Source: an optimization exercise on an open RTL-to-GDS flow (aim: small area, a short achievable clock period and few clock cycles per item). Production flows keep margins and buffers that such runs may drop.
In this exercise RTL edits were held to simulation tests only and were not proved equivalent to the original.
The series may have gaps, and a smaller design here may also do less where the tests do not look.

==> run_1/final_placement.png <==
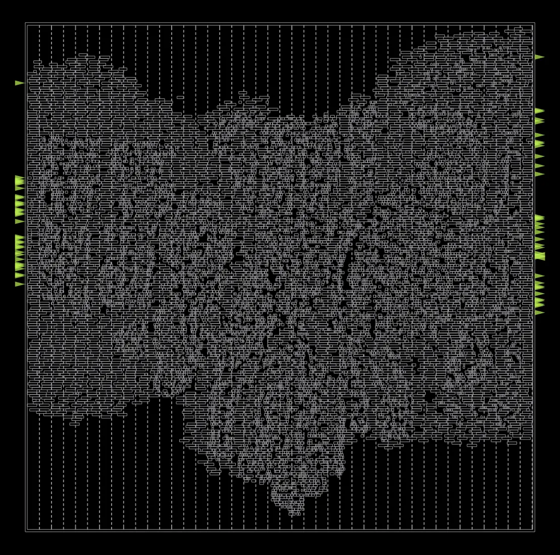
==> run_1/cell_classes.png <==
(1 px per um) Fill, decap, tap and diode cells in grey.
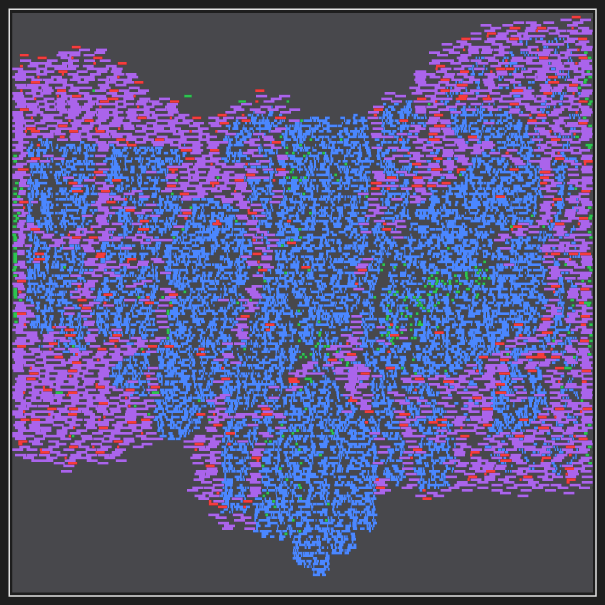
==> run_1/clock_map.png <==
(1 px per um)
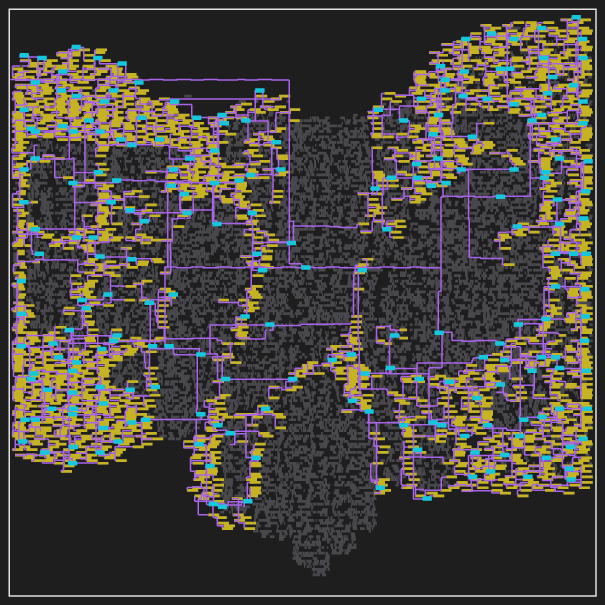
==> run_1/port_nets.png <==
(1 px per um)
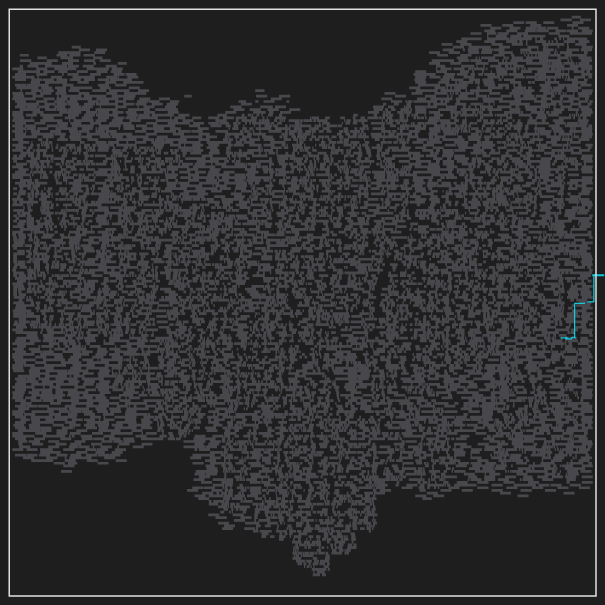
==> design/flow/design.v <==
module cmul_k23170 (
    input  logic signed [15:0] i_a,
    output logic signed [15:0] o_r
);
wire signed [31:0] A = i_a;
wire signed [31:0] p = 32'sd16384 + (A <<< 1) + (A <<< 7) + (A <<< 9) - (A <<< 11) - (A <<< 13) + (A <<< 15);
assign o_r = p[30:15];
endmodule
module cmul_k30274 (
    input  logic signed [15:0] i_a,
    output logic signed [15:0] o_r
);
wire signed [31:0] A = i_a;
wire signed [31:0] p = 32'sd16384 + (A <<< 1) + (A <<< 6) - (A <<< 9) - (A <<< 11) + (A <<< 15);
assign o_r = p[30:15];
endmodule
module cmul_k12540 (
    input  logic signed [15:0] i_a,
    output logic signed [15:0] o_r
);
wire signed [31:0] A = i_a;
wire signed [31:0] p = 32'sd16384 - (A <<< 2) + (A <<< 8) - (A <<< 12) + (A <<< 14);
assign o_r = p[30:15];
endmodule
module twiddle_lut (
    input  logic [3:0] i_idx,
    output logic signed [15:0] o_c,
    output logic signed [15:0] o_d
);
always_comb begin
    case (i_idx)
        4'd0: begin o_c = 16'h7fff; o_d = 16'h0000; end
        4'd1: begin o_c = 16'h7d8a; o_d = 16'he707; end
        4'd2: begin o_c = 16'h7642; o_d = 16'hcf04; end
        4'd3: begin o_c = 16'h6a6e; o_d = 16'hb8e3; end
        4'd4: begin o_c = 16'h5a82; o_d = 16'ha57e; end
        4'd5: begin o_c = 16'h471d; o_d = 16'h9592; end
        4'd6: begin o_c = 16'h30fc; o_d = 16'h89be; end
        4'd7: begin o_c = 16'h18f9; o_d = 16'h8276; end
        4'd8: begin o_c = 16'h0000; o_d = 16'h8000; end
        4'd9: begin o_c = 16'he707; o_d = 16'h8276; end
        4'd10: begin o_c = 16'hcf04; o_d = 16'h89be; end
        4'd11: begin o_c = 16'hb8e3; o_d = 16'h9592; end
        4'd12: begin o_c = 16'ha57e; o_d = 16'ha57e; end
        4'd13: begin o_c = 16'h9592; o_d = 16'hb8e3; end
        4'd14: begin o_c = 16'h89be; o_d = 16'hcf04; end
        4'd15: begin o_c = 16'h8276; o_d = 16'he707; end
        default: begin o_c = 16'h0000; o_d = 16'h0000; end
    endcase
end
endmodule
module delay_line #(
    parameter N = 1
) (
    input  logic i_clk,
    input  logic i_en,
    input  logic [31:0] i_data,
    output logic [31:0] o_data
);
logic [31:0] r [0:N-1];
always_ff @(posedge i_clk) begin
    if (i_en) begin
        r[0] <= i_data;
        for (int i = 1; i < N; i++) r[i] <= r[i-1];
    end
end
assign o_data = r[N-1];
endmodule
module sdf_stage #(
    parameter D = 1
) (
    input  logic i_clk,
    input  logic i_en,
    input  logic i_second,
    input  logic [31:0] i_x,
    output logic [31:0] o_out
);
logic [31:0] head, top, btm, fin;
delay_line #(.N(D)) fifo (
    .i_clk(i_clk),
    .i_en(i_en),
    .i_data(fin),
    .o_data(head)
);
bfly bf (
    .i_e(head),
    .i_m(i_x),
    .o_top(top),
    .o_btm(btm)
);
assign fin = i_second ? btm : i_x;
always_ff @(posedge i_clk) begin
    if (i_en) o_out <= i_second ? top : head;
end
endmodule
module booth_rmul16 (
    input  logic signed [15:0] i_a,
    input  logic signed [15:0] i_c,
    output logic signed [15:0] o_r
);
localparam logic [31:0] CK = 32'd16384 - (32'h10000 * 32'h5555);
logic [31:0] acc;
logic [16:0] cc;
logic [31:0] negs;
always_comb begin
    cc = {i_c, 1'b0};
    acc = CK;
    negs = '0;
    for (int i = 0; i < 8; i++) begin
        logic [2:0] bb;
        logic [16:0] sel;
        logic [16:0] pp;
        logic neg, one, two;
        bb = cc[2*i +: 3];
        neg = bb[2];
        one = bb[1] ^ bb[0];
        two = (bb == 3'b011) || (bb == 3'b100);
        sel = one ? {i_a[15], i_a} : (two ? {i_a, 1'b0} : 17'd0);
        pp = neg ? ~sel : sel;
        acc = acc + ({15'd0, ~pp[16], pp[15:0]} << (2*i));
        negs[2*i] = neg;
    end
    acc = acc + negs;
end
assign o_r = acc[30:15];
endmodule
module bfly (
    input  logic [31:0] i_e,
    input  logic [31:0] i_m,
    output logic [31:0] o_top,
    output logic [31:0] o_btm
);
logic [15:0] sr, si, dr, di;
always_comb begin
    sr = i_e[31:16] + i_m[31:16] + 16'd1;
    si = i_e[15:0]  + i_m[15:0]  + 16'd1;
    dr = i_e[31:16] - i_m[31:16] + 16'd1;
    di = i_e[15:0]  - i_m[15:0]  + 16'd1;
    o_top = {sr[15], sr[15:1], si[15], si[15:1]};
    o_btm = {dr[15], dr[15:1], di[15], di[15:1]};
end
endmodule
module bitx #(
    parameter I = 1,
    parameter J = 0
) (
    input  logic i_clk,
    input  logic i_en,
    input  logic [4:0] i_pos,
    input  logic [31:0] i_x,
    output logic [31:0] o_y
);
localparam N = (1 << I) - (1 << J);
logic sel;
logic [31:0] dl_out, dl_in;
assign sel = i_pos[I] & ~i_pos[J];
assign dl_in = sel ? dl_out : i_x;
assign o_y = sel ? i_x : dl_out;
delay_line #(.N(N)) dl (
    .i_clk(i_clk),
    .i_en(i_en),
    .i_data(dl_in),
    .o_data(dl_out)
);
endmodule
module out_perm (
    input  logic i_clk,
    input  logic i_en,
    input  logic [4:0] i_pos,
    input  logic [31:0] i_x,
    output logic [31:0] o_y
);
logic [31:0] y1, y2, y3;
bitx #(.I(1), .J(0)) x1 (.i_clk(i_clk), .i_en(i_en), .i_pos(i_pos),         .i_x(i_x), .o_y(y1));
bitx #(.I(2), .J(1)) x2 (.i_clk(i_clk), .i_en(i_en), .i_pos(i_pos - 5'd1),  .i_x(y1),  .o_y(y2));
bitx #(.I(3), .J(2)) x3 (.i_clk(i_clk), .i_en(i_en), .i_pos(i_pos - 5'd3),  .i_x(y2),  .o_y(y3));
bitx #(.I(4), .J(3)) x4 (.i_clk(i_clk), .i_en(i_en), .i_pos(i_pos - 5'd7),  .i_x(y3),  .o_y(o_y));
endmodule
module control #(
    parameter LAT = 58
) (
    input  logic i_clk,
    input  logic i_rst,
    input  logic i_in_valid,
    output logic o_in_ready,
    output logic o_adv,
    output logic [4:0] o_cnt,
    output logic o_out_valid
);
logic v_r;        
logic bmode;      
logic f_cur;      
logic f_1, f_2;   
logic start;
assign start = (o_cnt == 5'd0) && !v_r && !bmode && (f_1 || f_2);
assign o_in_ready = !bmode && !start;
assign o_adv = v_r || bmode || start;
always_ff @(posedge i_clk) begin
    if (i_rst) begin
        v_r <= 1'b0;
        bmode <= 1'b0;
        o_cnt <= '0;
        f_cur <= 1'b0;
        f_1 <= 1'b0;
        f_2 <= 1'b0;
        o_out_valid <= 1'b0;
    end
    else begin
        v_r <= i_in_valid && o_in_ready;
        if (o_adv) begin
            o_cnt <= o_cnt + 5'd1;
            if (o_cnt == 5'd0) f_cur <= v_r;
            if (o_cnt == 5'd31) begin
                f_1 <= f_cur;
                f_2 <= f_1;
                bmode <= 1'b0;
            end
            else if (start) begin
                bmode <= 1'b1;
            end
        end
        o_out_valid <= o_adv && ((o_cnt >= 5'(LAT - 32)) ? f_1 : f_2);
    end
end
endmodule
module fft_engine (
    input i_clk,
    input i_rst,
    input i_in_valid,
    output o_in_ready,
    input signed [15:0] i_in_re,
    input signed [15:0] i_in_im,
    output o_out_valid,
    output signed [15:0] o_out_re,
    output signed [15:0] o_out_im
);
function automatic logic [15:0] fw0(input logic signed [15:0] a);
    fw0 = a - {15'd0, (a > 16'sd16384)} + {15'd0, (a <= -16'sd16384)};
endfunction
localparam LAT = 58;
logic adv;
logic [4:0] cnt;
control #(.LAT(LAT)) ctl (
    .i_clk(i_clk),
    .i_rst(i_rst),
    .i_in_valid(i_in_valid),
    .o_in_ready(o_in_ready),
    .o_adv(adv),
    .o_cnt(cnt),
    .o_out_valid(o_out_valid)
);
logic [31:0] data_r;
always_ff @(posedge i_clk) data_r <= {i_in_re, i_in_im};
logic s0_second;
logic [31:0] x0, out0;
assign s0_second = cnt[4];
assign x0 = s0_second ? {fw0(data_r[31:16]), fw0(data_r[15:0])} : data_r;
sdf_stage #(.D(16)) st0 (.i_clk(i_clk), .i_en(adv), .i_second(s0_second), .i_x(x0), .o_out(out0));
logic [4:0] l1;
logic s1_second;
logic [31:0] x1, out1;
assign l1 = cnt - 5'd17;
assign s1_second = l1[3];
always_comb begin
    if (!s1_second) x1 = out0;
    else if (!l1[4]) x1 = {fw0(out0[31:16]), fw0(out0[15:0])};
    else x1 = {out0[15:0], 16'd0 - out0[31:16]};
end
sdf_stage #(.D(8)) st1 (.i_clk(i_clk), .i_en(adv), .i_second(s1_second), .i_x(x1), .o_out(out1));
logic [4:0] l2a;
logic s2a_second;
logic [15:0] k2_ra, k2_rb;
logic [15:0] s2_x, s2_y;
logic s2_ea, s2_eb, s2_k, s2_w12;
assign l2a = cnt - 5'd26;
assign s2a_second = l2a[2];
cmul_k23170 m2a (.i_a(out1[31:16]), .o_r(k2_ra));
cmul_k23170 m2b (.i_a(out1[15:0]),  .o_r(k2_rb));
always_ff @(posedge i_clk) begin
    if (adv) begin
        s2_ea <= (out1[29:16] == 14'h2000);
        s2_eb <= (out1[13:0] == 14'h2000);
        s2_k <= s2a_second && l2a[4];
        s2_w12 <= l2a[3];
        if (!s2a_second) begin
            s2_x <= out1[31:16];
            s2_y <= out1[15:0];
        end
        else begin
            case (l2a[4:3])
                2'd0: begin s2_x <= fw0(out1[31:16]); s2_y <= fw0(out1[15:0]); end
                2'd1: begin s2_x <= out1[15:0]; s2_y <= 16'd0 - out1[31:16]; end
                default: begin s2_x <= k2_ra; s2_y <= k2_rb; end
            endcase
        end
    end
end
logic [31:0] x2, x2r, out2;
always_comb begin
    if (!s2_k) x2 = {s2_x, s2_y};
    else if (!s2_w12)  
        x2 = {s2_x + s2_y - {15'd0, s2_eb}, s2_y - s2_x + {15'd0, s2_ea}};
    else               
        x2 = {s2_y - s2_x + {15'd0, s2_ea} - {15'd0, s2_eb},
              16'd0 - s2_x - s2_y + {15'd0, s2_ea} + {15'd0, s2_eb}};
end
always_ff @(posedge i_clk) if (adv) x2r <= x2;
logic [4:0] l2;
assign l2 = cnt - 5'd28;
sdf_stage #(.D(4)) st2 (.i_clk(i_clk), .i_en(adv), .i_second(l2[2]), .i_x(x2r), .o_out(out2));
logic [4:0] l3a;
logic s3a_second;
logic [15:0] a3, b3;
logic [15:0] rA1, rA2, rAK, rB1, rB2, rBK;
logic eA1, eA2, eB1, eB2;
assign l3a = cnt - 5'd1;
assign s3a_second = l3a[1];
assign a3 = out2[31:16];
assign b3 = out2[15:0];
assign eA1 = (a3[13:0] == 14'h2000);
assign eB1 = (b3[13:0] == 14'h2000);
assign eA2 = (a3[12:0] == 13'h1000);
assign eB2 = (b3[12:0] == 13'h1000);
cmul_k30274 m3a1 (.i_a(a3), .o_r(rA1));
cmul_k12540 m3a2 (.i_a(a3), .o_r(rA2));
cmul_k23170 m3ak (.i_a(a3), .o_r(rAK));
cmul_k30274 m3b1 (.i_a(b3), .o_r(rB1));
cmul_k12540 m3b2 (.i_a(b3), .o_r(rB2));
cmul_k23170 m3bk (.i_a(b3), .o_r(rBK));
logic [15:0] r3_ac, r3_ad, r3_bc, r3_bd;
logic e3_ac, e3_ad, e3_bc, e3_bd, n3_c, n3_d;
always_ff @(posedge i_clk) begin
    if (adv) begin
        if (!s3a_second) begin
            r3_ac <= a3; r3_ad <= 16'd0; r3_bc <= b3; r3_bd <= 16'd0;
            e3_ac <= 1'b0; e3_ad <= 1'b0; e3_bc <= 1'b0; e3_bd <= 1'b0;
            n3_c <= 1'b0; n3_d <= 1'b0;
        end
        else begin
            case (l3a[4:2])
                3'd0: begin  
                    r3_ac <= fw0(a3); r3_ad <= 16'd0; r3_bc <= fw0(b3); r3_bd <= 16'd0;
                    e3_ac <= 1'b0; e3_ad <= 1'b0; e3_bc <= 1'b0; e3_bd <= 1'b0;
                    n3_c <= 1'b0; n3_d <= 1'b0;
                end
                3'd1: begin  
                    r3_ac <= 16'd0; r3_ad <= a3; r3_bc <= 16'd0; r3_bd <= b3;
                    e3_ac <= 1'b0; e3_ad <= 1'b0; e3_bc <= 1'b0; e3_bd <= 1'b0;
                    n3_c <= 1'b0; n3_d <= 1'b1;
                end
                3'd2, 3'd3: begin  
                    r3_ac <= rAK; r3_ad <= rAK; r3_bc <= rBK; r3_bd <= rBK;
                    e3_ac <= eA1; e3_ad <= eA1; e3_bc <= eB1; e3_bd <= eB1;
                    n3_c <= l3a[2]; n3_d <= 1'b1;
                end
                3'd4, 3'd7: begin  
                    r3_ac <= rA1; r3_ad <= rA2; r3_bc <= rB1; r3_bd <= rB2;
                    e3_ac <= eA1; e3_ad <= eA2; e3_bc <= eB1; e3_bd <= eB2;
                    n3_c <= l3a[2]; n3_d <= 1'b1;
                end
                default: begin  
                    r3_ac <= rA2; r3_ad <= rA1; r3_bc <= rB2; r3_bd <= rB1;
                    e3_ac <= eA2; e3_ad <= eA1; e3_bc <= eB2; e3_bd <= eB1;
                    n3_c <= l3a[2]; n3_d <= 1'b1;
                end
            endcase
        end
    end
end
logic [15:0] t1, t2, t3, t4;
assign t1 = n3_c ? (16'd0 - r3_ac + {15'd0, e3_ac}) : r3_ac;
assign t2 = n3_d ? (16'd0 - r3_ad + {15'd0, e3_ad}) : r3_ad;
assign t3 = n3_c ? (16'd0 - r3_bc + {15'd0, e3_bc}) : r3_bc;
assign t4 = n3_d ? (16'd0 - r3_bd + {15'd0, e3_bd}) : r3_bd;
logic [31:0] x3r, out3;
always_ff @(posedge i_clk) if (adv) x3r <= {t1 - t4, t2 + t3};
logic [4:0] l3;
assign l3 = cnt - 5'd35;
sdf_stage #(.D(2)) st3 (.i_clk(i_clk), .i_en(adv), .i_second(l3[1]), .i_x(x3r), .o_out(out3));
logic [4:0] l4, l4g;
logic par;
logic [15:0] tw_c, tw_d, coef, ma, mb, pa, pb;
logic [31:0] h4, e4, e4b, m4, b4, out4;
logic [15:0] T1, T2, T3, T4;
logic [31:0] top4, btm4;
assign l4 = cnt - 5'd38;
assign par = l4[0];
assign l4g = par ? l4 : (l4 - 5'd1);
twiddle_lut lut4 (.i_idx({l4g[1], l4g[2], l4g[3], l4g[4]}), .o_c(tw_c), .o_d(tw_d));
assign coef = par ? tw_c : tw_d;
assign ma = par ? out3[31:16] : h4[31:16];
assign mb = par ? out3[15:0] : h4[15:0];
booth_rmul16 mul4a (.i_a(ma), .i_c(coef), .o_r(pa));
booth_rmul16 mul4b (.i_a(mb), .i_c(coef), .o_r(pb));
bfly bf4 (.i_e(e4b), .i_m(m4), .o_top(top4), .o_btm(btm4));
always_ff @(posedge i_clk) begin
    if (adv) begin
        if (par) begin
            T1 <= pa;
            T3 <= pb;
            h4 <= out3;
            m4 <= {T1 - T4, T2 + T3};
            out4 <= b4;
        end
        else begin
            T2 <= pa;
            T4 <= pb;
            e4 <= out3;
            e4b <= e4;
            b4 <= btm4;
            out4 <= top4;
        end
    end
end
logic [31:0] y;
out_perm perm (.i_clk(i_clk), .i_en(adv), .i_pos(cnt - 5'd43), .i_x(out4), .o_y(y));
logic [31:0] out_r;
always_ff @(posedge i_clk) if (adv) out_r <= y;
assign o_out_re = out_r[31:16];
assign o_out_im = out_r[15:0];
endmodule
==> design/flow/run.sh <==
#!/bin/bash
# synth_recipe.tcl (not shown) runs the flow's synth.tcl, then flattens the netlist and writes it again
# the make line also repeats each setting of config.mk as NAME=value (left out here)
make -C /OpenROAD-flow-scripts/flow DESIGN_CONFIG=/design/flow/config.mk WORK_HOME=/design/flow/orfs CLKGATE_MAP_FILE= SYNTH_SCRIPT=/design/flow/synth_recipe.tcl finish
==> design/flow/config.mk <==
export PLATFORM = sky130hd
export DESIGN_NAME = fft_engine
export DESIGN_NICKNAME = fft_engine
export VERILOG_FILES = /design/flow/design.v
export SDC_FILE = /design/flow/constraint.sdc
export NUM_CORES = 4
export LEC_CHECK = 0
export CAP_MARGIN = 20
export CORE_MARGIN = 2
export CORE_UTILIZATION = 40
export SLEW_MARGIN = 20
==> design/flow/constraint.sdc <==
create_clock -name core_clock -period 9.0 [get_ports {i_clk}]
set_input_delay 1.8000 -clock core_clock [delete_from_list [all_inputs] [get_ports {i_clk}]]
set_output_delay 1.8000 -clock core_clock [all_outputs]
set_load 0.01 [all_outputs]
==> results.json, run 1 <==
{
  "status": "finished clean",
  "synthTopCellsByArea": "edfxtp_1 45%, ha_1 14%, fa_1 7.1%",
  "antenna_cells": 2,
  "max_cap_violations": 0,
  "cp.arrival_ns": 9.20,
  "drive_above_1_share_pct": 6.217,
  "post_drt_wl_per_cell_um": 18.73,
  "rsz0062_at_grt": "false",
  "n_all_inverters": 1274,
  "min_path_type": "reg2reg",
  "start_util_pct": 40.17,
  "fin_crit_ns": 8.565,
  "final_cell_mix": "2,020 x edfxtp_1, 1,497 x ha_1, 1,265 x inv_1",
  "syn_nets": 14050,
  "post_cts_resized": 0,
  "htree_levels": 4,
  "seq_area_mm2": 0.06153,
  "synth_area_mm2": 0.1351,
  "finalNonFillerCells": 16900,
  "place_inst": 16490,
  "hpwl_um": 235800,
  "fin_crit_sh_pct": 95.17,
  "cts_root_buf": "clkbuf_16",
  "multi_input_comb_cells": 8350,
  "gp_congestion": 0.9103,
  "grt_overflow": 0,
  "cts_num_sinks": 2063,
  "antenna_found_initial": 2,
  "numCtsBuffers": 220,
  "ys_seq_area_share_pct": 45.53,
  "holdWs_ns": 0.3458,
  "synth_ff_type": "edfxtp_1",
  "rr_worst_depth": 35,
  "grt_pass1_wl_um": 491400,
  "ys_async_sr_fraction_pct": 0,
  "synth_top_area_cell": "edfxtp_1",
  "vias": 87790,
  "dr.pass1.iters": 6,
  "slew_violations": 0,
  "dieHeight_um": 585.2,
  "die-width_um": 585.2,
  "dominant_cells": "multi-input gates",
  "grt_max_degree": 197,
  "multi_input_area_share_pct": 45.32,
  "slowest_delay_ns": 0.54,
  "clock_area_share_pct": 4.896,
  "holdBufCountCts": 0,
  "grt_pass1_vias": 87000,
  "crit_slowest_cell": "fa_1",
  "tns_ns": 0,
  "track_usage_pct": 18.20,
  "via_per_inst": 5.194,
  "final_common_cell": "edfxtp_1",
  "buf_share_pct": 1.658,
  "antenna_left": 0,
  "maxSlewHeadroom_pct": 18.36,
  "max_freq_mhz": 116.7,
  "synthMostInstantiatedCell": "edfxtp_1",
  "buffers": 294,
  "dieArea_mm2": 0.3424
}
Testbench counts for the RTL of run 1, summed over its fixed seeds: cycles 6,624, frames 192.
## Picture notes: final_placement.png
core area: 0.3363 mm^2
number of sequential cells: 2,063
post-layout util: 44.48%
# Taps: 4,515

## Picture notes: cell_classes.png
class	colour	cells
other buffers and delay cells	green	294
clock drivers and dummy loads	red	405
flip-flops	purple	2,063
all other logic	blue	9,624
post-route cell area: 0.1496 mm^2
FP Rows: 213
sequential share of cell area: 41.13%

## Picture notes: clock_map.png
[clock wires] purple | length: 26.5 mm
[cells driving clock nets] cyan | count: 220
[flip-flops] yellow | count: 2,063
routed clock nets	221
flops lie	all over the die
clock latency on the worst-skew pair: 0.93 ns
Max Clock Skew: 0.08966 ns

## Picture notes: port_nets.png
port	colour	bits	direction	end cells	buffers	wire
o_in_ready	cyan	1	output	1	1	97.3 um
# port buffers: 68
I/O Pins: 69

[run 1: worst paths after layout]
kind                    startpoint               end  slack (ns)
setup / recovery      ctl.o_cnt[2]            T4[15]        0.43
hold / removal    st1.fifo.r[5][4]  st1.fifo.r[6][4]        0.35
setup reg to reg      ctl.o_cnt[2]            T4[15]        0.43
hold reg to reg   st1.fifo.r[5][4]  st1.fifo.r[6][4]        0.35
[run 1: stage by stage]
stage / setup slack [ns] / area (um^2)
2_1_floorplan: -0.9979 / 135100
3_3_place_gp: 0.2132 / 142200
3_5_place_dp: 0.1442 / 142200
4_1_cts: 0.1483 / 149500
5_1_grt: 0.002807 / 149600
6_report: 0.4346 / 149600
[run 1: sequential cells by signal (all words and copies together), names as in the netlist, 32 cells and up]
register and cells:
e4b 32, st0.o_out 32, st3.fifo.r 64, perm.x4.dl.r 256, st1.fifo.r 256, perm.x3.dl.r 128, st2.fifo.r 128, st3.o_out 32
e4 32, st1.o_out 32, x2r 32, data_r 32, x3r 32, m4 32, h4 32, out_r 32
st0.fifo.r 512, perm.x2.dl.r 64, st2.o_out 32
[run 1: critical path, delay by kind of cell, from the launching register on]
family          cells  cell delay, ns
fa+ha+maj           9            3.48
xor+xnor            3            0.47
flops               1            0.36
compound gates     13            2.67
buf+inv             4            0.29
simple gates        6            1.07
[run 1: per-layer routing]
metal	up-vias	global-route usage, %	routed length, um	share of wire, %
li1	43280	-	-	-
met1	42180	22.80	135500	43
met2	1770	32.33	156400	49
met3	559	1.814	11780	3.7
met4	0	6.823	12820	4.1
met5	-	0	0	0
[run 1: cell families (layout without fill, tap and decap cells)]
| kind of cell | after synthesis | in the layout | synth area share (%) |
|---|---|---|---|
| adder cells (fa/ha/maj) | 1982 | 1982 | 21.03 |
| AO/OA/AOI/OAI | 2827 | 2827 | 13.14 |
| AND/OR/NAND/NOR | 2365 | 2365 | 7.921 |
| flip-flops | 2063 | 2063 | 45.53 |
| multiplexers | 174 | 174 | 1.359 |
| XOR/XNOR | 1002 | 1002 | 6.507 |
| other | 0 | 2 | 0 |
| buffers and inverters | 1617 | 1973 | 4.519 |
## Run 2: files that changed since run 1, shown whole
==> design/flow/design.v <==
module csa #(
    parameter W = 16
) (
    input  logic [W-1:0] i_x,
    input  logic [W-1:0] i_y,
    input  logic [W-1:0] i_z,
    output logic [W-1:0] o_s,
    output logic [W-1:0] o_c
);
logic [W-1:0] maj;
assign o_s = i_x ^ i_y ^ i_z;
assign maj = (i_x & i_y) | (i_x & i_z) | (i_y & i_z);
assign o_c = {maj[W-2:0], 1'b0};
endmodule
module sum3 #(
    parameter W = 16
) (
    input  logic [W-1:0] i_x0,
    input  logic [W-1:0] i_x1,
    input  logic [W-1:0] i_x2,
    output logic [W-1:0] o_sum
);
logic [W-1:0] s0, c0;
csa #(.W(W)) u0 (.i_x(i_x0), .i_y(i_x1), .i_z(i_x2), .o_s(s0), .o_c(c0));
assign o_sum = s0 + c0;
endmodule
module sum4 #(
    parameter W = 16
) (
    input  logic [W-1:0] i_x0,
    input  logic [W-1:0] i_x1,
    input  logic [W-1:0] i_x2,
    input  logic [W-1:0] i_x3,
    output logic [W-1:0] o_sum
);
logic [W-1:0] s0, c0;
csa #(.W(W)) u0 (.i_x(i_x0), .i_y(i_x1), .i_z(i_x2), .o_s(s0), .o_c(c0));
logic [W-1:0] s1, c1;
csa #(.W(W)) u1 (.i_x(i_x3), .i_y(s0), .i_z(c0), .o_s(s1), .o_c(c1));
assign o_sum = s1 + c1;
endmodule
module sum5 #(
    parameter W = 16
) (
    input  logic [W-1:0] i_x0,
    input  logic [W-1:0] i_x1,
    input  logic [W-1:0] i_x2,
    input  logic [W-1:0] i_x3,
    input  logic [W-1:0] i_x4,
    output logic [W-1:0] o_sum
);
logic [W-1:0] s0, c0;
csa #(.W(W)) u0 (.i_x(i_x0), .i_y(i_x1), .i_z(i_x2), .o_s(s0), .o_c(c0));
logic [W-1:0] s1, c1;
csa #(.W(W)) u1 (.i_x(i_x3), .i_y(i_x4), .i_z(s0), .o_s(s1), .o_c(c1));
logic [W-1:0] s2, c2;
csa #(.W(W)) u2 (.i_x(c0), .i_y(s1), .i_z(c1), .o_s(s2), .o_c(c2));
assign o_sum = s2 + c2;
endmodule
module sum6 #(
    parameter W = 16
) (
    input  logic [W-1:0] i_x0,
    input  logic [W-1:0] i_x1,
    input  logic [W-1:0] i_x2,
    input  logic [W-1:0] i_x3,
    input  logic [W-1:0] i_x4,
    input  logic [W-1:0] i_x5,
    output logic [W-1:0] o_sum
);
logic [W-1:0] s0, c0;
csa #(.W(W)) u0 (.i_x(i_x0), .i_y(i_x1), .i_z(i_x2), .o_s(s0), .o_c(c0));
logic [W-1:0] s1, c1;
csa #(.W(W)) u1 (.i_x(i_x3), .i_y(i_x4), .i_z(i_x5), .o_s(s1), .o_c(c1));
logic [W-1:0] s2, c2;
csa #(.W(W)) u2 (.i_x(s0), .i_y(c0), .i_z(s1), .o_s(s2), .o_c(c2));
logic [W-1:0] s3, c3;
csa #(.W(W)) u3 (.i_x(c1), .i_y(s2), .i_z(c2), .o_s(s3), .o_c(c3));
assign o_sum = s3 + c3;
endmodule
module sum7 #(
    parameter W = 16
) (
    input  logic [W-1:0] i_x0,
    input  logic [W-1:0] i_x1,
    input  logic [W-1:0] i_x2,
    input  logic [W-1:0] i_x3,
    input  logic [W-1:0] i_x4,
    input  logic [W-1:0] i_x5,
    input  logic [W-1:0] i_x6,
    output logic [W-1:0] o_sum
);
logic [W-1:0] s0, c0;
csa #(.W(W)) u0 (.i_x(i_x0), .i_y(i_x1), .i_z(i_x2), .o_s(s0), .o_c(c0));
logic [W-1:0] s1, c1;
csa #(.W(W)) u1 (.i_x(i_x3), .i_y(i_x4), .i_z(i_x5), .o_s(s1), .o_c(c1));
logic [W-1:0] s2, c2;
csa #(.W(W)) u2 (.i_x(i_x6), .i_y(s0), .i_z(c0), .o_s(s2), .o_c(c2));
logic [W-1:0] s3, c3;
csa #(.W(W)) u3 (.i_x(s1), .i_y(c1), .i_z(s2), .o_s(s3), .o_c(c3));
logic [W-1:0] s4, c4;
csa #(.W(W)) u4 (.i_x(c2), .i_y(s3), .i_z(c3), .o_s(s4), .o_c(c4));
assign o_sum = s4 + c4;
endmodule
module cs5 #(
    parameter W = 16
) (
    input  logic [W-1:0] i_x0,
    input  logic [W-1:0] i_x1,
    input  logic [W-1:0] i_x2,
    input  logic [W-1:0] i_x3,
    input  logic [W-1:0] i_x4,
    output logic [W-1:0] o_s,
    output logic [W-1:0] o_c
);
logic [W-1:0] s0, c0;
csa #(.W(W)) u0 (.i_x(i_x0), .i_y(i_x1), .i_z(i_x2), .o_s(s0), .o_c(c0));
logic [W-1:0] s1, c1;
csa #(.W(W)) u1 (.i_x(i_x3), .i_y(i_x4), .i_z(s0), .o_s(s1), .o_c(c1));
logic [W-1:0] s2, c2;
csa #(.W(W)) u2 (.i_x(c0), .i_y(s1), .i_z(c1), .o_s(s2), .o_c(c2));
assign o_s = s2;
assign o_c = c2;
endmodule
module cs6 #(
    parameter W = 16
) (
    input  logic [W-1:0] i_x0,
    input  logic [W-1:0] i_x1,
    input  logic [W-1:0] i_x2,
    input  logic [W-1:0] i_x3,
    input  logic [W-1:0] i_x4,
    input  logic [W-1:0] i_x5,
    output logic [W-1:0] o_s,
    output logic [W-1:0] o_c
);
logic [W-1:0] s0, c0;
csa #(.W(W)) u0 (.i_x(i_x0), .i_y(i_x1), .i_z(i_x2), .o_s(s0), .o_c(c0));
logic [W-1:0] s1, c1;
csa #(.W(W)) u1 (.i_x(i_x3), .i_y(i_x4), .i_z(i_x5), .o_s(s1), .o_c(c1));
logic [W-1:0] s2, c2;
csa #(.W(W)) u2 (.i_x(s0), .i_y(c0), .i_z(s1), .o_s(s2), .o_c(c2));
logic [W-1:0] s3, c3;
csa #(.W(W)) u3 (.i_x(c1), .i_y(s2), .i_z(c2), .o_s(s3), .o_c(c3));
assign o_s = s3;
assign o_c = c3;
endmodule
module cs7 #(
    parameter W = 16
) (
    input  logic [W-1:0] i_x0,
    input  logic [W-1:0] i_x1,
    input  logic [W-1:0] i_x2,
    input  logic [W-1:0] i_x3,
    input  logic [W-1:0] i_x4,
    input  logic [W-1:0] i_x5,
    input  logic [W-1:0] i_x6,
    output logic [W-1:0] o_s,
    output logic [W-1:0] o_c
);
logic [W-1:0] s0, c0;
csa #(.W(W)) u0 (.i_x(i_x0), .i_y(i_x1), .i_z(i_x2), .o_s(s0), .o_c(c0));
logic [W-1:0] s1, c1;
csa #(.W(W)) u1 (.i_x(i_x3), .i_y(i_x4), .i_z(i_x5), .o_s(s1), .o_c(c1));
logic [W-1:0] s2, c2;
csa #(.W(W)) u2 (.i_x(i_x6), .i_y(s0), .i_z(c0), .o_s(s2), .o_c(c2));
logic [W-1:0] s3, c3;
csa #(.W(W)) u3 (.i_x(s1), .i_y(c1), .i_z(s2), .o_s(s3), .o_c(c3));
logic [W-1:0] s4, c4;
csa #(.W(W)) u4 (.i_x(c2), .i_y(s3), .i_z(c3), .o_s(s4), .o_c(c4));
assign o_s = s4;
assign o_c = c4;
endmodule
module cs9 #(
    parameter W = 16
) (
    input  logic [W-1:0] i_x0,
    input  logic [W-1:0] i_x1,
    input  logic [W-1:0] i_x2,
    input  logic [W-1:0] i_x3,
    input  logic [W-1:0] i_x4,
    input  logic [W-1:0] i_x5,
    input  logic [W-1:0] i_x6,
    input  logic [W-1:0] i_x7,
    input  logic [W-1:0] i_x8,
    output logic [W-1:0] o_s,
    output logic [W-1:0] o_c
);
logic [W-1:0] s0, c0;
csa #(.W(W)) u0 (.i_x(i_x0), .i_y(i_x1), .i_z(i_x2), .o_s(s0), .o_c(c0));
logic [W-1:0] s1, c1;
csa #(.W(W)) u1 (.i_x(i_x3), .i_y(i_x4), .i_z(i_x5), .o_s(s1), .o_c(c1));
logic [W-1:0] s2, c2;
csa #(.W(W)) u2 (.i_x(i_x6), .i_y(i_x7), .i_z(i_x8), .o_s(s2), .o_c(c2));
logic [W-1:0] s3, c3;
csa #(.W(W)) u3 (.i_x(s0), .i_y(c0), .i_z(s1), .o_s(s3), .o_c(c3));
logic [W-1:0] s4, c4;
csa #(.W(W)) u4 (.i_x(c1), .i_y(s2), .i_z(c2), .o_s(s4), .o_c(c4));
logic [W-1:0] s5, c5;
csa #(.W(W)) u5 (.i_x(s3), .i_y(c3), .i_z(s4), .o_s(s5), .o_c(c5));
logic [W-1:0] s6, c6;
csa #(.W(W)) u6 (.i_x(c4), .i_y(s5), .i_z(c5), .o_s(s6), .o_c(c6));
assign o_s = s6;
assign o_c = c6;
endmodule
module cmul_k23170 (
    input  logic signed [15:0] i_a,
    output logic [15:0] o_h1,
    output logic [15:0] o_h2,
    output logic o_cl
);
wire signed [31:0] A = i_a;
logic [31:0] ps, pc;
logic [15:0] lo;
cs7 #(.W(32)) t (.i_x0(32'(A) << 1), .i_x1(32'(A) << 7), .i_x2(32'(A) << 9), .i_x3(~(32'(A) << 11)), .i_x4(~(32'(A) << 13)), .i_x5(32'(A) << 15), .i_x6(32'd16386), .o_s(ps), .o_c(pc));
assign lo = {1'b0, ps[14:0]} + {1'b0, pc[14:0]};
assign o_h1 = ps[30:15];
assign o_h2 = pc[30:15];
assign o_cl = lo[15];
endmodule
module cmul_k30274 (
    input  logic signed [15:0] i_a,
    output logic [15:0] o_h1,
    output logic [15:0] o_h2,
    output logic o_cl
);
wire signed [31:0] A = i_a;
logic [31:0] ps, pc;
logic [15:0] lo;
cs6 #(.W(32)) t (.i_x0(32'(A) << 1), .i_x1(32'(A) << 6), .i_x2(~(32'(A) << 9)), .i_x3(~(32'(A) << 11)), .i_x4(32'(A) << 15), .i_x5(32'd16386), .o_s(ps), .o_c(pc));
assign lo = {1'b0, ps[14:0]} + {1'b0, pc[14:0]};
assign o_h1 = ps[30:15];
assign o_h2 = pc[30:15];
assign o_cl = lo[15];
endmodule
module cmul_k12540 (
    input  logic signed [15:0] i_a,
    output logic [15:0] o_h1,
    output logic [15:0] o_h2,
    output logic o_cl
);
wire signed [31:0] A = i_a;
logic [31:0] ps, pc;
logic [15:0] lo;
cs5 #(.W(32)) t (.i_x0(~(32'(A) << 2)), .i_x1(32'(A) << 8), .i_x2(~(32'(A) << 12)), .i_x3(32'(A) << 14), .i_x4(32'd16386), .o_s(ps), .o_c(pc));
assign lo = {1'b0, ps[14:0]} + {1'b0, pc[14:0]};
assign o_h1 = ps[30:15];
assign o_h2 = pc[30:15];
assign o_cl = lo[15];
endmodule
module twiddle_lut (
    input  logic [3:0] i_idx,
    output logic signed [15:0] o_c,
    output logic signed [15:0] o_d
);
always_comb begin
    case (i_idx)
        4'd0: begin o_c = 16'h7fff; o_d = 16'h0000; end
        4'd1: begin o_c = 16'h7d8a; o_d = 16'he707; end
        4'd2: begin o_c = 16'h7642; o_d = 16'hcf04; end
        4'd3: begin o_c = 16'h6a6e; o_d = 16'hb8e3; end
        4'd4: begin o_c = 16'h5a82; o_d = 16'ha57e; end
        4'd5: begin o_c = 16'h471d; o_d = 16'h9592; end
        4'd6: begin o_c = 16'h30fc; o_d = 16'h89be; end
        4'd7: begin o_c = 16'h18f9; o_d = 16'h8276; end
        4'd8: begin o_c = 16'h0000; o_d = 16'h8000; end
        4'd9: begin o_c = 16'he707; o_d = 16'h8276; end
        4'd10: begin o_c = 16'hcf04; o_d = 16'h89be; end
        4'd11: begin o_c = 16'hb8e3; o_d = 16'h9592; end
        4'd12: begin o_c = 16'ha57e; o_d = 16'ha57e; end
        4'd13: begin o_c = 16'h9592; o_d = 16'hb8e3; end
        4'd14: begin o_c = 16'h89be; o_d = 16'hcf04; end
        4'd15: begin o_c = 16'h8276; o_d = 16'he707; end
        default: begin o_c = 16'h0000; o_d = 16'h0000; end
    endcase
end
endmodule
module delay_line #(
    parameter N = 1
) (
    input  logic i_clk,
    input  logic i_en,
    input  logic [31:0] i_data,
    output logic [31:0] o_data
);
logic [31:0] r [0:N-1];
always_ff @(posedge i_clk) begin
    if (i_en) begin
        r[0] <= i_data;
        for (int i = 1; i < N; i++) r[i] <= r[i-1];
    end
end
assign o_data = r[N-1];
endmodule
module sdf_stage #(
    parameter D = 1
) (
    input  logic i_clk,
    input  logic i_en,
    input  logic i_second,
    input  logic [31:0] i_x,
    output logic [31:0] o_next,
    output logic [31:0] o_out
);
logic [31:0] head, top, btm, fin;
delay_line #(.N(D)) fifo (
    .i_clk(i_clk),
    .i_en(i_en),
    .i_data(fin),
    .o_data(head)
);
bfly bf (
    .i_e(head),
    .i_m(i_x),
    .o_top(top),
    .o_btm(btm)
);
assign fin = i_second ? btm : i_x;
assign o_next = i_second ? top : head;
always_ff @(posedge i_clk) begin
    if (i_en) o_out <= o_next;
end
endmodule
module booth_cs (
    input  logic i_clk,
    input  logic i_en,
    input  logic signed [15:0] i_a,
    input  logic signed [15:0] i_c,
    output logic [30:0] o_s,
    output logic [30:0] o_c
);
logic [16:0] cc;
logic [30:0] p [0:7];
logic [30:0] n;
logic [30:0] s, c;
always_comb begin
    cc = {i_c, 1'b0};
    n = '0;
    for (int i = 0; i < 8; i++) begin
        logic [2:0] bb;
        logic [16:0] sel;
        logic [16:0] pp;
        logic neg, one, two;
        bb = cc[2*i +: 3];
        neg = bb[2];
        one = bb[1] ^ bb[0];
        two = (bb == 3'b011) || (bb == 3'b100);
        sel = one ? {i_a[15], i_a} : (two ? {i_a, 1'b0} : 17'd0);
        pp = neg ? ~sel : sel;
        p[i] = 31'({~pp[16], pp[15:0]}) << (2*i);
        n[2*i] = neg;
    end
end
cs9 #(.W(31)) t (.i_x0(p[0]), .i_x1(p[1]), .i_x2(p[2]), .i_x3(p[3]), .i_x4(p[4]),
                 .i_x5(p[5]), .i_x6(p[6]), .i_x7(p[7]), .i_x8(n), .o_s(s), .o_c(c));
always_ff @(posedge i_clk) begin
    if (i_en) begin
        o_s <= s;
        o_c <= c;
    end
end
endmodule
module bfly (
    input  logic [31:0] i_e,
    input  logic [31:0] i_m,
    output logic [31:0] o_top,
    output logic [31:0] o_btm
);
logic [15:0] sr, si, dr, di;
always_comb begin
    sr = i_e[31:16] + i_m[31:16] + 16'd1;
    si = i_e[15:0]  + i_m[15:0]  + 16'd1;
    dr = i_e[31:16] - i_m[31:16] + 16'd1;
    di = i_e[15:0]  - i_m[15:0]  + 16'd1;
    o_top = {sr[15], sr[15:1], si[15], si[15:1]};
    o_btm = {dr[15], dr[15:1], di[15], di[15:1]};
end
endmodule
module bitx #(
    parameter I = 1,
    parameter J = 0
) (
    input  logic i_clk,
    input  logic i_en,
    input  logic i_sel,
    input  logic [31:0] i_x,
    output logic [31:0] o_y
);
localparam N = (1 << I) - (1 << J);
logic sel;
logic [31:0] dl_out, dl_in;
assign sel = i_sel;
assign dl_in = sel ? dl_out : i_x;
assign o_y = sel ? i_x : dl_out;
delay_line #(.N(N)) dl (
    .i_clk(i_clk),
    .i_en(i_en),
    .i_data(dl_in),
    .o_data(dl_out)
);
endmodule
module out_perm (
    input  logic i_clk,
    input  logic i_en,
    input  logic [3:0] i_sel,
    input  logic [31:0] i_x,
    output logic [31:0] o_y
);
logic [31:0] y1, y2, y3;
bitx #(.I(1), .J(0)) x1 (.i_clk(i_clk), .i_en(i_en), .i_sel(i_sel[0]), .i_x(i_x), .o_y(y1));
bitx #(.I(2), .J(1)) x2 (.i_clk(i_clk), .i_en(i_en), .i_sel(i_sel[1]), .i_x(y1),  .o_y(y2));
bitx #(.I(3), .J(2)) x3 (.i_clk(i_clk), .i_en(i_en), .i_sel(i_sel[2]), .i_x(y2),  .o_y(y3));
bitx #(.I(4), .J(3)) x4 (.i_clk(i_clk), .i_en(i_en), .i_sel(i_sel[3]), .i_x(y3),  .o_y(o_y));
endmodule
module control #(
    parameter LAT = 58
) (
    input  logic i_clk,
    input  logic i_rst,
    input  logic i_in_valid,
    output logic o_in_ready,
    output logic o_adv,
    output logic [4:0] o_cnt,
    output logic [4:0] o_cnt_next,
    output logic o_out_valid
);
logic v_r;        
logic bmode;      
logic f_cur;      
logic f_1, f_2;   
logic start;
logic v_n, bmode_n, f_cur_n, f_1_n, f_2_n, start_n, ready_n;
assign start = (o_cnt == 5'd0) && !v_r && !bmode && (f_1 || f_2);
assign o_cnt_next = o_cnt + {4'd0, o_adv};
always_comb begin
    v_n = i_in_valid && o_in_ready;
    bmode_n = bmode;
    f_cur_n = f_cur;
    f_1_n = f_1;
    f_2_n = f_2;
    if (o_adv) begin
        if (o_cnt == 5'd0) f_cur_n = v_r;
        if (o_cnt == 5'd31) begin
            f_1_n = f_cur;
            f_2_n = f_1;
            bmode_n = 1'b0;
        end
        else if (start) begin
            bmode_n = 1'b1;
        end
    end
    start_n = (o_cnt_next == 5'd0) && !v_n && !bmode_n && (f_1_n || f_2_n);
    ready_n = !bmode_n && !start_n;
end
always_ff @(posedge i_clk) begin
    if (i_rst) begin
        v_r <= 1'b0;
        bmode <= 1'b0;
        o_cnt <= '0;
        f_cur <= 1'b0;
        f_1 <= 1'b0;
        f_2 <= 1'b0;
        o_out_valid <= 1'b0;
        o_in_ready <= 1'b1;
        o_adv <= 1'b0;
    end
    else begin
        v_r <= v_n;
        bmode <= bmode_n;
        o_cnt <= o_cnt_next;
        f_cur <= f_cur_n;
        f_1 <= f_1_n;
        f_2 <= f_2_n;
        o_in_ready <= ready_n;
        o_adv <= v_n || bmode_n || start_n;
        o_out_valid <= o_adv && ((o_cnt >= 5'(LAT - 32)) ? f_1 : f_2);
    end
end
endmodule
module fft_engine (
    input i_clk,
    input i_rst,
    input i_in_valid,
    output o_in_ready,
    input signed [15:0] i_in_re,
    input signed [15:0] i_in_im,
    output o_out_valid,
    output signed [15:0] o_out_re,
    output signed [15:0] o_out_im
);
function automatic logic [15:0] fw0(input logic signed [15:0] a);
    fw0 = a - {15'd0, (a > 16'sd16384)} + {15'd0, (a <= -16'sd16384)};
endfunction
localparam LAT = 58;
logic adv;
logic [4:0] cnt, cnt_next;
control #(.LAT(LAT)) ctl (
    .i_clk(i_clk),
    .i_rst(i_rst),
    .i_in_valid(i_in_valid),
    .o_in_ready(o_in_ready),
    .o_adv(adv),
    .o_cnt(cnt),
    .o_cnt_next(cnt_next),
    .o_out_valid(o_out_valid)
);
logic [4:0] i1a, i1b, i2a, i2, i3a, i3, i4, ip1, ip2, ip3, ip4;
assign i1a = cnt_next - 5'd17;    
assign i1b = cnt_next - 5'd18;    
assign i2a = cnt_next - 5'd27;    
assign i2  = cnt_next - 5'd29;    
assign i3a = cnt_next - 5'd2;     
assign i3  = cnt_next - 5'd4;     
assign i4  = cnt_next - 5'd6;     
assign ip1 = cnt_next - 5'd11;    
assign ip2 = cnt_next - 5'd12;
assign ip3 = cnt_next - 5'd14;
assign ip4 = cnt_next - 5'd18;
logic d0_sec, d1_sec, d1_g, d1b_sec, d2_sec, d2b_sec, d3_sec, d3b_sec;
logic [1:0] d2_g;
logic [2:0] d3_g;
logic [4:0] j4;
logic [3:0] dp_sel;
always_ff @(posedge i_clk) begin
    d0_sec <= cnt_next[4];
    d1_sec <= i1a[3];
    d1_g <= i1a[4];
    d1b_sec <= i1b[3];
    d2_sec <= i2a[2];
    d2_g <= i2a[4:3];
    d2b_sec <= i2[2];
    d3_sec <= i3a[1];
    d3_g <= i3a[4:2];
    d3b_sec <= i3[1];
    j4 <= i4;
    dp_sel <= {ip4[4] & ~ip4[3], ip3[3] & ~ip3[2], ip2[2] & ~ip2[1], ip1[1] & ~ip1[0]};
end
logic [31:0] data_r, out0;
always_ff @(posedge i_clk)
    data_r <= cnt_next[4] ? {fw0(i_in_re), fw0(i_in_im)} : {i_in_re, i_in_im};
sdf_stage #(.D(16)) st0 (.i_clk(i_clk), .i_en(adv), .i_second(d0_sec), .i_x(data_r), .o_next(), .o_out(out0));
logic [31:0] x1, x1r, out1;
always_comb begin
    if (!d1_sec) x1 = out0;
    else if (!d1_g) x1 = {fw0(out0[31:16]), fw0(out0[15:0])};
    else x1 = {out0[15:0], 16'd0 - out0[31:16]};
end
always_ff @(posedge i_clk) if (adv) x1r <= x1;
sdf_stage #(.D(8)) st1 (.i_clk(i_clk), .i_en(adv), .i_second(d1b_sec), .i_x(x1r), .o_next(), .o_out(out1));
logic [15:0] a2, b2, ka1, ka2, kb1, kb2;
logic kacl, kbcl;
logic [15:0] s2_x1, s2_x2, s2_y1, s2_y2;
logic s2_xc, s2_yc, s2_ea, s2_eb, s2_k, s2_w12;
assign a2 = out1[31:16];
assign b2 = out1[15:0];
cmul_k23170 m2a (.i_a(a2), .o_h1(ka1), .o_h2(ka2), .o_cl(kacl));
cmul_k23170 m2b (.i_a(b2), .o_h1(kb1), .o_h2(kb2), .o_cl(kbcl));
always_ff @(posedge i_clk) begin
    if (adv) begin
        s2_ea <= (a2[13:0] == 14'h2000);
        s2_eb <= (b2[13:0] == 14'h2000);
        s2_k <= d2_sec && d2_g[1];
        s2_w12 <= d2_g[0];
        if (!d2_sec) begin
            s2_x1 <= a2; s2_x2 <= 16'd0; s2_xc <= 1'b0;
            s2_y1 <= b2; s2_y2 <= 16'd0; s2_yc <= 1'b0;
        end
        else begin
            case (d2_g)
                2'd0: begin
                    s2_x1 <= fw0(a2); s2_x2 <= 16'd0; s2_xc <= 1'b0;
                    s2_y1 <= fw0(b2); s2_y2 <= 16'd0; s2_yc <= 1'b0;
                end
                2'd1: begin
                    s2_x1 <= b2; s2_x2 <= 16'd0; s2_xc <= 1'b0;
                    s2_y1 <= 16'd0 - a2; s2_y2 <= 16'd0; s2_yc <= 1'b0;
                end
                default: begin
                    s2_x1 <= ka1; s2_x2 <= ka2; s2_xc <= kacl;
                    s2_y1 <= kb1; s2_y2 <= kb2; s2_yc <= kbcl;
                end
            endcase
        end
    end
end
logic [15:0] rx1p, rx2p, rx1n, rx2n, ry1p, ry2p, ry1n, ry2n;
logic [15:0] o2r1, o2r2, o2r3, o2r4, o2rk, o2i1, o2i2, o2i3, o2i4, o2ik, x2re, x2im;
assign rx1p = s2_x1; assign rx2p = s2_x2; assign rx1n = ~s2_x1; assign rx2n = ~s2_x2;
assign ry1p = s2_y1; assign ry2p = s2_y2; assign ry1n = ~s2_y1; assign ry2n = ~s2_y2;
always_comb begin
    if (!s2_k) begin
        o2r1 = rx1p; o2r2 = rx2p; o2r3 = 16'd0; o2r4 = 16'd0; o2rk = {15'd0, s2_xc};
        o2i1 = 16'd0; o2i2 = 16'd0; o2i3 = ry1p; o2i4 = ry2p; o2ik = {15'd0, s2_yc};
    end
    else if (!s2_w12) begin
        o2r1 = rx1p; o2r2 = rx2p; o2r3 = ry1p; o2r4 = ry2p;
        o2rk = {15'd0, s2_xc} + {15'd0, s2_yc} - {15'd0, s2_eb};
        o2i1 = rx1n; o2i2 = rx2n; o2i3 = ry1p; o2i4 = ry2p;
        o2ik = 16'd2 - {15'd0, s2_xc} + {15'd0, s2_yc} + {15'd0, s2_ea};
    end
    else begin
        o2r1 = rx1n; o2r2 = rx2n; o2r3 = ry1p; o2r4 = ry2p;
        o2rk = 16'd2 - {15'd0, s2_xc} + {15'd0, s2_yc} + {15'd0, s2_ea} - {15'd0, s2_eb};
        o2i1 = rx1n; o2i2 = rx2n; o2i3 = ry1n; o2i4 = ry2n;
        o2ik = 16'd4 - {15'd0, s2_xc} - {15'd0, s2_yc} + {15'd0, s2_ea} + {15'd0, s2_eb};
    end
end
sum5 #(.W(16)) a2re (.i_x0(o2r1), .i_x1(o2r2), .i_x2(o2r3), .i_x3(o2r4), .i_x4(o2rk), .o_sum(x2re));
sum5 #(.W(16)) a2im (.i_x0(o2i1), .i_x1(o2i2), .i_x2(o2i3), .i_x3(o2i4), .i_x4(o2ik), .o_sum(x2im));
logic [31:0] x2r, out2;
always_ff @(posedge i_clk) if (adv) x2r <= {x2re, x2im};
sdf_stage #(.D(4)) st2 (.i_clk(i_clk), .i_en(adv), .i_second(d2b_sec), .i_x(x2r), .o_next(), .o_out(out2));
logic [15:0] a3, b3;
logic [15:0] A1h1, A1h2, A2h1, A2h2, AKh1, AKh2, B1h1, B1h2, B2h1, B2h2, BKh1, BKh2;
logic A1c, A2c, AKc, B1c, B2c, BKc;
logic eA1, eA2, eB1, eB2;
assign a3 = out2[31:16];
assign b3 = out2[15:0];
assign eA1 = (a3[13:0] == 14'h2000);
assign eB1 = (b3[13:0] == 14'h2000);
assign eA2 = (a3[12:0] == 13'h1000);
assign eB2 = (b3[12:0] == 13'h1000);
cmul_k30274 m3a1 (.i_a(a3), .o_h1(A1h1), .o_h2(A1h2), .o_cl(A1c));
cmul_k12540 m3a2 (.i_a(a3), .o_h1(A2h1), .o_h2(A2h2), .o_cl(A2c));
cmul_k23170 m3ak (.i_a(a3), .o_h1(AKh1), .o_h2(AKh2), .o_cl(AKc));
cmul_k30274 m3b1 (.i_a(b3), .o_h1(B1h1), .o_h2(B1h2), .o_cl(B1c));
cmul_k12540 m3b2 (.i_a(b3), .o_h1(B2h1), .o_h2(B2h2), .o_cl(B2c));
cmul_k23170 m3bk (.i_a(b3), .o_h1(BKh1), .o_h2(BKh2), .o_cl(BKc));
logic [15:0] ac1, ac2, ad1, ad2, bc1, bc2, bd1, bd2;
logic acc_, adc, bcc, bdc;
logic e3_ac, e3_ad, e3_bc, e3_bd, n3_c, n3_d;
always_ff @(posedge i_clk) begin
    if (adv) begin
        if (!d3_sec) begin
            ac1 <= a3; ac2 <= 16'd0; acc_ <= 1'b0;
            ad1 <= 16'd0; ad2 <= 16'd0; adc <= 1'b0;
            bc1 <= b3; bc2 <= 16'd0; bcc <= 1'b0;
            bd1 <= 16'd0; bd2 <= 16'd0; bdc <= 1'b0;
            e3_ac <= 1'b0; e3_ad <= 1'b0; e3_bc <= 1'b0; e3_bd <= 1'b0;
            n3_c <= 1'b0; n3_d <= 1'b0;
        end
        else begin
            case (d3_g)
                3'd0: begin  
                    ac1 <= fw0(a3); ac2 <= 16'd0; acc_ <= 1'b0;
                    ad1 <= 16'd0; ad2 <= 16'd0; adc <= 1'b0;
                    bc1 <= fw0(b3); bc2 <= 16'd0; bcc <= 1'b0;
                    bd1 <= 16'd0; bd2 <= 16'd0; bdc <= 1'b0;
                    e3_ac <= 1'b0; e3_ad <= 1'b0; e3_bc <= 1'b0; e3_bd <= 1'b0;
                    n3_c <= 1'b0; n3_d <= 1'b0;
                end
                3'd1: begin  
                    ac1 <= 16'd0; ac2 <= 16'd0; acc_ <= 1'b0;
                    ad1 <= a3; ad2 <= 16'd0; adc <= 1'b0;
                    bc1 <= 16'd0; bc2 <= 16'd0; bcc <= 1'b0;
                    bd1 <= b3; bd2 <= 16'd0; bdc <= 1'b0;
                    e3_ac <= 1'b0; e3_ad <= 1'b0; e3_bc <= 1'b0; e3_bd <= 1'b0;
                    n3_c <= 1'b0; n3_d <= 1'b1;
                end
                3'd2, 3'd3: begin  
                    ac1 <= AKh1; ac2 <= AKh2; acc_ <= AKc;
                    ad1 <= AKh1; ad2 <= AKh2; adc <= AKc;
                    bc1 <= BKh1; bc2 <= BKh2; bcc <= BKc;
                    bd1 <= BKh1; bd2 <= BKh2; bdc <= BKc;
                    e3_ac <= eA1; e3_ad <= eA1; e3_bc <= eB1; e3_bd <= eB1;
                    n3_c <= d3_g[0]; n3_d <= 1'b1;
                end
                3'd4, 3'd7: begin  
                    ac1 <= A1h1; ac2 <= A1h2; acc_ <= A1c;
                    ad1 <= A2h1; ad2 <= A2h2; adc <= A2c;
                    bc1 <= B1h1; bc2 <= B1h2; bcc <= B1c;
                    bd1 <= B2h1; bd2 <= B2h2; bdc <= B2c;
                    e3_ac <= eA1; e3_ad <= eA2; e3_bc <= eB1; e3_bd <= eB2;
                    n3_c <= d3_g[0]; n3_d <= 1'b1;
                end
                default: begin  
                    ac1 <= A2h1; ac2 <= A2h2; acc_ <= A2c;
                    ad1 <= A1h1; ad2 <= A1h2; adc <= A1c;
                    bc1 <= B2h1; bc2 <= B2h2; bcc <= B2c;
                    bd1 <= B1h1; bd2 <= B1h2; bdc <= B1c;
                    e3_ac <= eA2; e3_ad <= eA1; e3_bc <= eB2; e3_bd <= eB1;
                    n3_c <= d3_g[0]; n3_d <= 1'b1;
                end
            endcase
        end
    end
end
logic [15:0] x3re, x3im, k3re, k3im;
always_comb begin
    k3re = (n3_c ? 16'd2 - {15'd0, acc_} + {15'd0, e3_ac} : {15'd0, acc_})
         + (n3_d ? {15'd0, bdc} - {15'd0, e3_bd} : 16'd2 - {15'd0, bdc});
    k3im = (n3_d ? 16'd2 - {15'd0, adc} + {15'd0, e3_ad} : {15'd0, adc})
         + (n3_c ? 16'd2 - {15'd0, bcc} + {15'd0, e3_bc} : {15'd0, bcc});
end
sum5 #(.W(16)) a3re (.i_x0(n3_c ? ~ac1 : ac1), .i_x1(n3_c ? ~ac2 : ac2),
                     .i_x2(n3_d ? bd1 : ~bd1), .i_x3(n3_d ? bd2 : ~bd2), .i_x4(k3re), .o_sum(x3re));
sum5 #(.W(16)) a3im (.i_x0(n3_d ? ~ad1 : ad1), .i_x1(n3_d ? ~ad2 : ad2),
                     .i_x2(n3_c ? ~bc1 : bc1), .i_x3(n3_c ? ~bc2 : bc2), .i_x4(k3im), .o_sum(x3im));
logic [31:0] x3r;
always_ff @(posedge i_clk) if (adv) x3r <= {x3re, x3im};
logic [31:0] n3;
sdf_stage #(.D(2)) st3 (.i_clk(i_clk), .i_en(adv), .i_second(d3b_sec), .i_x(x3r), .o_next(n3), .o_out());
localparam logic [30:0] CK = 31'(32'd16384 - (32'h10000 * 32'h5555));
localparam logic [30:0] CKN = 31'(32'h8001 - (32'd16384 - (32'h10000 * 32'h5555)));
logic [4:0] j4g;
logic [15:0] tw_c, tw_d;
logic [31:0] h4, e4, e4b, e4c, m4, b4;
logic [15:0] coef_r, T1, T3;
logic pA, pB;
logic [31:0] top4, btm4, x4;
logic [30:0] sa, ca, sb, cb, pa, pb, smr, smi;
assign j4g = j4[0] ? j4 : (j4 - 5'd1);
twiddle_lut lut4 (.i_idx({j4g[1], j4g[2], j4g[3], j4g[4]}), .o_c(tw_c), .o_d(tw_d));
booth_cs mul4a (.i_clk(i_clk), .i_en(adv), .i_a(h4[31:16]), .i_c(coef_r), .o_s(sa), .o_c(ca));
booth_cs mul4b (.i_clk(i_clk), .i_en(adv), .i_a(h4[15:0]),  .i_c(coef_r), .o_s(sb), .o_c(cb));
sum3 #(.W(31)) pta (.i_x0(sa), .i_x1(ca), .i_x2(CK), .o_sum(pa));
sum3 #(.W(31)) ptb (.i_x0(sb), .i_x1(cb), .i_x2(CK), .o_sum(pb));
sum4 #(.W(31)) pmr (.i_x0({T1, 15'd0}), .i_x1(~sb), .i_x2(~cb), .i_x3(CKN), .o_sum(smr));
sum4 #(.W(31)) pmi (.i_x0({T3, 15'd0}), .i_x1(sa), .i_x2(ca), .i_x3(CK), .o_sum(smi));
bfly bf4 (.i_e(e4c), .i_m(m4), .o_top(top4), .o_btm(btm4));
always_ff @(posedge i_clk) begin
    if (adv) begin
        coef_r <= j4[0] ? tw_c : tw_d;
        pA <= j4[0];
        pB <= pA;
        if (j4[0]) begin
            h4 <= n3;
            b4 <= btm4;
        end
        else begin
            e4 <= n3;
            e4b <= e4;
            e4c <= e4b;
        end
        if (pB) begin
            T1 <= pa[30:15];
            T3 <= pb[30:15];
        end
        else begin
            m4 <= {smr[30:15], smi[30:15]};
        end
    end
end
assign x4 = j4[0] ? top4 : b4;
logic [31:0] y;
out_perm perm (.i_clk(i_clk), .i_en(adv), .i_sel(dp_sel), .i_x(x4), .o_y(y));
logic [31:0] out_r;
always_ff @(posedge i_clk) out_r <= y;
assign o_out_re = out_r[31:16];
assign o_out_im = out_r[15:0];
endmodule
==> design/flow/config.mk <==
export PLATFORM = sky130hd
export DESIGN_NAME = fft_engine
export DESIGN_NICKNAME = fft_engine
export VERILOG_FILES = /design/flow/design.v
export SDC_FILE = /design/flow/constraint.sdc
export NUM_CORES = 4
export LEC_CHECK = 0
export CAP_MARGIN = 20
export CORE_MARGIN = 2
export CORE_UTILIZATION = 40
export SETUP_SLACK_MARGIN = 4
export SLEW_MARGIN = 20
==> results.json, run 2 <==
{
  "status": "finished clean",
  "synth_ff_type": "edfxtp_1",
  "holdPathStages": 0,
  "antenna_found_initial": 11,
  "largest_register": "st0.fifo.r",
  "cts_root_buf": "clkbuf_16",
  "final_cell_mix": "2,192 x edfxtp_1, 1,663 x inv_1, 1,471 x ha_1",
  "drive_above_1_share_pct": 8.941,
  "start_util_pct": 40.08,
  "antenna_left": 0,
  "max_cap_violations": 0,
  "htree_levels": 4,
  "clock_latency_ns": 0.96,
  "drt-initial-drc-count": 6789,
  "start_kind": "flip-flop",
  "crit_type": "reg2reg",
  "tightest_slew_ns": 1.132,
  "syn_nets": 14430,
  "largest_register_ffs": 512,
  "stdcell_area_mm2": 0.1611,
  "rows": 220,
  "tns_ns": 0,
  "finalNonFillerCells": 17370,
  "grt_pass1_vias": 87490,
  "die-width_um": 603.3,
  "via_per_inst": 5.119,
  "grt_overflow": 0,
  "numCtsBuffers": 238,
  "wl_met2_um": 167700,
  "post_drt_wl_per_cell_um": 19.87,
  "clock_skew_ns": 0.1068,
  "core_area_mm2": 0.3584,
  "gp_congestion": 0.8989,
  "vias": 88900,
  "place_inst": 16710,
  "io_pins": 69,
  "synth_area_mm2": 0.1436,
  "grt_max_degree": 208,
  "cp.arrival_ns": 5.68,
  "wl_met3_um": 15250,
  "top_usage_layer": "met2",
  "min_path_type": "reg2reg",
  "fin_crit_sh_pct": 56.16,
  "path_depth": 23,
  "hpwl_um": 247700,
  "syn2layout_area_growth_pct": 12.14,
  "wl_met1_um": 147100,
  "portBuffers": 68,
  "critPathRequiredTime_ns": 9.63,
  "synth_top_area_cell": "edfxtp_1",
  "ys_async_sr_fraction_pct": 0,
  "dr.pass1.iters": 8,
  "place_ws_ns": 2.666,
  "rsz0062_at_grt": "true",
  "grt_util_met3_pct": 2.045,
  "use_met1_pct": 23.94,
  "final_common_cell": "edfxtp_1",
  "critPathTopFamily": "adder cells",
  "yosys-top-cells-count": "2,192 x edfxtp_1, 1,716 x inv_1, 1,491 x ha_1, 772 x fa_1, 755 x xnor2_1",
  "synthTopCellsByArea": "edfxtp_1 46%, ha_1 13%, fa_1 11%",
  "highest_layer": "met5",
  "cts_num_sinks": 2289,
  "met2_usage_pct": 32.04,
  "slew_violations": 0,
  "slowest_delay_ns": 0.51,
  "max_freq_mhz": 197.8,
  "top_regs": "st0.fifo.r: 512 flops, perm.x4.dl.r: 256 flops, st1.fifo.r: 256 flops",
  "grt_pass1_wl_um": 524100,
  "rr_worst_depth": 23,
  "maxSlewHeadroom_pct": 23.72,
  "ys_seq_area_share_pct": 47.17,
  "dieHeight_um": 603.3,
  "synth_top_area_share_pct": 45.82,
  "synthMostInstantiatedCell": "edfxtp_1",
  "fin_crit_ns": 5.055,
  "track_usage_pct": 18.61,
  "dieArea_mm2": 0.3639,
  "place_area_mm2": 0.1502,
  "setup_slack_ns": 3.945,
  "crit_slowest_cell": "fa_1",
  "critPathBufInv": 3
}
Testbench counts for the RTL of run 2, summed over its fixed seeds: cycles 6,624, frames 192.
==> run 2: cell count changes after synthesis, sizes merged, moves of 142 or more <==
| cell | delta |
|---|---|
| inv | +445 |
| fa | +291 |
| edfxtp | +172 |
| nand2 | -160 |
| a21oi | -154 |
| o21ai | -142 |
==> run 2: path summary, 6_finish.rpt <==
kind	start	slack (ns)	end
setup / recovery	s2_yc	3.95	x2r[30]
hold / removal	perm.x2.dl.r[0][13]	0.34	perm.x2.dl.r[1][13]
setup reg to reg	s2_yc	3.95	x2r[30]
hold reg to reg	perm.x2.dl.r[0][13]	0.34	perm.x2.dl.r[1][13]
==> run 2: final cells by class <==
cell class | instances | area [um^2]
Timing Repair Buffer | 427 | 3741
Multi-Input combinational cell | 7714 | 68840
Sequential cell | 2289 | 67800
Clock inverter | 149 | 1837
Inverter | 1722 | 6568
Antenna cell | 1 | 2.502
Clock buffer | 293 | 6325
Fill cell | 32770 | 197300
Tap cell | 4773 | 5972
==> run 2: what timing repair did <==
item / 4_1_cts / 5_1_grt
cloned: 4 / 6
hold buffers: 0 / 0
endpoints found under the setup margin: 102 / 78
setup buffers: 59 / 151
pin swaps: 46 / 90
endpoints found under the hold margin: 0 / 0
gates resized for setup: 101 / 134
==> run 2: cell families (layout without fill, tap and decap cells) <==
logic type / after synthesis / after routing / share of synthesized area [%]
fa+ha+maj: 2263 / 2263 / 23.75
mux: 186 / 186 / 1.377
compound gates: 2273 / 2273 / 9.867
other cells: 0 / 1 / 0
xor+xnor: 927 / 927 / 5.652
buf+inv: 2131 / 2591 / 5.568
flops: 2289 / 2289 / 47.17
simple gates: 2062 / 2065 / 6.615
==> run 2: metrics by stage <==
step	hold slack, ns	utilization, %
2_1_floorplan	0.4003	-
6_report	0.3421	44.95
3_3_place_gp	0.4001	41.92
5_1_grt	0.3566	44.95
4_1_cts	0.3390	44.45
3_5_place_dp	0.4045	41.92
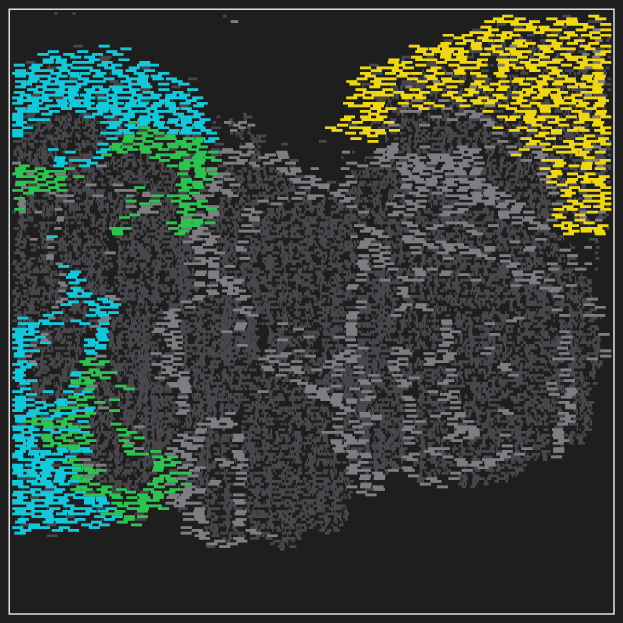
(run_2/hierarchy.png)
(1 px per um) Other sequential cells in the stronger grey, the rest of the logic in the fainter grey.
scope	colour	placed flops
st0	cyan	544
perm	yellow	478
st1	green	288

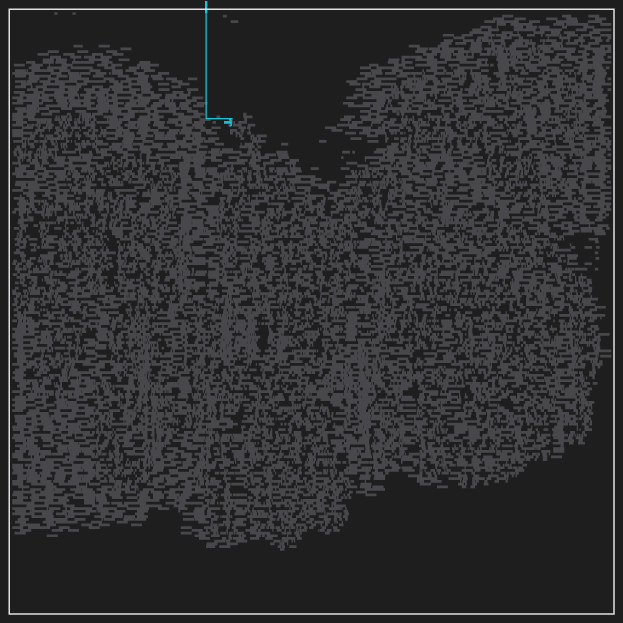
(run_2/port_nets.png)
(1 px per um)
port	colour	bits	direction	end cells	buffers	wire
o_in_ready	cyan	1	output	1	1	144 um

==> run 3: too many edits to list; what changed since run 2 <==
design/flow/design.v: 751 -> 901 lines; modules unchanged: 10
  padd: new, 32 lines
  sum3: edited, 12 -> 12 lines
  sum4: edited, 15 -> 15 lines
  sum5: edited, 18 -> 18 lines
  sum6: edited, 21 -> 21 lines
  sum7: edited, 24 -> 24 lines
  cmul_k23170: edited, 15 -> 15 lines
  cmul_k30274: edited, 15 -> 15 lines
  cmul_k12540: edited, 15 -> 15 lines
  sdf_stage: edited, 29 -> 33 lines
  booth_cs: edited, 39 -> 33 lines
  booth_enc: new, 14 lines
  bfly: edited, 16 -> 20 lines
  fw0u: new, 9 lines
  neg16: new, 6 lines
  sum4b: new, 16 lines
  fft_engine: edited, 272 -> 343 lines
==> module sum6 as of run 3 <==
module sum6 #(
    parameter W = 16
) (
    input  logic [W-1:0] i_x0,
    input  logic [W-1:0] i_x1,
    input  logic [W-1:0] i_x2,
    input  logic [W-1:0] i_x3,
    input  logic [W-1:0] i_x4,
    input  logic [W-1:0] i_x5,
    output logic [W-1:0] o_sum
);
logic [W-1:0] s0, c0;
csa #(.W(W)) u0 (.i_x(i_x0), .i_y(i_x1), .i_z(i_x2), .o_s(s0), .o_c(c0));
logic [W-1:0] s1, c1;
csa #(.W(W)) u1 (.i_x(i_x3), .i_y(i_x4), .i_z(i_x5), .o_s(s1), .o_c(c1));
logic [W-1:0] s2, c2;
csa #(.W(W)) u2 (.i_x(s0), .i_y(c0), .i_z(s1), .o_s(s2), .o_c(c2));
logic [W-1:0] s3, c3;
csa #(.W(W)) u3 (.i_x(c1), .i_y(s2), .i_z(c2), .o_s(s3), .o_c(c3));
padd #(.W(W)) fin (.i_a(s3), .i_b(c3), .i_ci(1'b0), .o_s(o_sum));
endmodule
==> module sdf_stage as of run 3 <==
module sdf_stage #(
    parameter D = 1
) (
    input  logic i_clk,
    input  logic i_en,
    input  logic i_second,
    input  logic [31:0] i_x,
    input  logic [3:0] i_kt,
    input  logic [3:0] i_kb,
    output logic [31:0] o_next,
    output logic [31:0] o_out
);
logic [31:0] head, top, btm, fin;
delay_line #(.N(D)) fifo (
    .i_clk(i_clk),
    .i_en(i_en),
    .i_data(fin),
    .o_data(head)
);
bfly bf (
    .i_e(head),
    .i_m(i_x),
    .i_kt(i_kt),
    .i_kb(i_kb),
    .o_top(top),
    .o_btm(btm)
);
assign fin = i_second ? btm : i_x;
assign o_next = i_second ? top : head;
always_ff @(posedge i_clk) begin
    if (i_en) o_out <= o_next;
end
endmodule
==> module bfly as of run 3 <==
module bfly (
    input  logic [31:0] i_e,
    input  logic [31:0] i_m,
    input  logic [3:0] i_kt,
    input  logic [3:0] i_kb,
    output logic [31:0] o_top,
    output logic [31:0] o_btm
);
logic [15:0] sr, si, dr, di, srs, src, sis, sic, drs, drc, dis, dic;
csa #(.W(16)) csr (.i_x(i_e[31:16]), .i_y(i_m[31:16]),  .i_z({14'd0, i_kt[3:2]}), .o_s(srs), .o_c(src));
csa #(.W(16)) csi (.i_x(i_e[15:0]),  .i_y(i_m[15:0]),   .i_z({14'd0, i_kt[1:0]}), .o_s(sis), .o_c(sic));
csa #(.W(16)) cdr (.i_x(i_e[31:16]), .i_y(~i_m[31:16]), .i_z({14'd0, i_kb[3:2]}), .o_s(drs), .o_c(drc));
csa #(.W(16)) cdi (.i_x(i_e[15:0]),  .i_y(~i_m[15:0]),  .i_z({14'd0, i_kb[1:0]}), .o_s(dis), .o_c(dic));
padd #(.W(16)) asr (.i_a(srs), .i_b(src), .i_ci(1'b0), .o_s(sr));
padd #(.W(16)) asi (.i_a(sis), .i_b(sic), .i_ci(1'b0), .o_s(si));
padd #(.W(16)) adr (.i_a(drs), .i_b(drc), .i_ci(1'b0), .o_s(dr));
padd #(.W(16)) adi (.i_a(dis), .i_b(dic), .i_ci(1'b0), .o_s(di));
assign o_top = {sr[15], sr[15:1], si[15], si[15:1]};
assign o_btm = {dr[15], dr[15:1], di[15], di[15:1]};
endmodule
==> module neg16 as of run 3 <==
module neg16 (
    input  logic [15:0] i_a,
    output logic [15:0] o_y
);
padd #(.W(16)) a (.i_a(~i_a), .i_b(16'd0), .i_ci(1'b1), .o_s(o_y));
endmodule
==> module cmul_k30274 as of run 3 <==
module cmul_k30274 (
    input  logic signed [15:0] i_a,
    output logic [15:0] o_h1,
    output logic [15:0] o_h2,
    output logic o_cl
);
wire signed [31:0] A = i_a;
logic [31:0] ps, pc;
logic [15:0] lo;
cs6 #(.W(32)) t (.i_x0(32'(A) << 1), .i_x1(32'(A) << 6), .i_x2(~(32'(A) << 9)), .i_x3(~(32'(A) << 11)), .i_x4(32'(A) << 15), .i_x5(32'd16386), .o_s(ps), .o_c(pc));
padd #(.W(16)) low (.i_a({1'b0, ps[14:0]}), .i_b({1'b0, pc[14:0]}), .i_ci(1'b0), .o_s(lo));
assign o_h1 = ps[30:15];
assign o_h2 = pc[30:15];
assign o_cl = lo[15];
endmodule
==> module booth_enc as of run 3 <==
module booth_enc (
    input  logic [15:0] i_c,
    output logic [23:0] o_enc
);
logic [16:0] cc;
always_comb begin
    cc = {i_c, 1'b0};
    for (int i = 0; i < 8; i++) begin
        logic [2:0] bb;
        bb = cc[2*i +: 3];
        o_enc[3*i +: 3] = {bb[2], bb[1] ^ bb[0], (bb == 3'b011) || (bb == 3'b100)};
    end
end
endmodule
==> module fw0u as of run 3 <==
module fw0u (
    input  logic [15:0] i_a,
    output logic [15:0] o_y
);
logic dec, inc;
assign dec = !i_a[15] && i_a[14] && (i_a[13:0] != 14'd0);
assign inc = i_a[15] && (!i_a[14] || (i_a[13:0] == 14'd0));
padd #(.W(16)) a (.i_a(i_a), .i_b({16{dec}}), .i_ci(inc), .o_s(o_y));
endmodule
==> module cmul_k12540 as of run 3 <==
module cmul_k12540 (
    input  logic signed [15:0] i_a,
    output logic [15:0] o_h1,
    output logic [15:0] o_h2,
    output logic o_cl
);
wire signed [31:0] A = i_a;
logic [31:0] ps, pc;
logic [15:0] lo;
cs5 #(.W(32)) t (.i_x0(~(32'(A) << 2)), .i_x1(32'(A) << 8), .i_x2(~(32'(A) << 12)), .i_x3(32'(A) << 14), .i_x4(32'd16386), .o_s(ps), .o_c(pc));
padd #(.W(16)) low (.i_a({1'b0, ps[14:0]}), .i_b({1'b0, pc[14:0]}), .i_ci(1'b0), .o_s(lo));
assign o_h1 = ps[30:15];
assign o_h2 = pc[30:15];
assign o_cl = lo[15];
endmodule
==> module sum3 as of run 3 <==
module sum3 #(
    parameter W = 16
) (
    input  logic [W-1:0] i_x0,
    input  logic [W-1:0] i_x1,
    input  logic [W-1:0] i_x2,
    output logic [W-1:0] o_sum
);
logic [W-1:0] s0, c0;
csa #(.W(W)) u0 (.i_x(i_x0), .i_y(i_x1), .i_z(i_x2), .o_s(s0), .o_c(c0));
padd #(.W(W)) fin (.i_a(s0), .i_b(c0), .i_ci(1'b0), .o_s(o_sum));
endmodule
==> module sum4 as of run 3 <==
module sum4 #(
    parameter W = 16
) (
    input  logic [W-1:0] i_x0,
    input  logic [W-1:0] i_x1,
    input  logic [W-1:0] i_x2,
    input  logic [W-1:0] i_x3,
    output logic [W-1:0] o_sum
);
logic [W-1:0] s0, c0;
csa #(.W(W)) u0 (.i_x(i_x0), .i_y(i_x1), .i_z(i_x2), .o_s(s0), .o_c(c0));
logic [W-1:0] s1, c1;
csa #(.W(W)) u1 (.i_x(i_x3), .i_y(s0), .i_z(c0), .o_s(s1), .o_c(c1));
padd #(.W(W)) fin (.i_a(s1), .i_b(c1), .i_ci(1'b0), .o_s(o_sum));
endmodule
==> module sum7 as of run 3 <==
module sum7 #(
    parameter W = 16
) (
    input  logic [W-1:0] i_x0,
    input  logic [W-1:0] i_x1,
    input  logic [W-1:0] i_x2,
    input  logic [W-1:0] i_x3,
    input  logic [W-1:0] i_x4,
    input  logic [W-1:0] i_x5,
    input  logic [W-1:0] i_x6,
    output logic [W-1:0] o_sum
);
logic [W-1:0] s0, c0;
csa #(.W(W)) u0 (.i_x(i_x0), .i_y(i_x1), .i_z(i_x2), .o_s(s0), .o_c(c0));
logic [W-1:0] s1, c1;
csa #(.W(W)) u1 (.i_x(i_x3), .i_y(i_x4), .i_z(i_x5), .o_s(s1), .o_c(c1));
logic [W-1:0] s2, c2;
csa #(.W(W)) u2 (.i_x(i_x6), .i_y(s0), .i_z(c0), .o_s(s2), .o_c(c2));
logic [W-1:0] s3, c3;
csa #(.W(W)) u3 (.i_x(s1), .i_y(c1), .i_z(s2), .o_s(s3), .o_c(c3));
logic [W-1:0] s4, c4;
csa #(.W(W)) u4 (.i_x(c2), .i_y(s3), .i_z(c3), .o_s(s4), .o_c(c4));
padd #(.W(W)) fin (.i_a(s4), .i_b(c4), .i_ci(1'b0), .o_s(o_sum));
endmodule
==> module sum4b as of run 3 <==
module sum4b (
    input  logic [15:0] i_x0,
    input  logic [15:0] i_x1,
    input  logic [15:0] i_x2,
    input  logic [15:0] i_x3,
    input  logic [3:0] i_k,
    input  logic i_b1,
    input  logic i_b2,
    output logic [15:0] o_sum
);
logic [15:0] s0, c0, s1, c1, s2, c2;
csa #(.W(16)) u0 (.i_x(i_x0), .i_y(i_x1), .i_z(i_x2), .o_s(s0), .o_c(c0));
csa #(.W(16)) u1 (.i_x(i_x3), .i_y({{12{i_k[3]}}, i_k}), .i_z(s0), .o_s(s1), .o_c(c1));
csa #(.W(16)) u2 (.i_x({c0[15:1], i_b2}), .i_y(c1), .i_z(s1), .o_s(s2), .o_c(c2));
padd #(.W(16)) fin (.i_a(s2), .i_b(c2), .i_ci(i_b1), .o_s(o_sum));
endmodule
==> module sum5 as of run 3 <==
module sum5 #(
    parameter W = 16
) (
    input  logic [W-1:0] i_x0,
    input  logic [W-1:0] i_x1,
    input  logic [W-1:0] i_x2,
    input  logic [W-1:0] i_x3,
    input  logic [W-1:0] i_x4,
    output logic [W-1:0] o_sum
);
logic [W-1:0] s0, c0;
csa #(.W(W)) u0 (.i_x(i_x0), .i_y(i_x1), .i_z(i_x2), .o_s(s0), .o_c(c0));
logic [W-1:0] s1, c1;
csa #(.W(W)) u1 (.i_x(i_x3), .i_y(i_x4), .i_z(s0), .o_s(s1), .o_c(c1));
logic [W-1:0] s2, c2;
csa #(.W(W)) u2 (.i_x(c0), .i_y(s1), .i_z(c1), .o_s(s2), .o_c(c2));
padd #(.W(W)) fin (.i_a(s2), .i_b(c2), .i_ci(1'b0), .o_s(o_sum));
endmodule
==> module padd as of run 3 <==
module padd #(
    parameter W = 16
) (
    input  logic [W-1:0] i_a,
    input  logic [W-1:0] i_b,
    input  logic i_ci,
    output logic [W-1:0] o_s
);
localparam L = (W <= 2) ? 1 : (W <= 4) ? 2 : (W <= 8) ? 3 : (W <= 16) ? 4 : (W <= 32) ? 5 : 6;
logic [L:0][W-1:0] g, p;
logic [W-1:0] c;
always_comb begin
    g[0] = i_a & i_b;
    p[0] = i_a ^ i_b;
    g[0][0] = (i_a[0] & i_b[0]) | ((i_a[0] ^ i_b[0]) & i_ci);
    for (int l = 0; l < L; l++) begin
        for (int i = 0; i < W; i++) begin
            if ((i >> l) & 1) begin
                g[l+1][i] = g[l][i] | (p[l][i] & g[l][((i >> l) << l) - 1]);
                p[l+1][i] = p[l][i] & p[l][((i >> l) << l) - 1];
            end
            else begin
                g[l+1][i] = g[l][i];
                p[l+1][i] = p[l][i];
            end
        end
    end
    c[0] = i_ci;
    for (int i = 1; i < W; i++) c[i] = g[L][i-1];
    o_s = p[0] ^ c;
end
endmodule
==> module booth_cs as of run 3 <==
module booth_cs (
    input  logic i_clk,
    input  logic i_en,
    input  logic signed [15:0] i_a,
    input  logic [23:0] i_enc,
    output logic [30:0] o_s,
    output logic [30:0] o_c
);
logic [30:0] p [0:7];
logic [30:0] n;
logic [30:0] s, c;
always_comb begin
    n = '0;
    for (int i = 0; i < 8; i++) begin
        logic [16:0] sel;
        logic [16:0] pp;
        logic neg, one, two;
        {neg, one, two} = i_enc[3*i +: 3];
        sel = one ? {i_a[15], i_a} : (two ? {i_a, 1'b0} : 17'd0);
        pp = neg ? ~sel : sel;
        p[i] = 31'({~pp[16], pp[15:0]}) << (2*i);
        n[2*i] = neg;
    end
end
cs9 #(.W(31)) t (.i_x0(p[0]), .i_x1(p[1]), .i_x2(p[2]), .i_x3(p[3]), .i_x4(p[4]),
                 .i_x5(p[5]), .i_x6(p[6]), .i_x7(p[7]), .i_x8(n), .o_s(s), .o_c(c));
always_ff @(posedge i_clk) begin
    if (i_en) begin
        o_s <= s;
        o_c <= c;
    end
end
endmodule
==> module cmul_k23170 as of run 3 <==
module cmul_k23170 (
    input  logic signed [15:0] i_a,
    output logic [15:0] o_h1,
    output logic [15:0] o_h2,
    output logic o_cl
);
wire signed [31:0] A = i_a;
logic [31:0] ps, pc;
logic [15:0] lo;
cs7 #(.W(32)) t (.i_x0(32'(A) << 1), .i_x1(32'(A) << 7), .i_x2(32'(A) << 9), .i_x3(~(32'(A) << 11)), .i_x4(~(32'(A) << 13)), .i_x5(32'(A) << 15), .i_x6(32'd16386), .o_s(ps), .o_c(pc));
padd #(.W(16)) low (.i_a({1'b0, ps[14:0]}), .i_b({1'b0, pc[14:0]}), .i_ci(1'b0), .o_s(lo));
assign o_h1 = ps[30:15];
assign o_h2 = pc[30:15];
assign o_cl = lo[15];
endmodule
--- a/design/flow/config.mk
+++ b/design/flow/config.mk
@@ -9,4 +9,4 @@
 export CORE_MARGIN = 2
 export CORE_UTILIZATION = 40
-export SETUP_SLACK_MARGIN = 4
+export SETUP_SLACK_MARGIN = 5
 export SLEW_MARGIN = 20
==> results.json, run 3 <==
{
  "status": "finished clean",
  "drive_above_1_share_pct": 10.18,
  "gp_congestion": 0.8720,
  "tightest_slew_ns": 1.112,
  "cts_root_buf": "clkbuf_16",
  "cp-end-kind": "flip-flop",
  "largest_register": "st0.fifo.r",
  "final_hold_viol_count": 0,
  "path_cells": "buf_6 > buf_12 > nand2_8 > buf_12 > xor2_2 > fa_1 > inv_2 > fa_1 > fa_1 > fa_2 > a21o_1 > a21oi_2 > o21bai_1 > a21oi_2 > o21a_1 > o211ai_1 > a31o_2 > a21oi_2 > xor2_1",
  "track_usage_pct": 18.17,
  "vias": 82380,
  "syn2layout_area_growth_pct": 12.66,
  "crit_type": "reg2reg",
  "largest_register_ffs": 512,
  "path_max_fanout": 5,
  "final_common_cell": "edfxtp_1",
  "min_path_type": "reg2reg",
  "grt_pass1_vias": 85070,
  "final_cell_mix": "2,215 x edfxtp_1, 1,692 x inv_1, 1,395 x ha_1",
  "synth_edf_count": 2215,
  "yosys-top-cells-count": "2,215 x edfxtp_1, 1,739 x inv_1, 1,422 x ha_1, 810 x fa_1, 708 x nand2_1",
  "critPathTopFamily": "adder cells",
  "dieHeight_um": 594.0,
  "hpwl_um": 229700,
  "numCtsBuffers": 240,
  "io_pins": 69,
  "drc": 0,
  "synth_cells": 11170,
  "synthTopCellsByArea": "edfxtp_1 48%, ha_1 13%, fa_1 12%",
  "die-width_um": 594.0,
  "synth_ff_type": "edfxtp_1",
  "grt_overflow": 0,
  "rsz0062_at_grt": "true",
  "ys_ff_latch": 2320,
  "synth.avg_cell_area_um2": 12.46,
  "seq_area_mm2": 0.06866,
  "holdBufCountCts": 0,
  "cts_buffer_depth": 4,
  "fin_crit_ns": 4.633,
  "syn_nets": 13440,
  "slew_violations": 0,
  "synth_area_mm2": 0.1392,
  "max_freq_mhz": 215.8,
  "maxSlewHeadroom_pct": 25.86,
  "top_regs": "st0.fifo.r: 512 flops, perm.x4.dl.r: 256 flops, st1.fifo.r: 256 flops",
  "critPathBufInv": 4,
  "cts.clk_slew.worst_paths_ns": 0.06,
  "tns_ns": 0,
  "start_util_pct": 40.22,
  "synth_top_area_cell": "edfxtp_1",
  "antenna_left": 0,
  "fin_crit_sh_pct": 51.48,
  "core_area_mm2": 0.3462,
  "portBuffers": 68,
  "cts_tree": "done",
  "drt-initial-drc-count": 5777,
  "totalWireLength_um": 325100,
  "max_cap_violations": 0,
  "dieArea_mm2": 0.3528,
  "ys_seq_area_share_pct": 49.28,
  "cts_num_sinks": 2320,
  "htree_levels": 4,
  "post_drt_wl_per_cell_um": 20.11,
  "via_per_inst": 5.096,
  "fillCellCount": 30880,
  "crit_slowest_cell": "fa_1",
  "start_kind": "flip-flop",
  "setup_viol": 0,
  "ys_async_sr_fraction_pct": 0,
  "critPathRequiredTime_ns": 9.65,
  "synth_top_area_share_pct": 47.77,
  "slowest_delay_ns": 0.54,
  "grt_pass1_wl_um": 501000,
  "antenna_found_initial": 10,
  "grt_max_degree": 220,
  "synthMostInstantiatedCell": "edfxtp_1",
  "yosysUniqueCellTypes": 79,
  "cp.arrival_ns": 5.28,
  "synth_warnings": 23,
  "nets": 13640,
  "multi_input_area_mm2": 0.06417,
  "dr.pass1.iters": 6
}
Testbench counts for the RTL of run 3, summed over its fixed seeds: cycles 6,624, frames 192.
[run 3: kinds of logic after synthesis]
kind of cell	share of synthesized area, %
flops	49.28
fa+ha+maj	24.45
buf+inv	5.795
compound gates	7.697
simple gates	5.352
xor+xnor	5.214
mux	2.212
[run 3: path summary, 6_finish.rpt]
check	from	end	slack (ns)	depth (start not counted)
min	st1.fifo.r[3][30]	st1.fifo.r[4][30]	0.33	0
max	s2_k	x2r[15]	4.37	19
max reg2reg	s2_k	x2r[15]	4.37	19
min reg2reg	st1.fifo.r[3][30]	st1.fifo.r[4][30]	0.33	0
[run 3: routing by layer]
metal | up-vias | share of wire (%) | global-route usage [%] | wire, um
met4 | 4 | 4.0 | 6.849 | 12910
li1 | 38540 | - | - | -
met5 | - | 0.0095 | 0 | 31
met2 | 2004 | 49 | 30.99 | 158200
met3 | 625 | 4.5 | 2.161 | 14510
met1 | 41210 | 43 | 23.67 | 139500
[run 3: cell type report]
type,instances,share of cell area (%)
Clock inverter,179,1.204
Timing Repair Buffer,361,2.265
Multi-Input combinational cell,6709,40.90
Sequential cell,2320,43.76
Clock buffer,273,3.973
Antenna cell,4,0.006381
Inverter,1742,4.232
Tap cell,4578,3.651
[run 3: through the flow]
stage	std cells	worst slack, ns	area, um^2	hold WS (ns)
floorplan	11170	-8.590	139500	0.4003
global placement	15530	3.050	145400	0.4004
detailed placement	15530	3.029	145500	0.4045
CTS	16110	4.348	155800	0.3243
global route	16160	4.141	156900	0.3549
finish	16170	4.367	156900	0.3328
[run 3: timing repair]
item / 4_1_cts / 5_1_grt
buffers inserted: 117 / 44
pin swaps: 121 / 53
resized for setup: 201 / 111
setup endpoints to repair: 181 / 324
cloned: 10 / 2
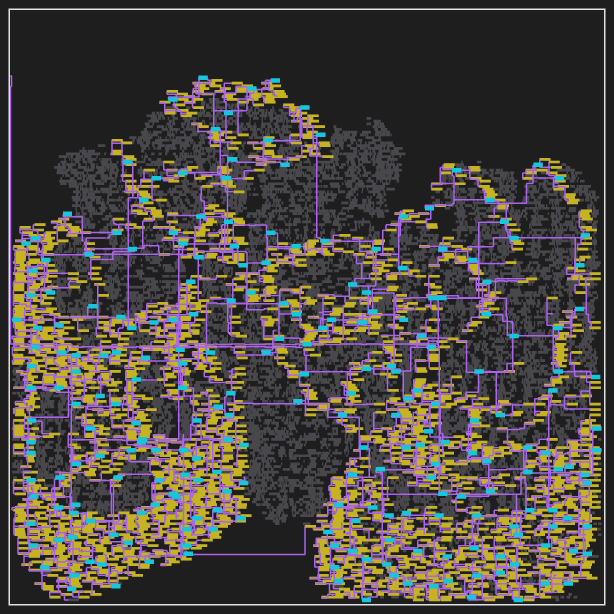
(run_3/clock_map.png)
(1 px per um)
[clock wires] purple | length: 30.2 mm
[cells driving clock nets] cyan | count: 240
[flip-flops] yellow | count: 2,320
routed clock nets	241
Max Clock Skew: 0.1152 ns
clock latency on the worst-skew pair: 0.96 ns

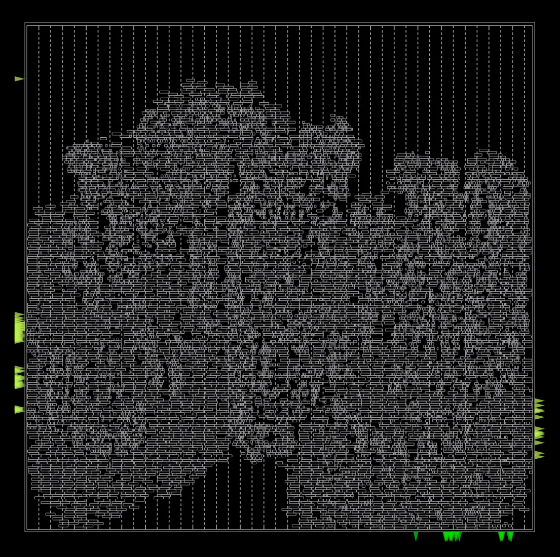
(run_3/final_placement.png)
number of sequential cells: 2,320
post-layout util: 45.31%
FP Rows: 216

==> inputs of run 4 (changes only) <==
--- a/design/flow/design.v
+++ b/design/flow/design.v
@@ -664,9 +664,6 @@
                         .i_kt(x1_ktr), .i_kb(x1_kbr), .o_next(), .o_out(out1));
 logic [15:0] a2, b2, ka1, ka2, kb1, kb2;
 logic kacl, kbcl;
-logic [15:0] s2_x1, s2_x2, s2_y1, s2_y2;
-logic s2_xc, s2_yc, s2_k, s2_w12;
-logic [3:0] s2_cr, s2_ci;
 logic ea2, eb2;
 assign a2 = out1[31:16];
 assign b2 = out1[15:0];
@@ -674,62 +671,44 @@
 assign eb2 = (b2[13:0] == 14'h2000);
 cmul_k23170 m2a (.i_a(a2), .o_h1(ka1), .o_h2(ka2), .o_cl(kacl));
 cmul_k23170 m2b (.i_a(b2), .o_h1(kb1), .o_h2(kb2), .o_cl(kbcl));
+logic [15:0] r2o1, r2o2, r2o3, r2o4, i2o1, i2o2, i2o3, i2o4;
+logic [3:0] s2_cr, s2_ci;
+logic r2b1, r2b2, i2b1, i2b2;
 always_ff @(posedge i_clk) begin
     if (adv) begin
-        s2_k <= d2_sec && d2_g[1];
-        s2_w12 <= d2_g[0];
-        if (!(d2_sec && d2_g[1])) begin
-            s2_cr <= 4'd0;
-            s2_ci <= 4'd0;
-        end
-        else if (!d2_g[0]) begin
-            s2_cr <= 4'd0 - {3'd0, eb2};
-            s2_ci <= 4'd1 + {3'd0, ea2};
-        end
-        else begin
-            s2_cr <= 4'd1 + {3'd0, ea2} - {3'd0, eb2};
-            s2_ci <= 4'd2 + {3'd0, ea2} + {3'd0, eb2};
-        end
-        if (!d2_sec) begin
-            s2_x1 <= a2; s2_x2 <= 16'd0; s2_xc <= 1'b0;
-            s2_y1 <= b2; s2_y2 <= 16'd0; s2_yc <= 1'b0;
-        end
-        else begin
+        r2o2 <= 16'd0; r2o3 <= 16'd0; r2o4 <= 16'd0; r2b1 <= 1'b0; r2b2 <= 1'b0; s2_cr <= 4'd0;
+        i2o2 <= 16'd0; i2o3 <= 16'd0; i2o4 <= 16'd0; i2b1 <= 1'b0; i2b2 <= 1'b0; s2_ci <= 4'd0;
+        r2o1 <= a2;
+        i2o1 <= b2;
+        if (d2_sec) begin
             case (d2_g)
                 2'd0: begin
-                    s2_x1 <= a2; s2_x2 <= {16{w0dec(a2)}}; s2_xc <= w0inc(a2);
-                    s2_y1 <= b2; s2_y2 <= {16{w0dec(b2)}}; s2_yc <= w0inc(b2);
+                    r2o2 <= {16{w0dec(a2)}}; r2b1 <= w0inc(a2);
+                    i2o2 <= {16{w0dec(b2)}}; i2b1 <= w0inc(b2);
                 end
                 2'd1: begin
-                    s2_x1 <= b2; s2_x2 <= 16'd0; s2_xc <= 1'b0;
-                    s2_y1 <= ~a2; s2_y2 <= 16'd0; s2_yc <= 1'b1;
+                    r2o1 <= b2;
+                    i2o1 <= ~a2; i2b1 <= 1'b1;
+                end
+                2'd2: begin
+                    r2o1 <= ka1;  r2o2 <= ka2;  r2o3 <= kb1; r2o4 <= kb2;
+                    r2b1 <= kacl; r2b2 <= kbcl; s2_cr <= 4'd0 - {3'd0, eb2};
+                    i2o1 <= ~ka1; i2o2 <= ~ka2; i2o3 <= kb1; i2o4 <= kb2;
+                    i2b1 <= !kacl; i2b2 <= kbcl; s2_ci <= 4'd1 + {3'd0, ea2};
                 end
                 default: begin
-                    s2_x1 <= ka1; s2_x2 <= ka2; s2_xc <= kacl;
-                    s2_y1 <= kb1; s2_y2 <= kb2; s2_yc <= kbcl;
+                    r2o1 <= ~ka1; r2o2 <= ~ka2; r2o3 <= kb1; r2o4 <= kb2;
+                    r2b1 <= !kacl; r2b2 <= kbcl; s2_cr <= 4'd1 + {3'd0, ea2} - {3'd0, eb2};
+                    i2o1 <= ~ka1; i2o2 <= ~ka2; i2o3 <= ~kb1; i2o4 <= ~kb2;
+                    i2b1 <= !kacl; i2b2 <= !kbcl; s2_ci <= 4'd2 + {3'd0, ea2} + {3'd0, eb2};
                 end
             endcase
         end
     end
 end
-logic [15:0] o2r1, o2r2, o2r3, o2r4, o2i1, o2i2, o2i3, o2i4, x2re, x2im;
-logic o2rb1, o2rb2, o2ib1, o2ib2;
-always_comb begin
-    if (!s2_k) begin
-        o2r1 = s2_x1; o2r2 = s2_x2; o2r3 = 16'd0; o2r4 = 16'd0; o2rb1 = s2_xc; o2rb2 = 1'b0;
-        o2i1 = 16'd0; o2i2 = 16'd0; o2i3 = s2_y1; o2i4 = s2_y2; o2ib1 = s2_yc; o2ib2 = 1'b0;
-    end
-    else if (!s2_w12) begin
-        o2r1 = s2_x1;  o2r2 = s2_x2;  o2r3 = s2_y1; o2r4 = s2_y2; o2rb1 = s2_xc;  o2rb2 = s2_yc;
-        o2i1 = ~s2_x1; o2i2 = ~s2_x2; o2i3 = s2_y1; o2i4 = s2_y2; o2ib1 = !s2_xc; o2ib2 = s2_yc;
-    end
-    else begin
-        o2r1 = ~s2_x1; o2r2 = ~s2_x2; o2r3 = s2_y1;  o2r4 = s2_y2;  o2rb1 = !s2_xc; o2rb2 = s2_yc;
-        o2i1 = ~s2_x1; o2i2 = ~s2_x2; o2i3 = ~s2_y1; o2i4 = ~s2_y2; o2ib1 = !s2_xc; o2ib2 = !s2_yc;
-    end
-end
-sum4b a2re (.i_x0(o2r1), .i_x1(o2r2), .i_x2(o2r3), .i_x3(o2r4), .i_k(s2_cr), .i_b1(o2rb1), .i_b2(o2rb2), .o_sum(x2re));
-sum4b a2im (.i_x0(o2i1), .i_x1(o2i2), .i_x2(o2i3), .i_x3(o2i4), .i_k(s2_ci), .i_b1(o2ib1), .i_b2(o2ib2), .o_sum(x2im));
+logic [15:0] x2re, x2im;
+sum4b a2re (.i_x0(r2o1), .i_x1(r2o2), .i_x2(r2o3), .i_x3(r2o4), .i_k(s2_cr), .i_b1(r2b1), .i_b2(r2b2), .o_sum(x2re));
+sum4b a2im (.i_x0(i2o1), .i_x1(i2o2), .i_x2(i2o3), .i_x3(i2o4), .i_k(s2_ci), .i_b1(i2b1), .i_b2(i2b2), .o_sum(x2im));
 logic [31:0] x2r, out2;
 always_ff @(posedge i_clk) if (adv) x2r <= {x2re, x2im};
 sdf_stage #(.D(4)) st2 (.i_clk(i_clk), .i_en(adv), .i_second(d2b_sec), .i_x(x2r),
@@ -750,98 +729,76 @@
 cmul_k30274 m3b1 (.i_a(b3), .o_h1(B1h1), .o_h2(B1h2), .o_cl(B1c));
 cmul_k12540 m3b2 (.i_a(b3), .o_h1(B2h1), .o_h2(B2h2), .o_cl(B2c));
 cmul_k23170 m3bk (.i_a(b3), .o_h1(BKh1), .o_h2(BKh2), .o_cl(BKc));
-logic [15:0] ac1, ac2, ad1, ad2, bc1, bc2, bd1, bd2;
-logic acc_, adc, bcc, bdc;
-logic e3_ac, e3_ad, e3_bc, e3_bd, n3_c, n3_d;
-logic [3:0] k3r4, k3i4;
-logic e3n_ac, e3n_ad, e3n_bc, e3n_bd, n3n_c, n3n_d;
+logic [15:0] p_ac1, p_ac2, p_ad1, p_ad2, p_bc1, p_bc2, p_bd1, p_bd2;
+logic p_acc, p_adc, p_bcc, p_bdc, p_eac, p_ead, p_ebc, p_ebd, n3n_c, n3n_d;
 always_comb begin
-    e3n_ac = 1'b0; e3n_ad = 1'b0; e3n_bc = 1'b0; e3n_bd = 1'b0; n3n_c = 1'b0; n3n_d = 1'b0;
+    p_ac1 = a3; p_ac2 = 16'd0; p_acc = 1'b0;
+    p_ad1 = 16'd0; p_ad2 = 16'd0; p_adc = 1'b0;
+    p_bc1 = b3; p_bc2 = 16'd0; p_bcc = 1'b0;
+    p_bd1 = 16'd0; p_bd2 = 16'd0; p_bdc = 1'b0;
+    p_eac = 1'b0; p_ead = 1'b0; p_ebc = 1'b0; p_ebd = 1'b0;
+    n3n_c = 1'b0; n3n_d = 1'b0;
     if (d3_sec) begin
         case (d3_g)
-            3'd0: ;
-            3'd1: n3n_d = 1'b1;
-            3'd2, 3'd3: begin
-                e3n_ac = eA1; e3n_ad = eA1; e3n_bc = eB1; e3n_bd = eB1; n3n_c = d3_g[0]; n3n_d = 1'b1;
+            3'd0: begin  
+                p_ac2 = {16{w0dec(a3)}}; p_acc = w0inc(a3);
+                p_bc2 = {16{w0dec(b3)}}; p_bcc = w0inc(b3);
+            end
+            3'd1: begin  
+                p_ac1 = 16'd0; p_ad1 = a3; p_bc1 = 16'd0; p_bd1 = b3;
+                n3n_d = 1'b1;
             end
-            3'd4, 3'd7: begin
-                e3n_ac = eA1; e3n_ad = eA2; e3n_bc = eB1; e3n_bd = eB2; n3n_c = d3_g[0]; n3n_d = 1'b1;
+            3'd2, 3'd3: begin  
+                p_ac1 = AKh1; p_ac2 = AKh2; p_acc = AKc;
+                p_ad1 = AKh1; p_ad2 = AKh2; p_adc = AKc;
+                p_bc1 = BKh1; p_bc2 = BKh2; p_bcc = BKc;
+                p_bd1 = BKh1; p_bd2 = BKh2; p_bdc = BKc;
+                p_eac = eA1; p_ead = eA1; p_ebc = eB1; p_ebd = eB1;
+                n3n_c = d3_g[0]; n3n_d = 1'b1;
             end
-            default: begin
-                e3n_ac = eA2; e3n_ad = eA1; e3n_bc = eB2; e3n_bd = eB1; n3n_c = d3_g[0]; n3n_d = 1'b1;
+            3'd4, 3'd7: begin  
+                p_ac1 = A1h1; p_ac2 = A1h2; p_acc = A1c;
+                p_ad1 = A2h1; p_ad2 = A2h2; p_adc = A2c;
+                p_bc1 = B1h1; p_bc2 = B1h2; p_bcc = B1c;
+                p_bd1 = B2h1; p_bd2 = B2h2; p_bdc = B2c;
+                p_eac = eA1; p_ead = eA2; p_ebc = eB1; p_ebd = eB2;
+                n3n_c = d3_g[0]; n3n_d = 1'b1;
+            end
+            default: begin  
+                p_ac1 = A2h1; p_ac2 = A2h2; p_acc = A2c;
+                p_ad1 = A1h1; p_ad2 = A1h2; p_adc = A1c;
+                p_bc1 = B2h1; p_bc2 = B2h2; p_bcc = B2c;
+                p_bd1 = B1h1; p_bd2 = B1h2; p_bdc = B1c;
+                p_eac = eA2; p_ead = eA1; p_ebc = eB2; p_ebd = eB1;
+                n3n_c = d3_g[0]; n3n_d = 1'b1;
             end
         endcase
     end
 end
+logic [15:0] q_r1, q_r2, q_r3, q_r4, q_i1, q_i2, q_i3, q_i4;
+logic q_rb1, q_rb2, q_ib1, q_ib2;
+logic [3:0] k3r4, k3i4;
 always_ff @(posedge i_clk) begin
     if (adv) begin
-        k3r4 <= (n3n_c ? 4'd1 + {3'd0, e3n_ac} : 4'd0) + (n3n_d ? 4'd0 - {3'd0, e3n_bd} : 4'd1);
-        k3i4 <= (n3n_d ? 4'd1 + {3'd0, e3n_ad} : 4'd0) + (n3n_c ? 4'd1 + {3'd0, e3n_bc} : 4'd0);
-    end
-end
-always_ff @(posedge i_clk) begin
-    if (adv) begin
-        if (!d3_sec) begin
-            ac1 <= a3; ac2 <= 16'd0; acc_ <= 1'b0;
-            ad1 <= 16'd0; ad2 <= 16'd0; adc <= 1'b0;
-            bc1 <= b3; bc2 <= 16'd0; bcc <= 1'b0;
-            bd1 <= 16'd0; bd2 <= 16'd0; bdc <= 1'b0;
-            e3_ac <= 1'b0; e3_ad <= 1'b0; e3_bc <= 1'b0; e3_bd <= 1'b0;
-            n3_c <= 1'b0; n3_d <= 1'b0;
-        end
-        else begin
-            case (d3_g)
-                3'd0: begin  
-                    ac1 <= a3; ac2 <= {16{w0dec(a3)}}; acc_ <= w0inc(a3);
-                    ad1 <= 16'd0; ad2 <= 16'd0; adc <= 1'b0;
-                    bc1 <= b3; bc2 <= {16{w0dec(b3)}}; bcc <= w0inc(b3);
-                    bd1 <= 16'd0; bd2 <= 16'd0; bdc <= 1'b0;
-                    e3_ac <= 1'b0; e3_ad <= 1'b0; e3_bc <= 1'b0; e3_bd <= 1'b0;
-                    n3_c <= 1'b0; n3_d <= 1'b0;
-                end
-                3'd1: begin  
-                    ac1 <= 16'd0; ac2 <= 16'd0; acc_ <= 1'b0;
-                    ad1 <= a3; ad2 <= 16'd0; adc <= 1'b0;
-                    bc1 <= 16'd0; bc2 <= 16'd0; bcc <= 1'b0;
-                    bd1 <= b3; bd2 <= 16'd0; bdc <= 1'b0;
-                    e3_ac <= 1'b0; e3_ad <= 1'b0; e3_bc <= 1'b0; e3_bd <= 1'b0;
-                    n3_c <= 1'b0; n3_d <= 1'b1;
-                end
-                3'd2, 3'd3: begin  
-                    ac1 <= AKh1; ac2 <= AKh2; acc_ <= AKc;
-                    ad1 <= AKh1; ad2 <= AKh2; adc <= AKc;
-                    bc1 <= BKh1; bc2 <= BKh2; bcc <= BKc;
-                    bd1 <= BKh1; bd2 <= BKh2; bdc <= BKc;
-                    e3_ac <= eA1; e3_ad <= eA1; e3_bc <= eB1; e3_bd <= eB1;
-                    n3_c <= d3_g[0]; n3_d <= 1'b1;
-                end
-                3'd4, 3'd7: begin  
-                    ac1 <= A1h1; ac2 <= A1h2; acc_ <= A1c;
-                    ad1 <= A2h1; ad2 <= A2h2; adc <= A2c;
-                    bc1 <= B1h1; bc2 <= B1h2; bcc <= B1c;
-                    bd1 <= B2h1; bd2 <= B2h2; bdc <= B2c;
-                    e3_ac <= eA1; e3_ad <= eA2; e3_bc <= eB1; e3_bd <= eB2;
-                    n3_c <= d3_g[0]; n3_d <= 1'b1;
-                end
-                default: begin  
-                    ac1 <= A2h1; ac2 <= A2h2; acc_ <= A2c;
-                    ad1 <= A1h1; ad2 <= A1h2; adc <= A1c;
-                    bc1 <= B2h1; bc2 <= B2h2; bcc <= B2c;
-                    bd1 <= B1h1; bd2 <= B1h2; bdc <= B1c;
-                    e3_ac <= eA2; e3_ad <= eA1; e3_bc <= eB2; e3_bd <= eB1;
-                    n3_c <= d3_g[0]; n3_d <= 1'b1;
-                end
-            endcase
-        end
+        q_r1 <= n3n_c ? ~p_ac1 : p_ac1;
+        q_r2 <= n3n_c ? ~p_ac2 : p_ac2;
+        q_rb1 <= p_acc ^ n3n_c;
+        q_r3 <= n3n_d ? p_bd1 : ~p_bd1;
+        q_r4 <= n3n_d ? p_bd2 : ~p_bd2;
+        q_rb2 <= p_bdc ^ !n3n_d;
+        k3r4 <= (n3n_c ? 4'd1 + {3'd0, p_eac} : 4'd0) + (n3n_d ? 4'd0 - {3'd0, p_ebd} : 4'd1);
+        q_i1 <= n3n_d ? ~p_ad1 : p_ad1;
+        q_i2 <= n3n_d ? ~p_ad2 : p_ad2;
+        q_ib1 <= p_adc ^ n3n_d;
+        q_i3 <= n3n_c ? ~p_bc1 : p_bc1;
+        q_i4 <= n3n_c ? ~p_bc2 : p_bc2;
+        q_ib2 <= p_bcc ^ n3n_c;
+        k3i4 <= (n3n_d ? 4'd1 + {3'd0, p_ead} : 4'd0) + (n3n_c ? 4'd1 + {3'd0, p_ebc} : 4'd0);
     end
 end
 logic [15:0] x3re, x3im;
-sum4b a3re (.i_x0(n3_c ? ~ac1 : ac1), .i_x1(n3_c ? ~ac2 : ac2),
-            .i_x2(n3_d ? bd1 : ~bd1), .i_x3(n3_d ? bd2 : ~bd2),
-            .i_k(k3r4), .i_b1(acc_ ^ n3_c), .i_b2(bdc ^ !n3_d), .o_sum(x3re));
-sum4b a3im (.i_x0(n3_d ? ~ad1 : ad1), .i_x1(n3_d ? ~ad2 : ad2),
-            .i_x2(n3_c ? ~bc1 : bc1), .i_x3(n3_c ? ~bc2 : bc2),
-            .i_k(k3i4), .i_b1(adc ^ n3_d), .i_b2(bcc ^ n3_c), .o_sum(x3im));
+sum4b a3re (.i_x0(q_r1), .i_x1(q_r2), .i_x2(q_r3), .i_x3(q_r4), .i_k(k3r4), .i_b1(q_rb1), .i_b2(q_rb2), .o_sum(x3re));
+sum4b a3im (.i_x0(q_i1), .i_x1(q_i2), .i_x2(q_i3), .i_x3(q_i4), .i_k(k3i4), .i_b1(q_ib1), .i_b2(q_ib2), .o_sum(x3im));
 logic [31:0] x3r;
 always_ff @(posedge i_clk) if (adv) x3r <= {x3re, x3im};
 logic [31:0] n3;
==> results.json, run 4 <==
{
  "rrSetupSlack_ns": 4.46,
  "synth-simple-area-share_pct": 5.675,
  "ys_async_sr_fraction_pct": 0,
  "startpoint": "q_r3[2]",
  "drive_above_1_share_pct": 10.24,
  "core_area_mm2": 0.3467,
  "largest_register_ffs": 512,
  "crit_slowest_cell": "fa_1",
  "synth_edf_count": 2277,
  "gp_congestion": 0.8889,
  "min_path_type": "reg2reg",
  "critPathBufInv": 2,
  "path_cells": "fa_1 > inv_1 > fa_1 > fa_1 > inv_1 > ha_1 > nor2b_4 > o21a_1 > o21a_1 > o21a_1 > o41ai_4 > o21ai_2 > or4_4 > a31oi_4 > o21bai_1 > xnor2_1",
  "ys_ff_latch": 2382,
  "worstReg2RegStart": "q_r3[2]",
  "path_depth": 16,
  "critPathRequiredTime_ns": 9.60,
  "dr.pass1.iters": 6,
  "wl_met3_um": 14240,
  "synthTopCellsByArea": "edfxtp_1 49%, ha_1 13%, fa_1 12%",
  "rr_worst_depth": 16,
  "synth_xor_area_share_pct": 4.687,
  "status": "finished clean",
  "drc": 0,
  "maxSlewHeadroom_pct": 23.34,
  "synth_area_mm2": 0.1396,
  "final_common_cell": "edfxtp_1",
  "place_ws_ns": 3.749,
  "rsz0062_at_grt": "true",
  "max_cap_violations": 0,
  "holdWs_ns": 0.3803,
  "totalWireLength_um": 328600,
  "synth_top_area_cell": "edfxtp_1",
  "setup_viol": 0,
  "cts_buffer_depth": 4,
  "numCtsBuffers": 267,
  "cts_num_sinks": 2382,
  "track_usage_pct": 18.32,
  "wl_met1_um": 134800,
  "synth_cells": 11050,
  "start_kind": "flip-flop",
  "grt_overflow": 0,
  "holdBufCountCts": 0,
  "io_pins": 69,
  "synth-adder-area-share_pct": 24.38,
  "final_cell_mix": "2,277 x edfxtp_1, 1,544 x inv_1, 1,406 x ha_1",
  "synth_warnings": 23,
  "hpwl_um": 231700,
  "setup_slack_ns": 4.459,
  "antenna_found_initial": 4,
  "synth_top_area_share_pct": 48.99,
  "synth.avg_cell_area_um2": 12.63,
  "cp.arrival_ns": 5.14,
  "tns_ns": 0,
  "grt_pass1_wl_um": 504500,
  "yosysUniqueCellTypes": 91,
  "wl_met2_um": 166200,
  "syn_nets": 13320,
  "post_drt_wl_per_cell_um": 20.43,
  "stdcell_area_mm2": 0.1571,
  "critPathTopFamily": "adder cells",
  "drt-initial-drc-count": 5670,
  "die-width_um": 594.7,
  "path_max_fanout": 2,
  "grt_max_degree": 214,
  "yosys-top-cells-count": "2,277 x edfxtp_1, 1,599 x inv_1, 1,420 x ha_1, 810 x fa_1, 765 x nand2_1",
  "fin_util_pct": 45.30,
  "dieArea_mm2": 0.3536,
  "rows": 216,
  "place_inst": 15410
}
Testbench counts for the RTL of run 4, summed over its fixed seeds: cycles 6,624, frames 192.
==> run 4: cell types whose count changed after synthesis, moves of 62 or more <==
cell	delta
o21ai_1	-65
inv_1	-140
edfxtp_1	+62
xor2_1	-116
o21ai_0	+96
nor2_1	+78
==> run 4: worst min-delay path by stage <==
| stage | from | end | slack [ns] | depth (start not counted) |
|---|---|---|---|---|
| after floorplan | e4[0] | e4b[0] | 0.40 | 0 |
| after detailed placement | e4[11] | e4b[11] | 0.40 | 0 |
| after global placement | perm.x4.dl.r[4][14] | perm.x4.dl.r[5][14] | 0.40 | 0 |
| final | perm.x3.dl.r[2][28] | perm.x3.dl.r[3][28] | 0.38 | 0 |
| after global routing | st0.fifo.r[8][26] | st0.fifo.r[9][26] | 0.38 | 0 |
| after CTS | st0.fifo.r[6][26] | st0.fifo.r[7][26] | 0.37 | 0 |
==> run 4: metal layers <==
layer	vias to the layer above	global-route usage [%]
li1	38400	-
met1	41010	22.85
met2	1988	32.43
met3	614	2.062
met4	0	7.116
met5	-	0
==> run 4: timing repair <==
| item | in CTS | in global routing |
|---|---|---|
| setup endpoints to repair | 215 | 127 |
| buffers inserted | 133 | 63 |
| gates cloned | 1 | 1 |
| resized for setup | 102 | 144 |
| pin swaps | 41 | 80 |
==> run 4: cell type report <==
cell class / count / area [um^2]
Inverter: 1609 / 6156
Sequential cell: 2382 / 70510
Fill cell: 30780 / 189700
Tap cell: 4578 / 5728
Clock buffer: 312 / 7007
Antenna cell: 5 / 12.51
Multi-Input combinational cell: 6662 / 62500
Timing Repair Buffer: 382 / 3390
Clock inverter: 156 / 1779
==> run 4: cells by family (layout without fill, tap and decap cells) <==
kind of cell | count (synthesis) | in the layout
xor+xnor | 746 | 746
fa+ha+maj | 2234 | 2234
simple gates | 1801 | 1801
flops | 2382 | 2382
other cells | 0 | 5
compound gates | 1612 | 1612
mux | 269 | 269
buf+inv | 2007 | 2459
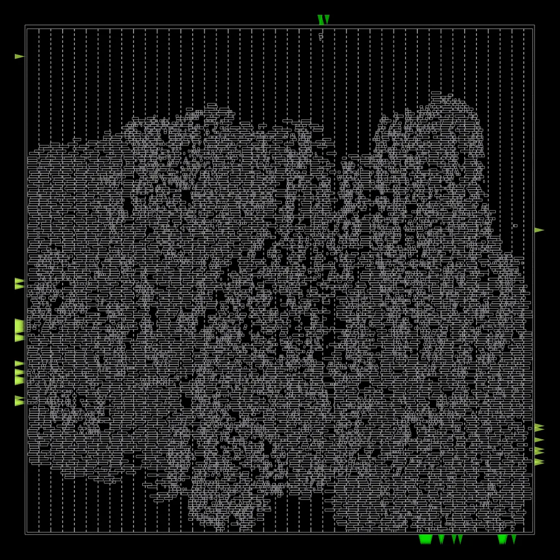
(run_4/final_placement.png)
Layout fillers: 30,780
final instance count without filler cells: 16,090
sequential share of cell area: 44.89%

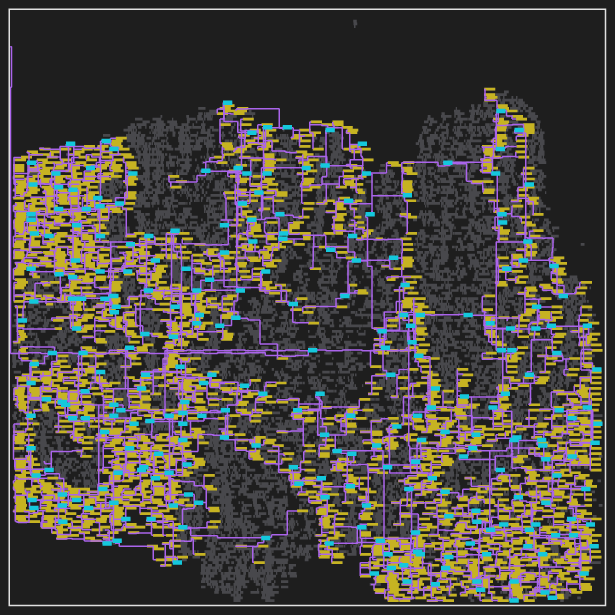
(run_4/clock_map.png)
(1 px per um)
[clock wires] purple | length: 31.0 mm
[cells driving clock nets] cyan | count: 267
[flip-flops] yellow | count: 2,382
routed clock nets	268
Max Clock Skew: 0.1129 ns
clock latency on the worst-skew pair: 0.89 ns

--- run 5: outline of the changes from run 4 ---
design/flow/design.v: 858 -> 890 lines; modules unchanged: 26
  sum3b: new, 13 lines
  fft_engine: edited, 300 -> 319 lines
==> module sum3b as of run 5 <==
module sum3b (
    input  logic [15:0] i_x0,
    input  logic [15:0] i_x1,
    input  logic [15:0] i_x2,
    input  logic [3:0] i_k,
    input  logic i_b1,
    output logic [15:0] o_sum
);
logic [15:0] s0, c0, s1, c1;
csa #(.W(16)) u0 (.i_x(i_x0), .i_y(i_x1), .i_z(i_x2), .o_s(s0), .o_c(c0));
csa #(.W(16)) u1 (.i_x({{12{i_k[3]}}, i_k}), .i_y(c0), .i_z(s0), .o_s(s1), .o_c(c1));
padd #(.W(16)) fin (.i_a(s1), .i_b(c1), .i_ci(i_b1), .o_s(o_sum));
endmodule
--- a/design/flow/config.mk
+++ b/design/flow/config.mk
@@ -8,5 +8,6 @@
 export CAP_MARGIN = 20
 export CORE_MARGIN = 2
-export CORE_UTILIZATION = 40
+export CORE_UTILIZATION = 58
 export SETUP_SLACK_MARGIN = 5
 export SLEW_MARGIN = 20
+export TNS_END_PERCENT = 10
==> results.json, run 5 <==
{
  "buffers": 362,
  "antenna_cells": 6,
  "dieHeight_um": 491.0,
  "critPathTopFamily": "adder cells",
  "yosys-top-cells-count": "2,209 x edfxtp_1, 1,546 x inv_1, 1,424 x ha_1, 811 x fa_1, 618 x nand2_1",
  "ys_seq_area_share_pct": 49.74,
  "largest_register_ffs": 512,
  "path_depth": 16,
  "max_freq_mhz": 227.7,
  "synth_warnings": 23,
  "path_cells": "clkinvlp_4 > fa_1 > inv_1 > ha_1 > inv_1 > fa_2 > inv_2 > fa_2 > ha_2 > a2111o_1 > o21ai_1 > o31ai_4 > a31oi_1 > o21ai_1 > o211ai_1 > xor2_1",
  "drt-initial-drc-count": 5840,
  "dieArea_mm2": 0.2411,
  "seq_cells": 2314,
  "setup_viol": 0,
  "slowest_delay_ns": 0.55,
  "portBuffers": 68,
  "cts_buffer_depth": 3,
  "holdBufCountCts": 0,
  "final_hold_viol_count": 0,
  "synth.avg_cell_area_um2": 12.70,
  "n_all_inverters": 1551,
  "synth_cells": 10840,
  "vias": 81020,
  "rr_worst_depth": 16,
  "crit_slowest_cell": "fa_1",
  "htree_levels": 4,
  "syn_nets": 13110,
  "status": "finished clean",
  "fin_crit_sh_pct": 48.80,
  "grt_pass1_vias": 83270,
  "min_path_type": "reg2reg",
  "fin_util_pct": 64.69,
  "synth_top_area_share_pct": 48.21,
  "antenna_left": 0,
  "gp_congestion": 0.9121,
  "dr.pass1.iters": 8,
  "seq_share_pct": 44.92,
  "cts_num_sinks": 2314,
  "post_drt_wl_per_cell_um": 22.50,
  "track_usage_pct": 26.79,
  "seq_area_mm2": 0.06848,
  "drc": 0,
  "clock_area_share_pct": 5.253,
  "syn2layout_area_growth_pct": 10.79,
  "multi_input_comb_cells": 6577,
  "drive_above_1_share_pct": 10.02,
  "cp.arrival_ns": 4.94,
  "synth_edf_count": 2209,
  "numCtsBuffers": 234
}
Testbench counts for the RTL of run 5, summed over its fixed seeds: cycles 6,624, frames 192.
## run 5: changes by cell type after synthesis, sizes merged, moves of 25 or more
cell / before / now
a21oi: 330 / 438
a21o: 99 / 124
xnor2: 537 / 507
nor2: 525 / 467
inv: 1603 / 1549
a21boi: 33 / 4
nand2: 765 / 618
nor3: 79 / 46
edfxtp: 2277 / 2209
o21ai: 591 / 565
a22oi: 135 / 168
## run 5: path summary, 6_finish.rpt
path,slack [ns],endpoint,from
setup / recovery,4.61,q_ic[0],st2.o_out[5]
hold / removal,0.32,perm.x3.dl.r[3][24],perm.x3.dl.r[2][24]
setup reg to reg,4.61,q_ic[0],st2.o_out[5]
hold reg to reg,0.32,perm.x3.dl.r[3][24],perm.x3.dl.r[2][24]
## run 5: per-stage QoR
stage	cell area [um^2]	std cells
2_1_floorplan	137700	10840
3_3_place_gp	142000	13790
3_5_place_dp	142000	13790
4_1_cts	151600	14350
5_1_grt	152400	14400
6_report	152400	14410
## run 5: cell families (layout without fill, tap and decap cells)
family,count (synthesis),in the layout,synth area share [%]
AO/OA/AOI/OAI,1787,1787,8.362
flip-flops,2314,2314,49.74
buffers and inverters,1945,2360,5.312
AND/OR/NAND/NOR,1542,1542,4.985
XOR/XNOR,738,738,4.698
other,0,6,0
multiplexers,271,271,2.122
adder cells (fa/ha/maj),2239,2239,24.78
## run 5: repair_timing
item                                    in CTS  in global routing
buffers inserted                           112                 47
pin swaps                                   85                 38
endpoints found under the setup margin     265                379
cloned                                       1                  2
gates resized for setup                    188                 86
## run 5: layer usage
metal	part of all wire, %	vias up	GRT usage [%]	wire (um)
met5	0.0040	-	0	13
met4	4.6	2	10.71	14920
met3	4.7	627	3.544	15260
met2	48	2118	44.36	155500
met1	43	40410	36.00	138500
li1	-	37870	-	-
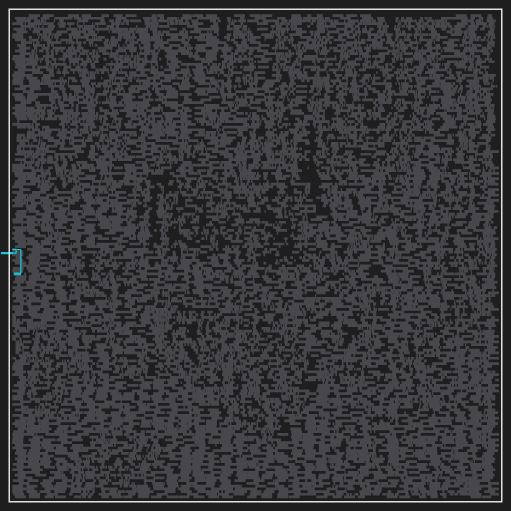
(run_5/port_nets.png)
(1 px per um)
port	colour	bits	direction	end cells	buffers	wire
o_in_ready	cyan	1	output	1	1	41.1 um

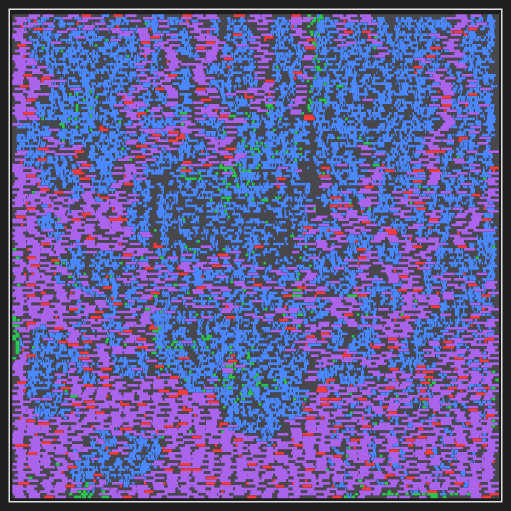
(run_5/cell_classes.png)
(1 px per um) Fill, decap, tap and diode cells in grey.
class	colour	cells
all other logic	blue	8,128
clock drivers and dummy loads	red	447
other buffers and delay cells	green	362
flip-flops	purple	2,314
core area: 0.2356 mm^2
post-route cell area: 0.1524 mm^2
FP Rows: 178


==> notes/layouts.md <==
Pictures saved along the way, in no particular order.

Clock routing.
panel A
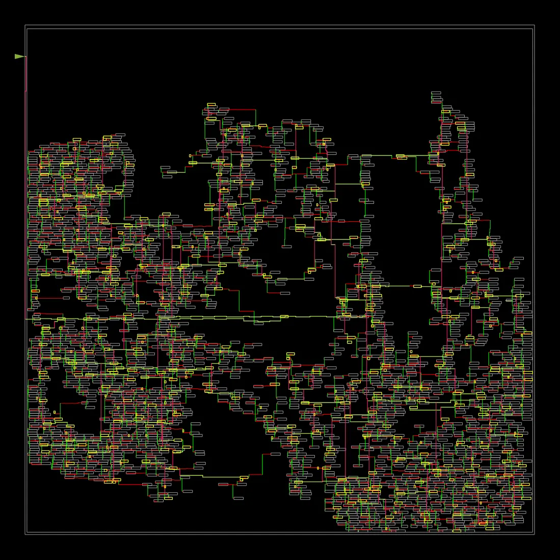
panel B
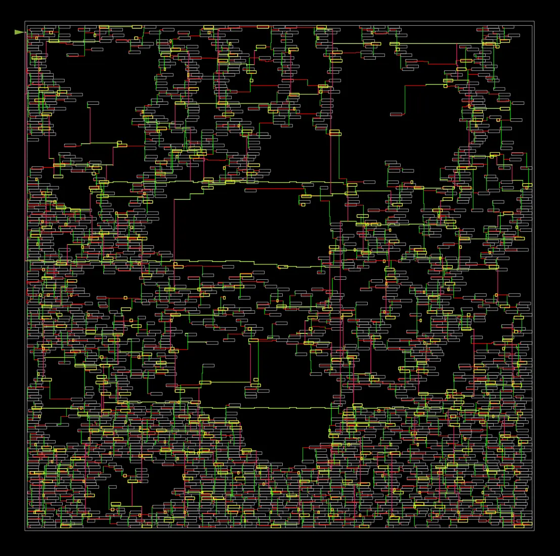
panel C
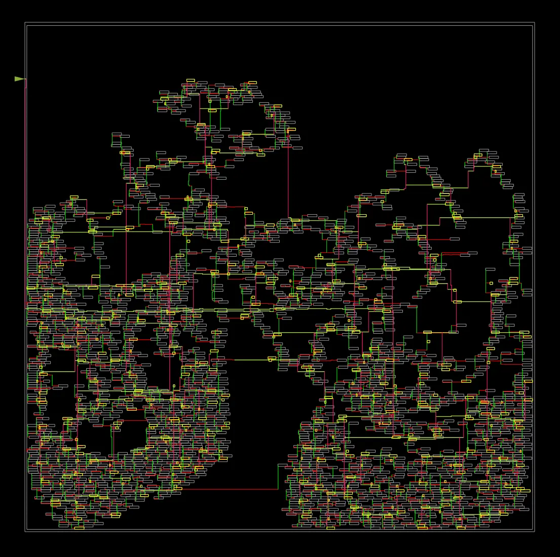
panel D
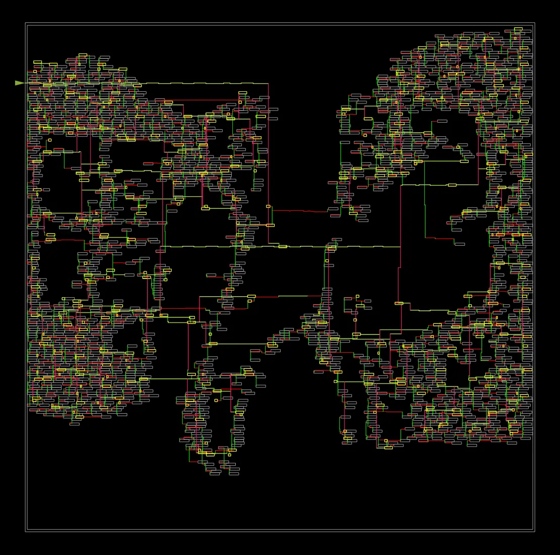
panel E
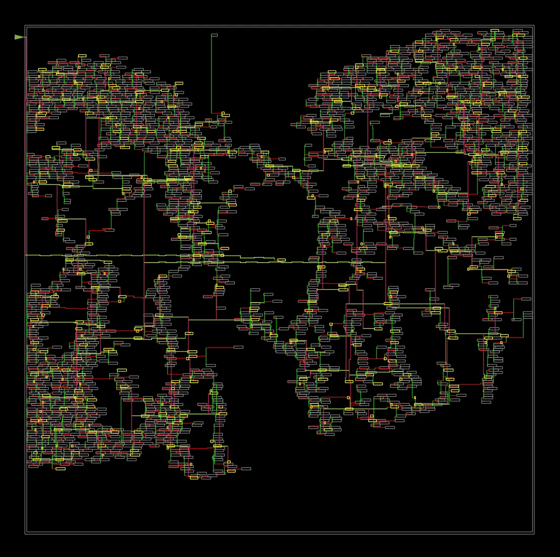
- panel E = run 2
- panel C = run 3
- panel D = run 1
- panel A = run 4
- panel B = run 5


==> layout pictures side by side <==
Flops by top-level scope.
(1 px per um) Other sequential cells in the stronger grey, the rest of the logic in the fainter grey.
image #1
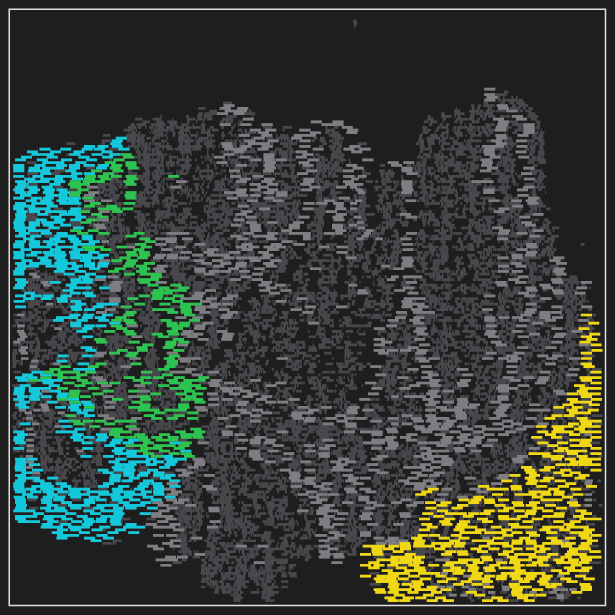
image #2
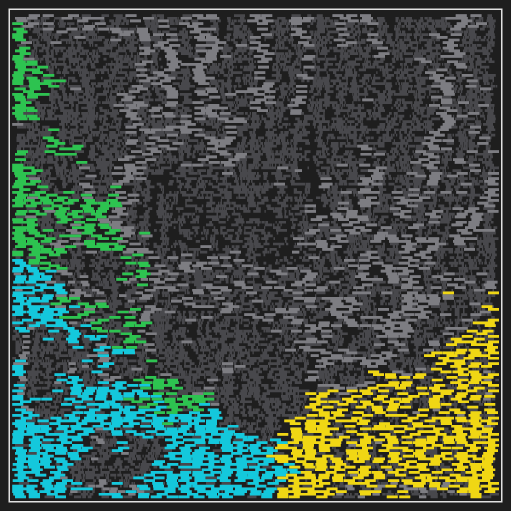
image #3
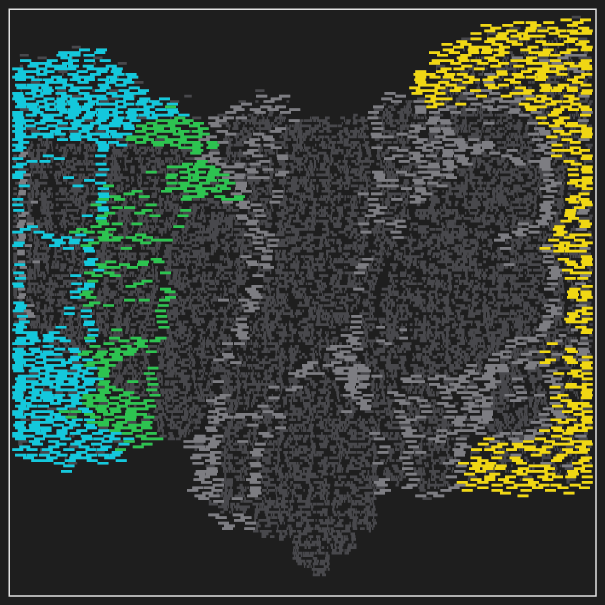
image #4
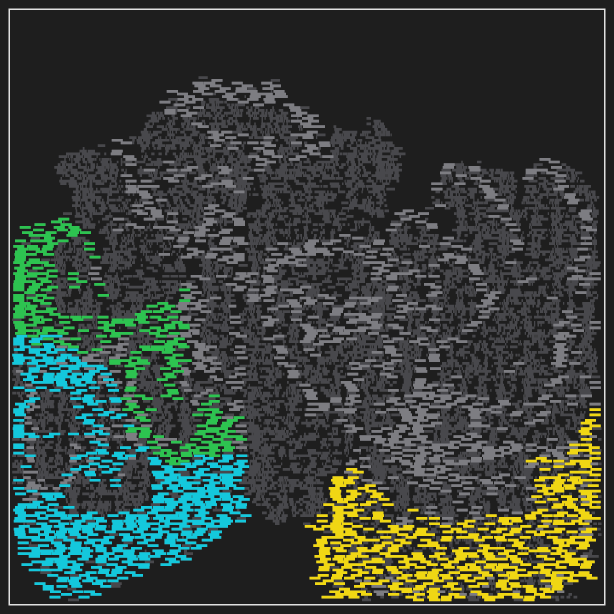
Of these, smallest die: image #2
image #1 -> run 4
image #2 -> run 5
image #4 -> run 3
image #3 -> run 1

Key to image #3:
scope	colour	placed flops
st0	cyan	544
perm	yellow	478
st1	green	288
not coloured	753

-- port drivers added, routing unchanged --
In the flow no input, the clock included, has a driving cell. The finished layouts below were timed again as built, in two steps. Step 1: set_driving_cell puts a clkbuf_16 on i_clk and a buf_2 on each other input, an assumption about the parent block. Step 2 adds t to the input delays and takes it off the output delays; t is the mean of the earliest and latest rising clock arrival at the registers after step 1. Input paths then give back, and output paths get back, about the clock's delay inside the block. a / b / c = ideal ports / drivers / drivers and shift; a / b = the first two.
run | t, ns | slack for setup (ns) | worst setup path after step 2 | latest minus earliest clock arrival (ns) | slew at the worst register clock pin (ns)
run 1 | 0.969 | 0.435 / 0.435 / 0.435 | register to register | 0.110 / 0.110 | 0.08 / 0.08
run 2 | 1.014 | 3.945 / 3.945 / 3.203 | input to register | 0.116 / 0.115 | 0.07 / 0.07
run 3 | 1.000 | 4.367 / 4.367 / 4.367 | register to register | 0.116 / 0.116 | 0.08 / 0.08
run 4 | 0.942 | 4.459 / 4.459 / 4.459 | register to register | 0.114 / 0.114 | 0.07 / 0.07
run 5 | 0.970 | 4.608 / 4.608 / 4.608 | register to register | 0.125 / 0.125 | 0.07 / 0.07
After both steps setup and hold are still met in every run listed. For run 2, which loses most, drivers alone change the setup slack by 0.000 ns; drivers and shift together by -0.742 ns.
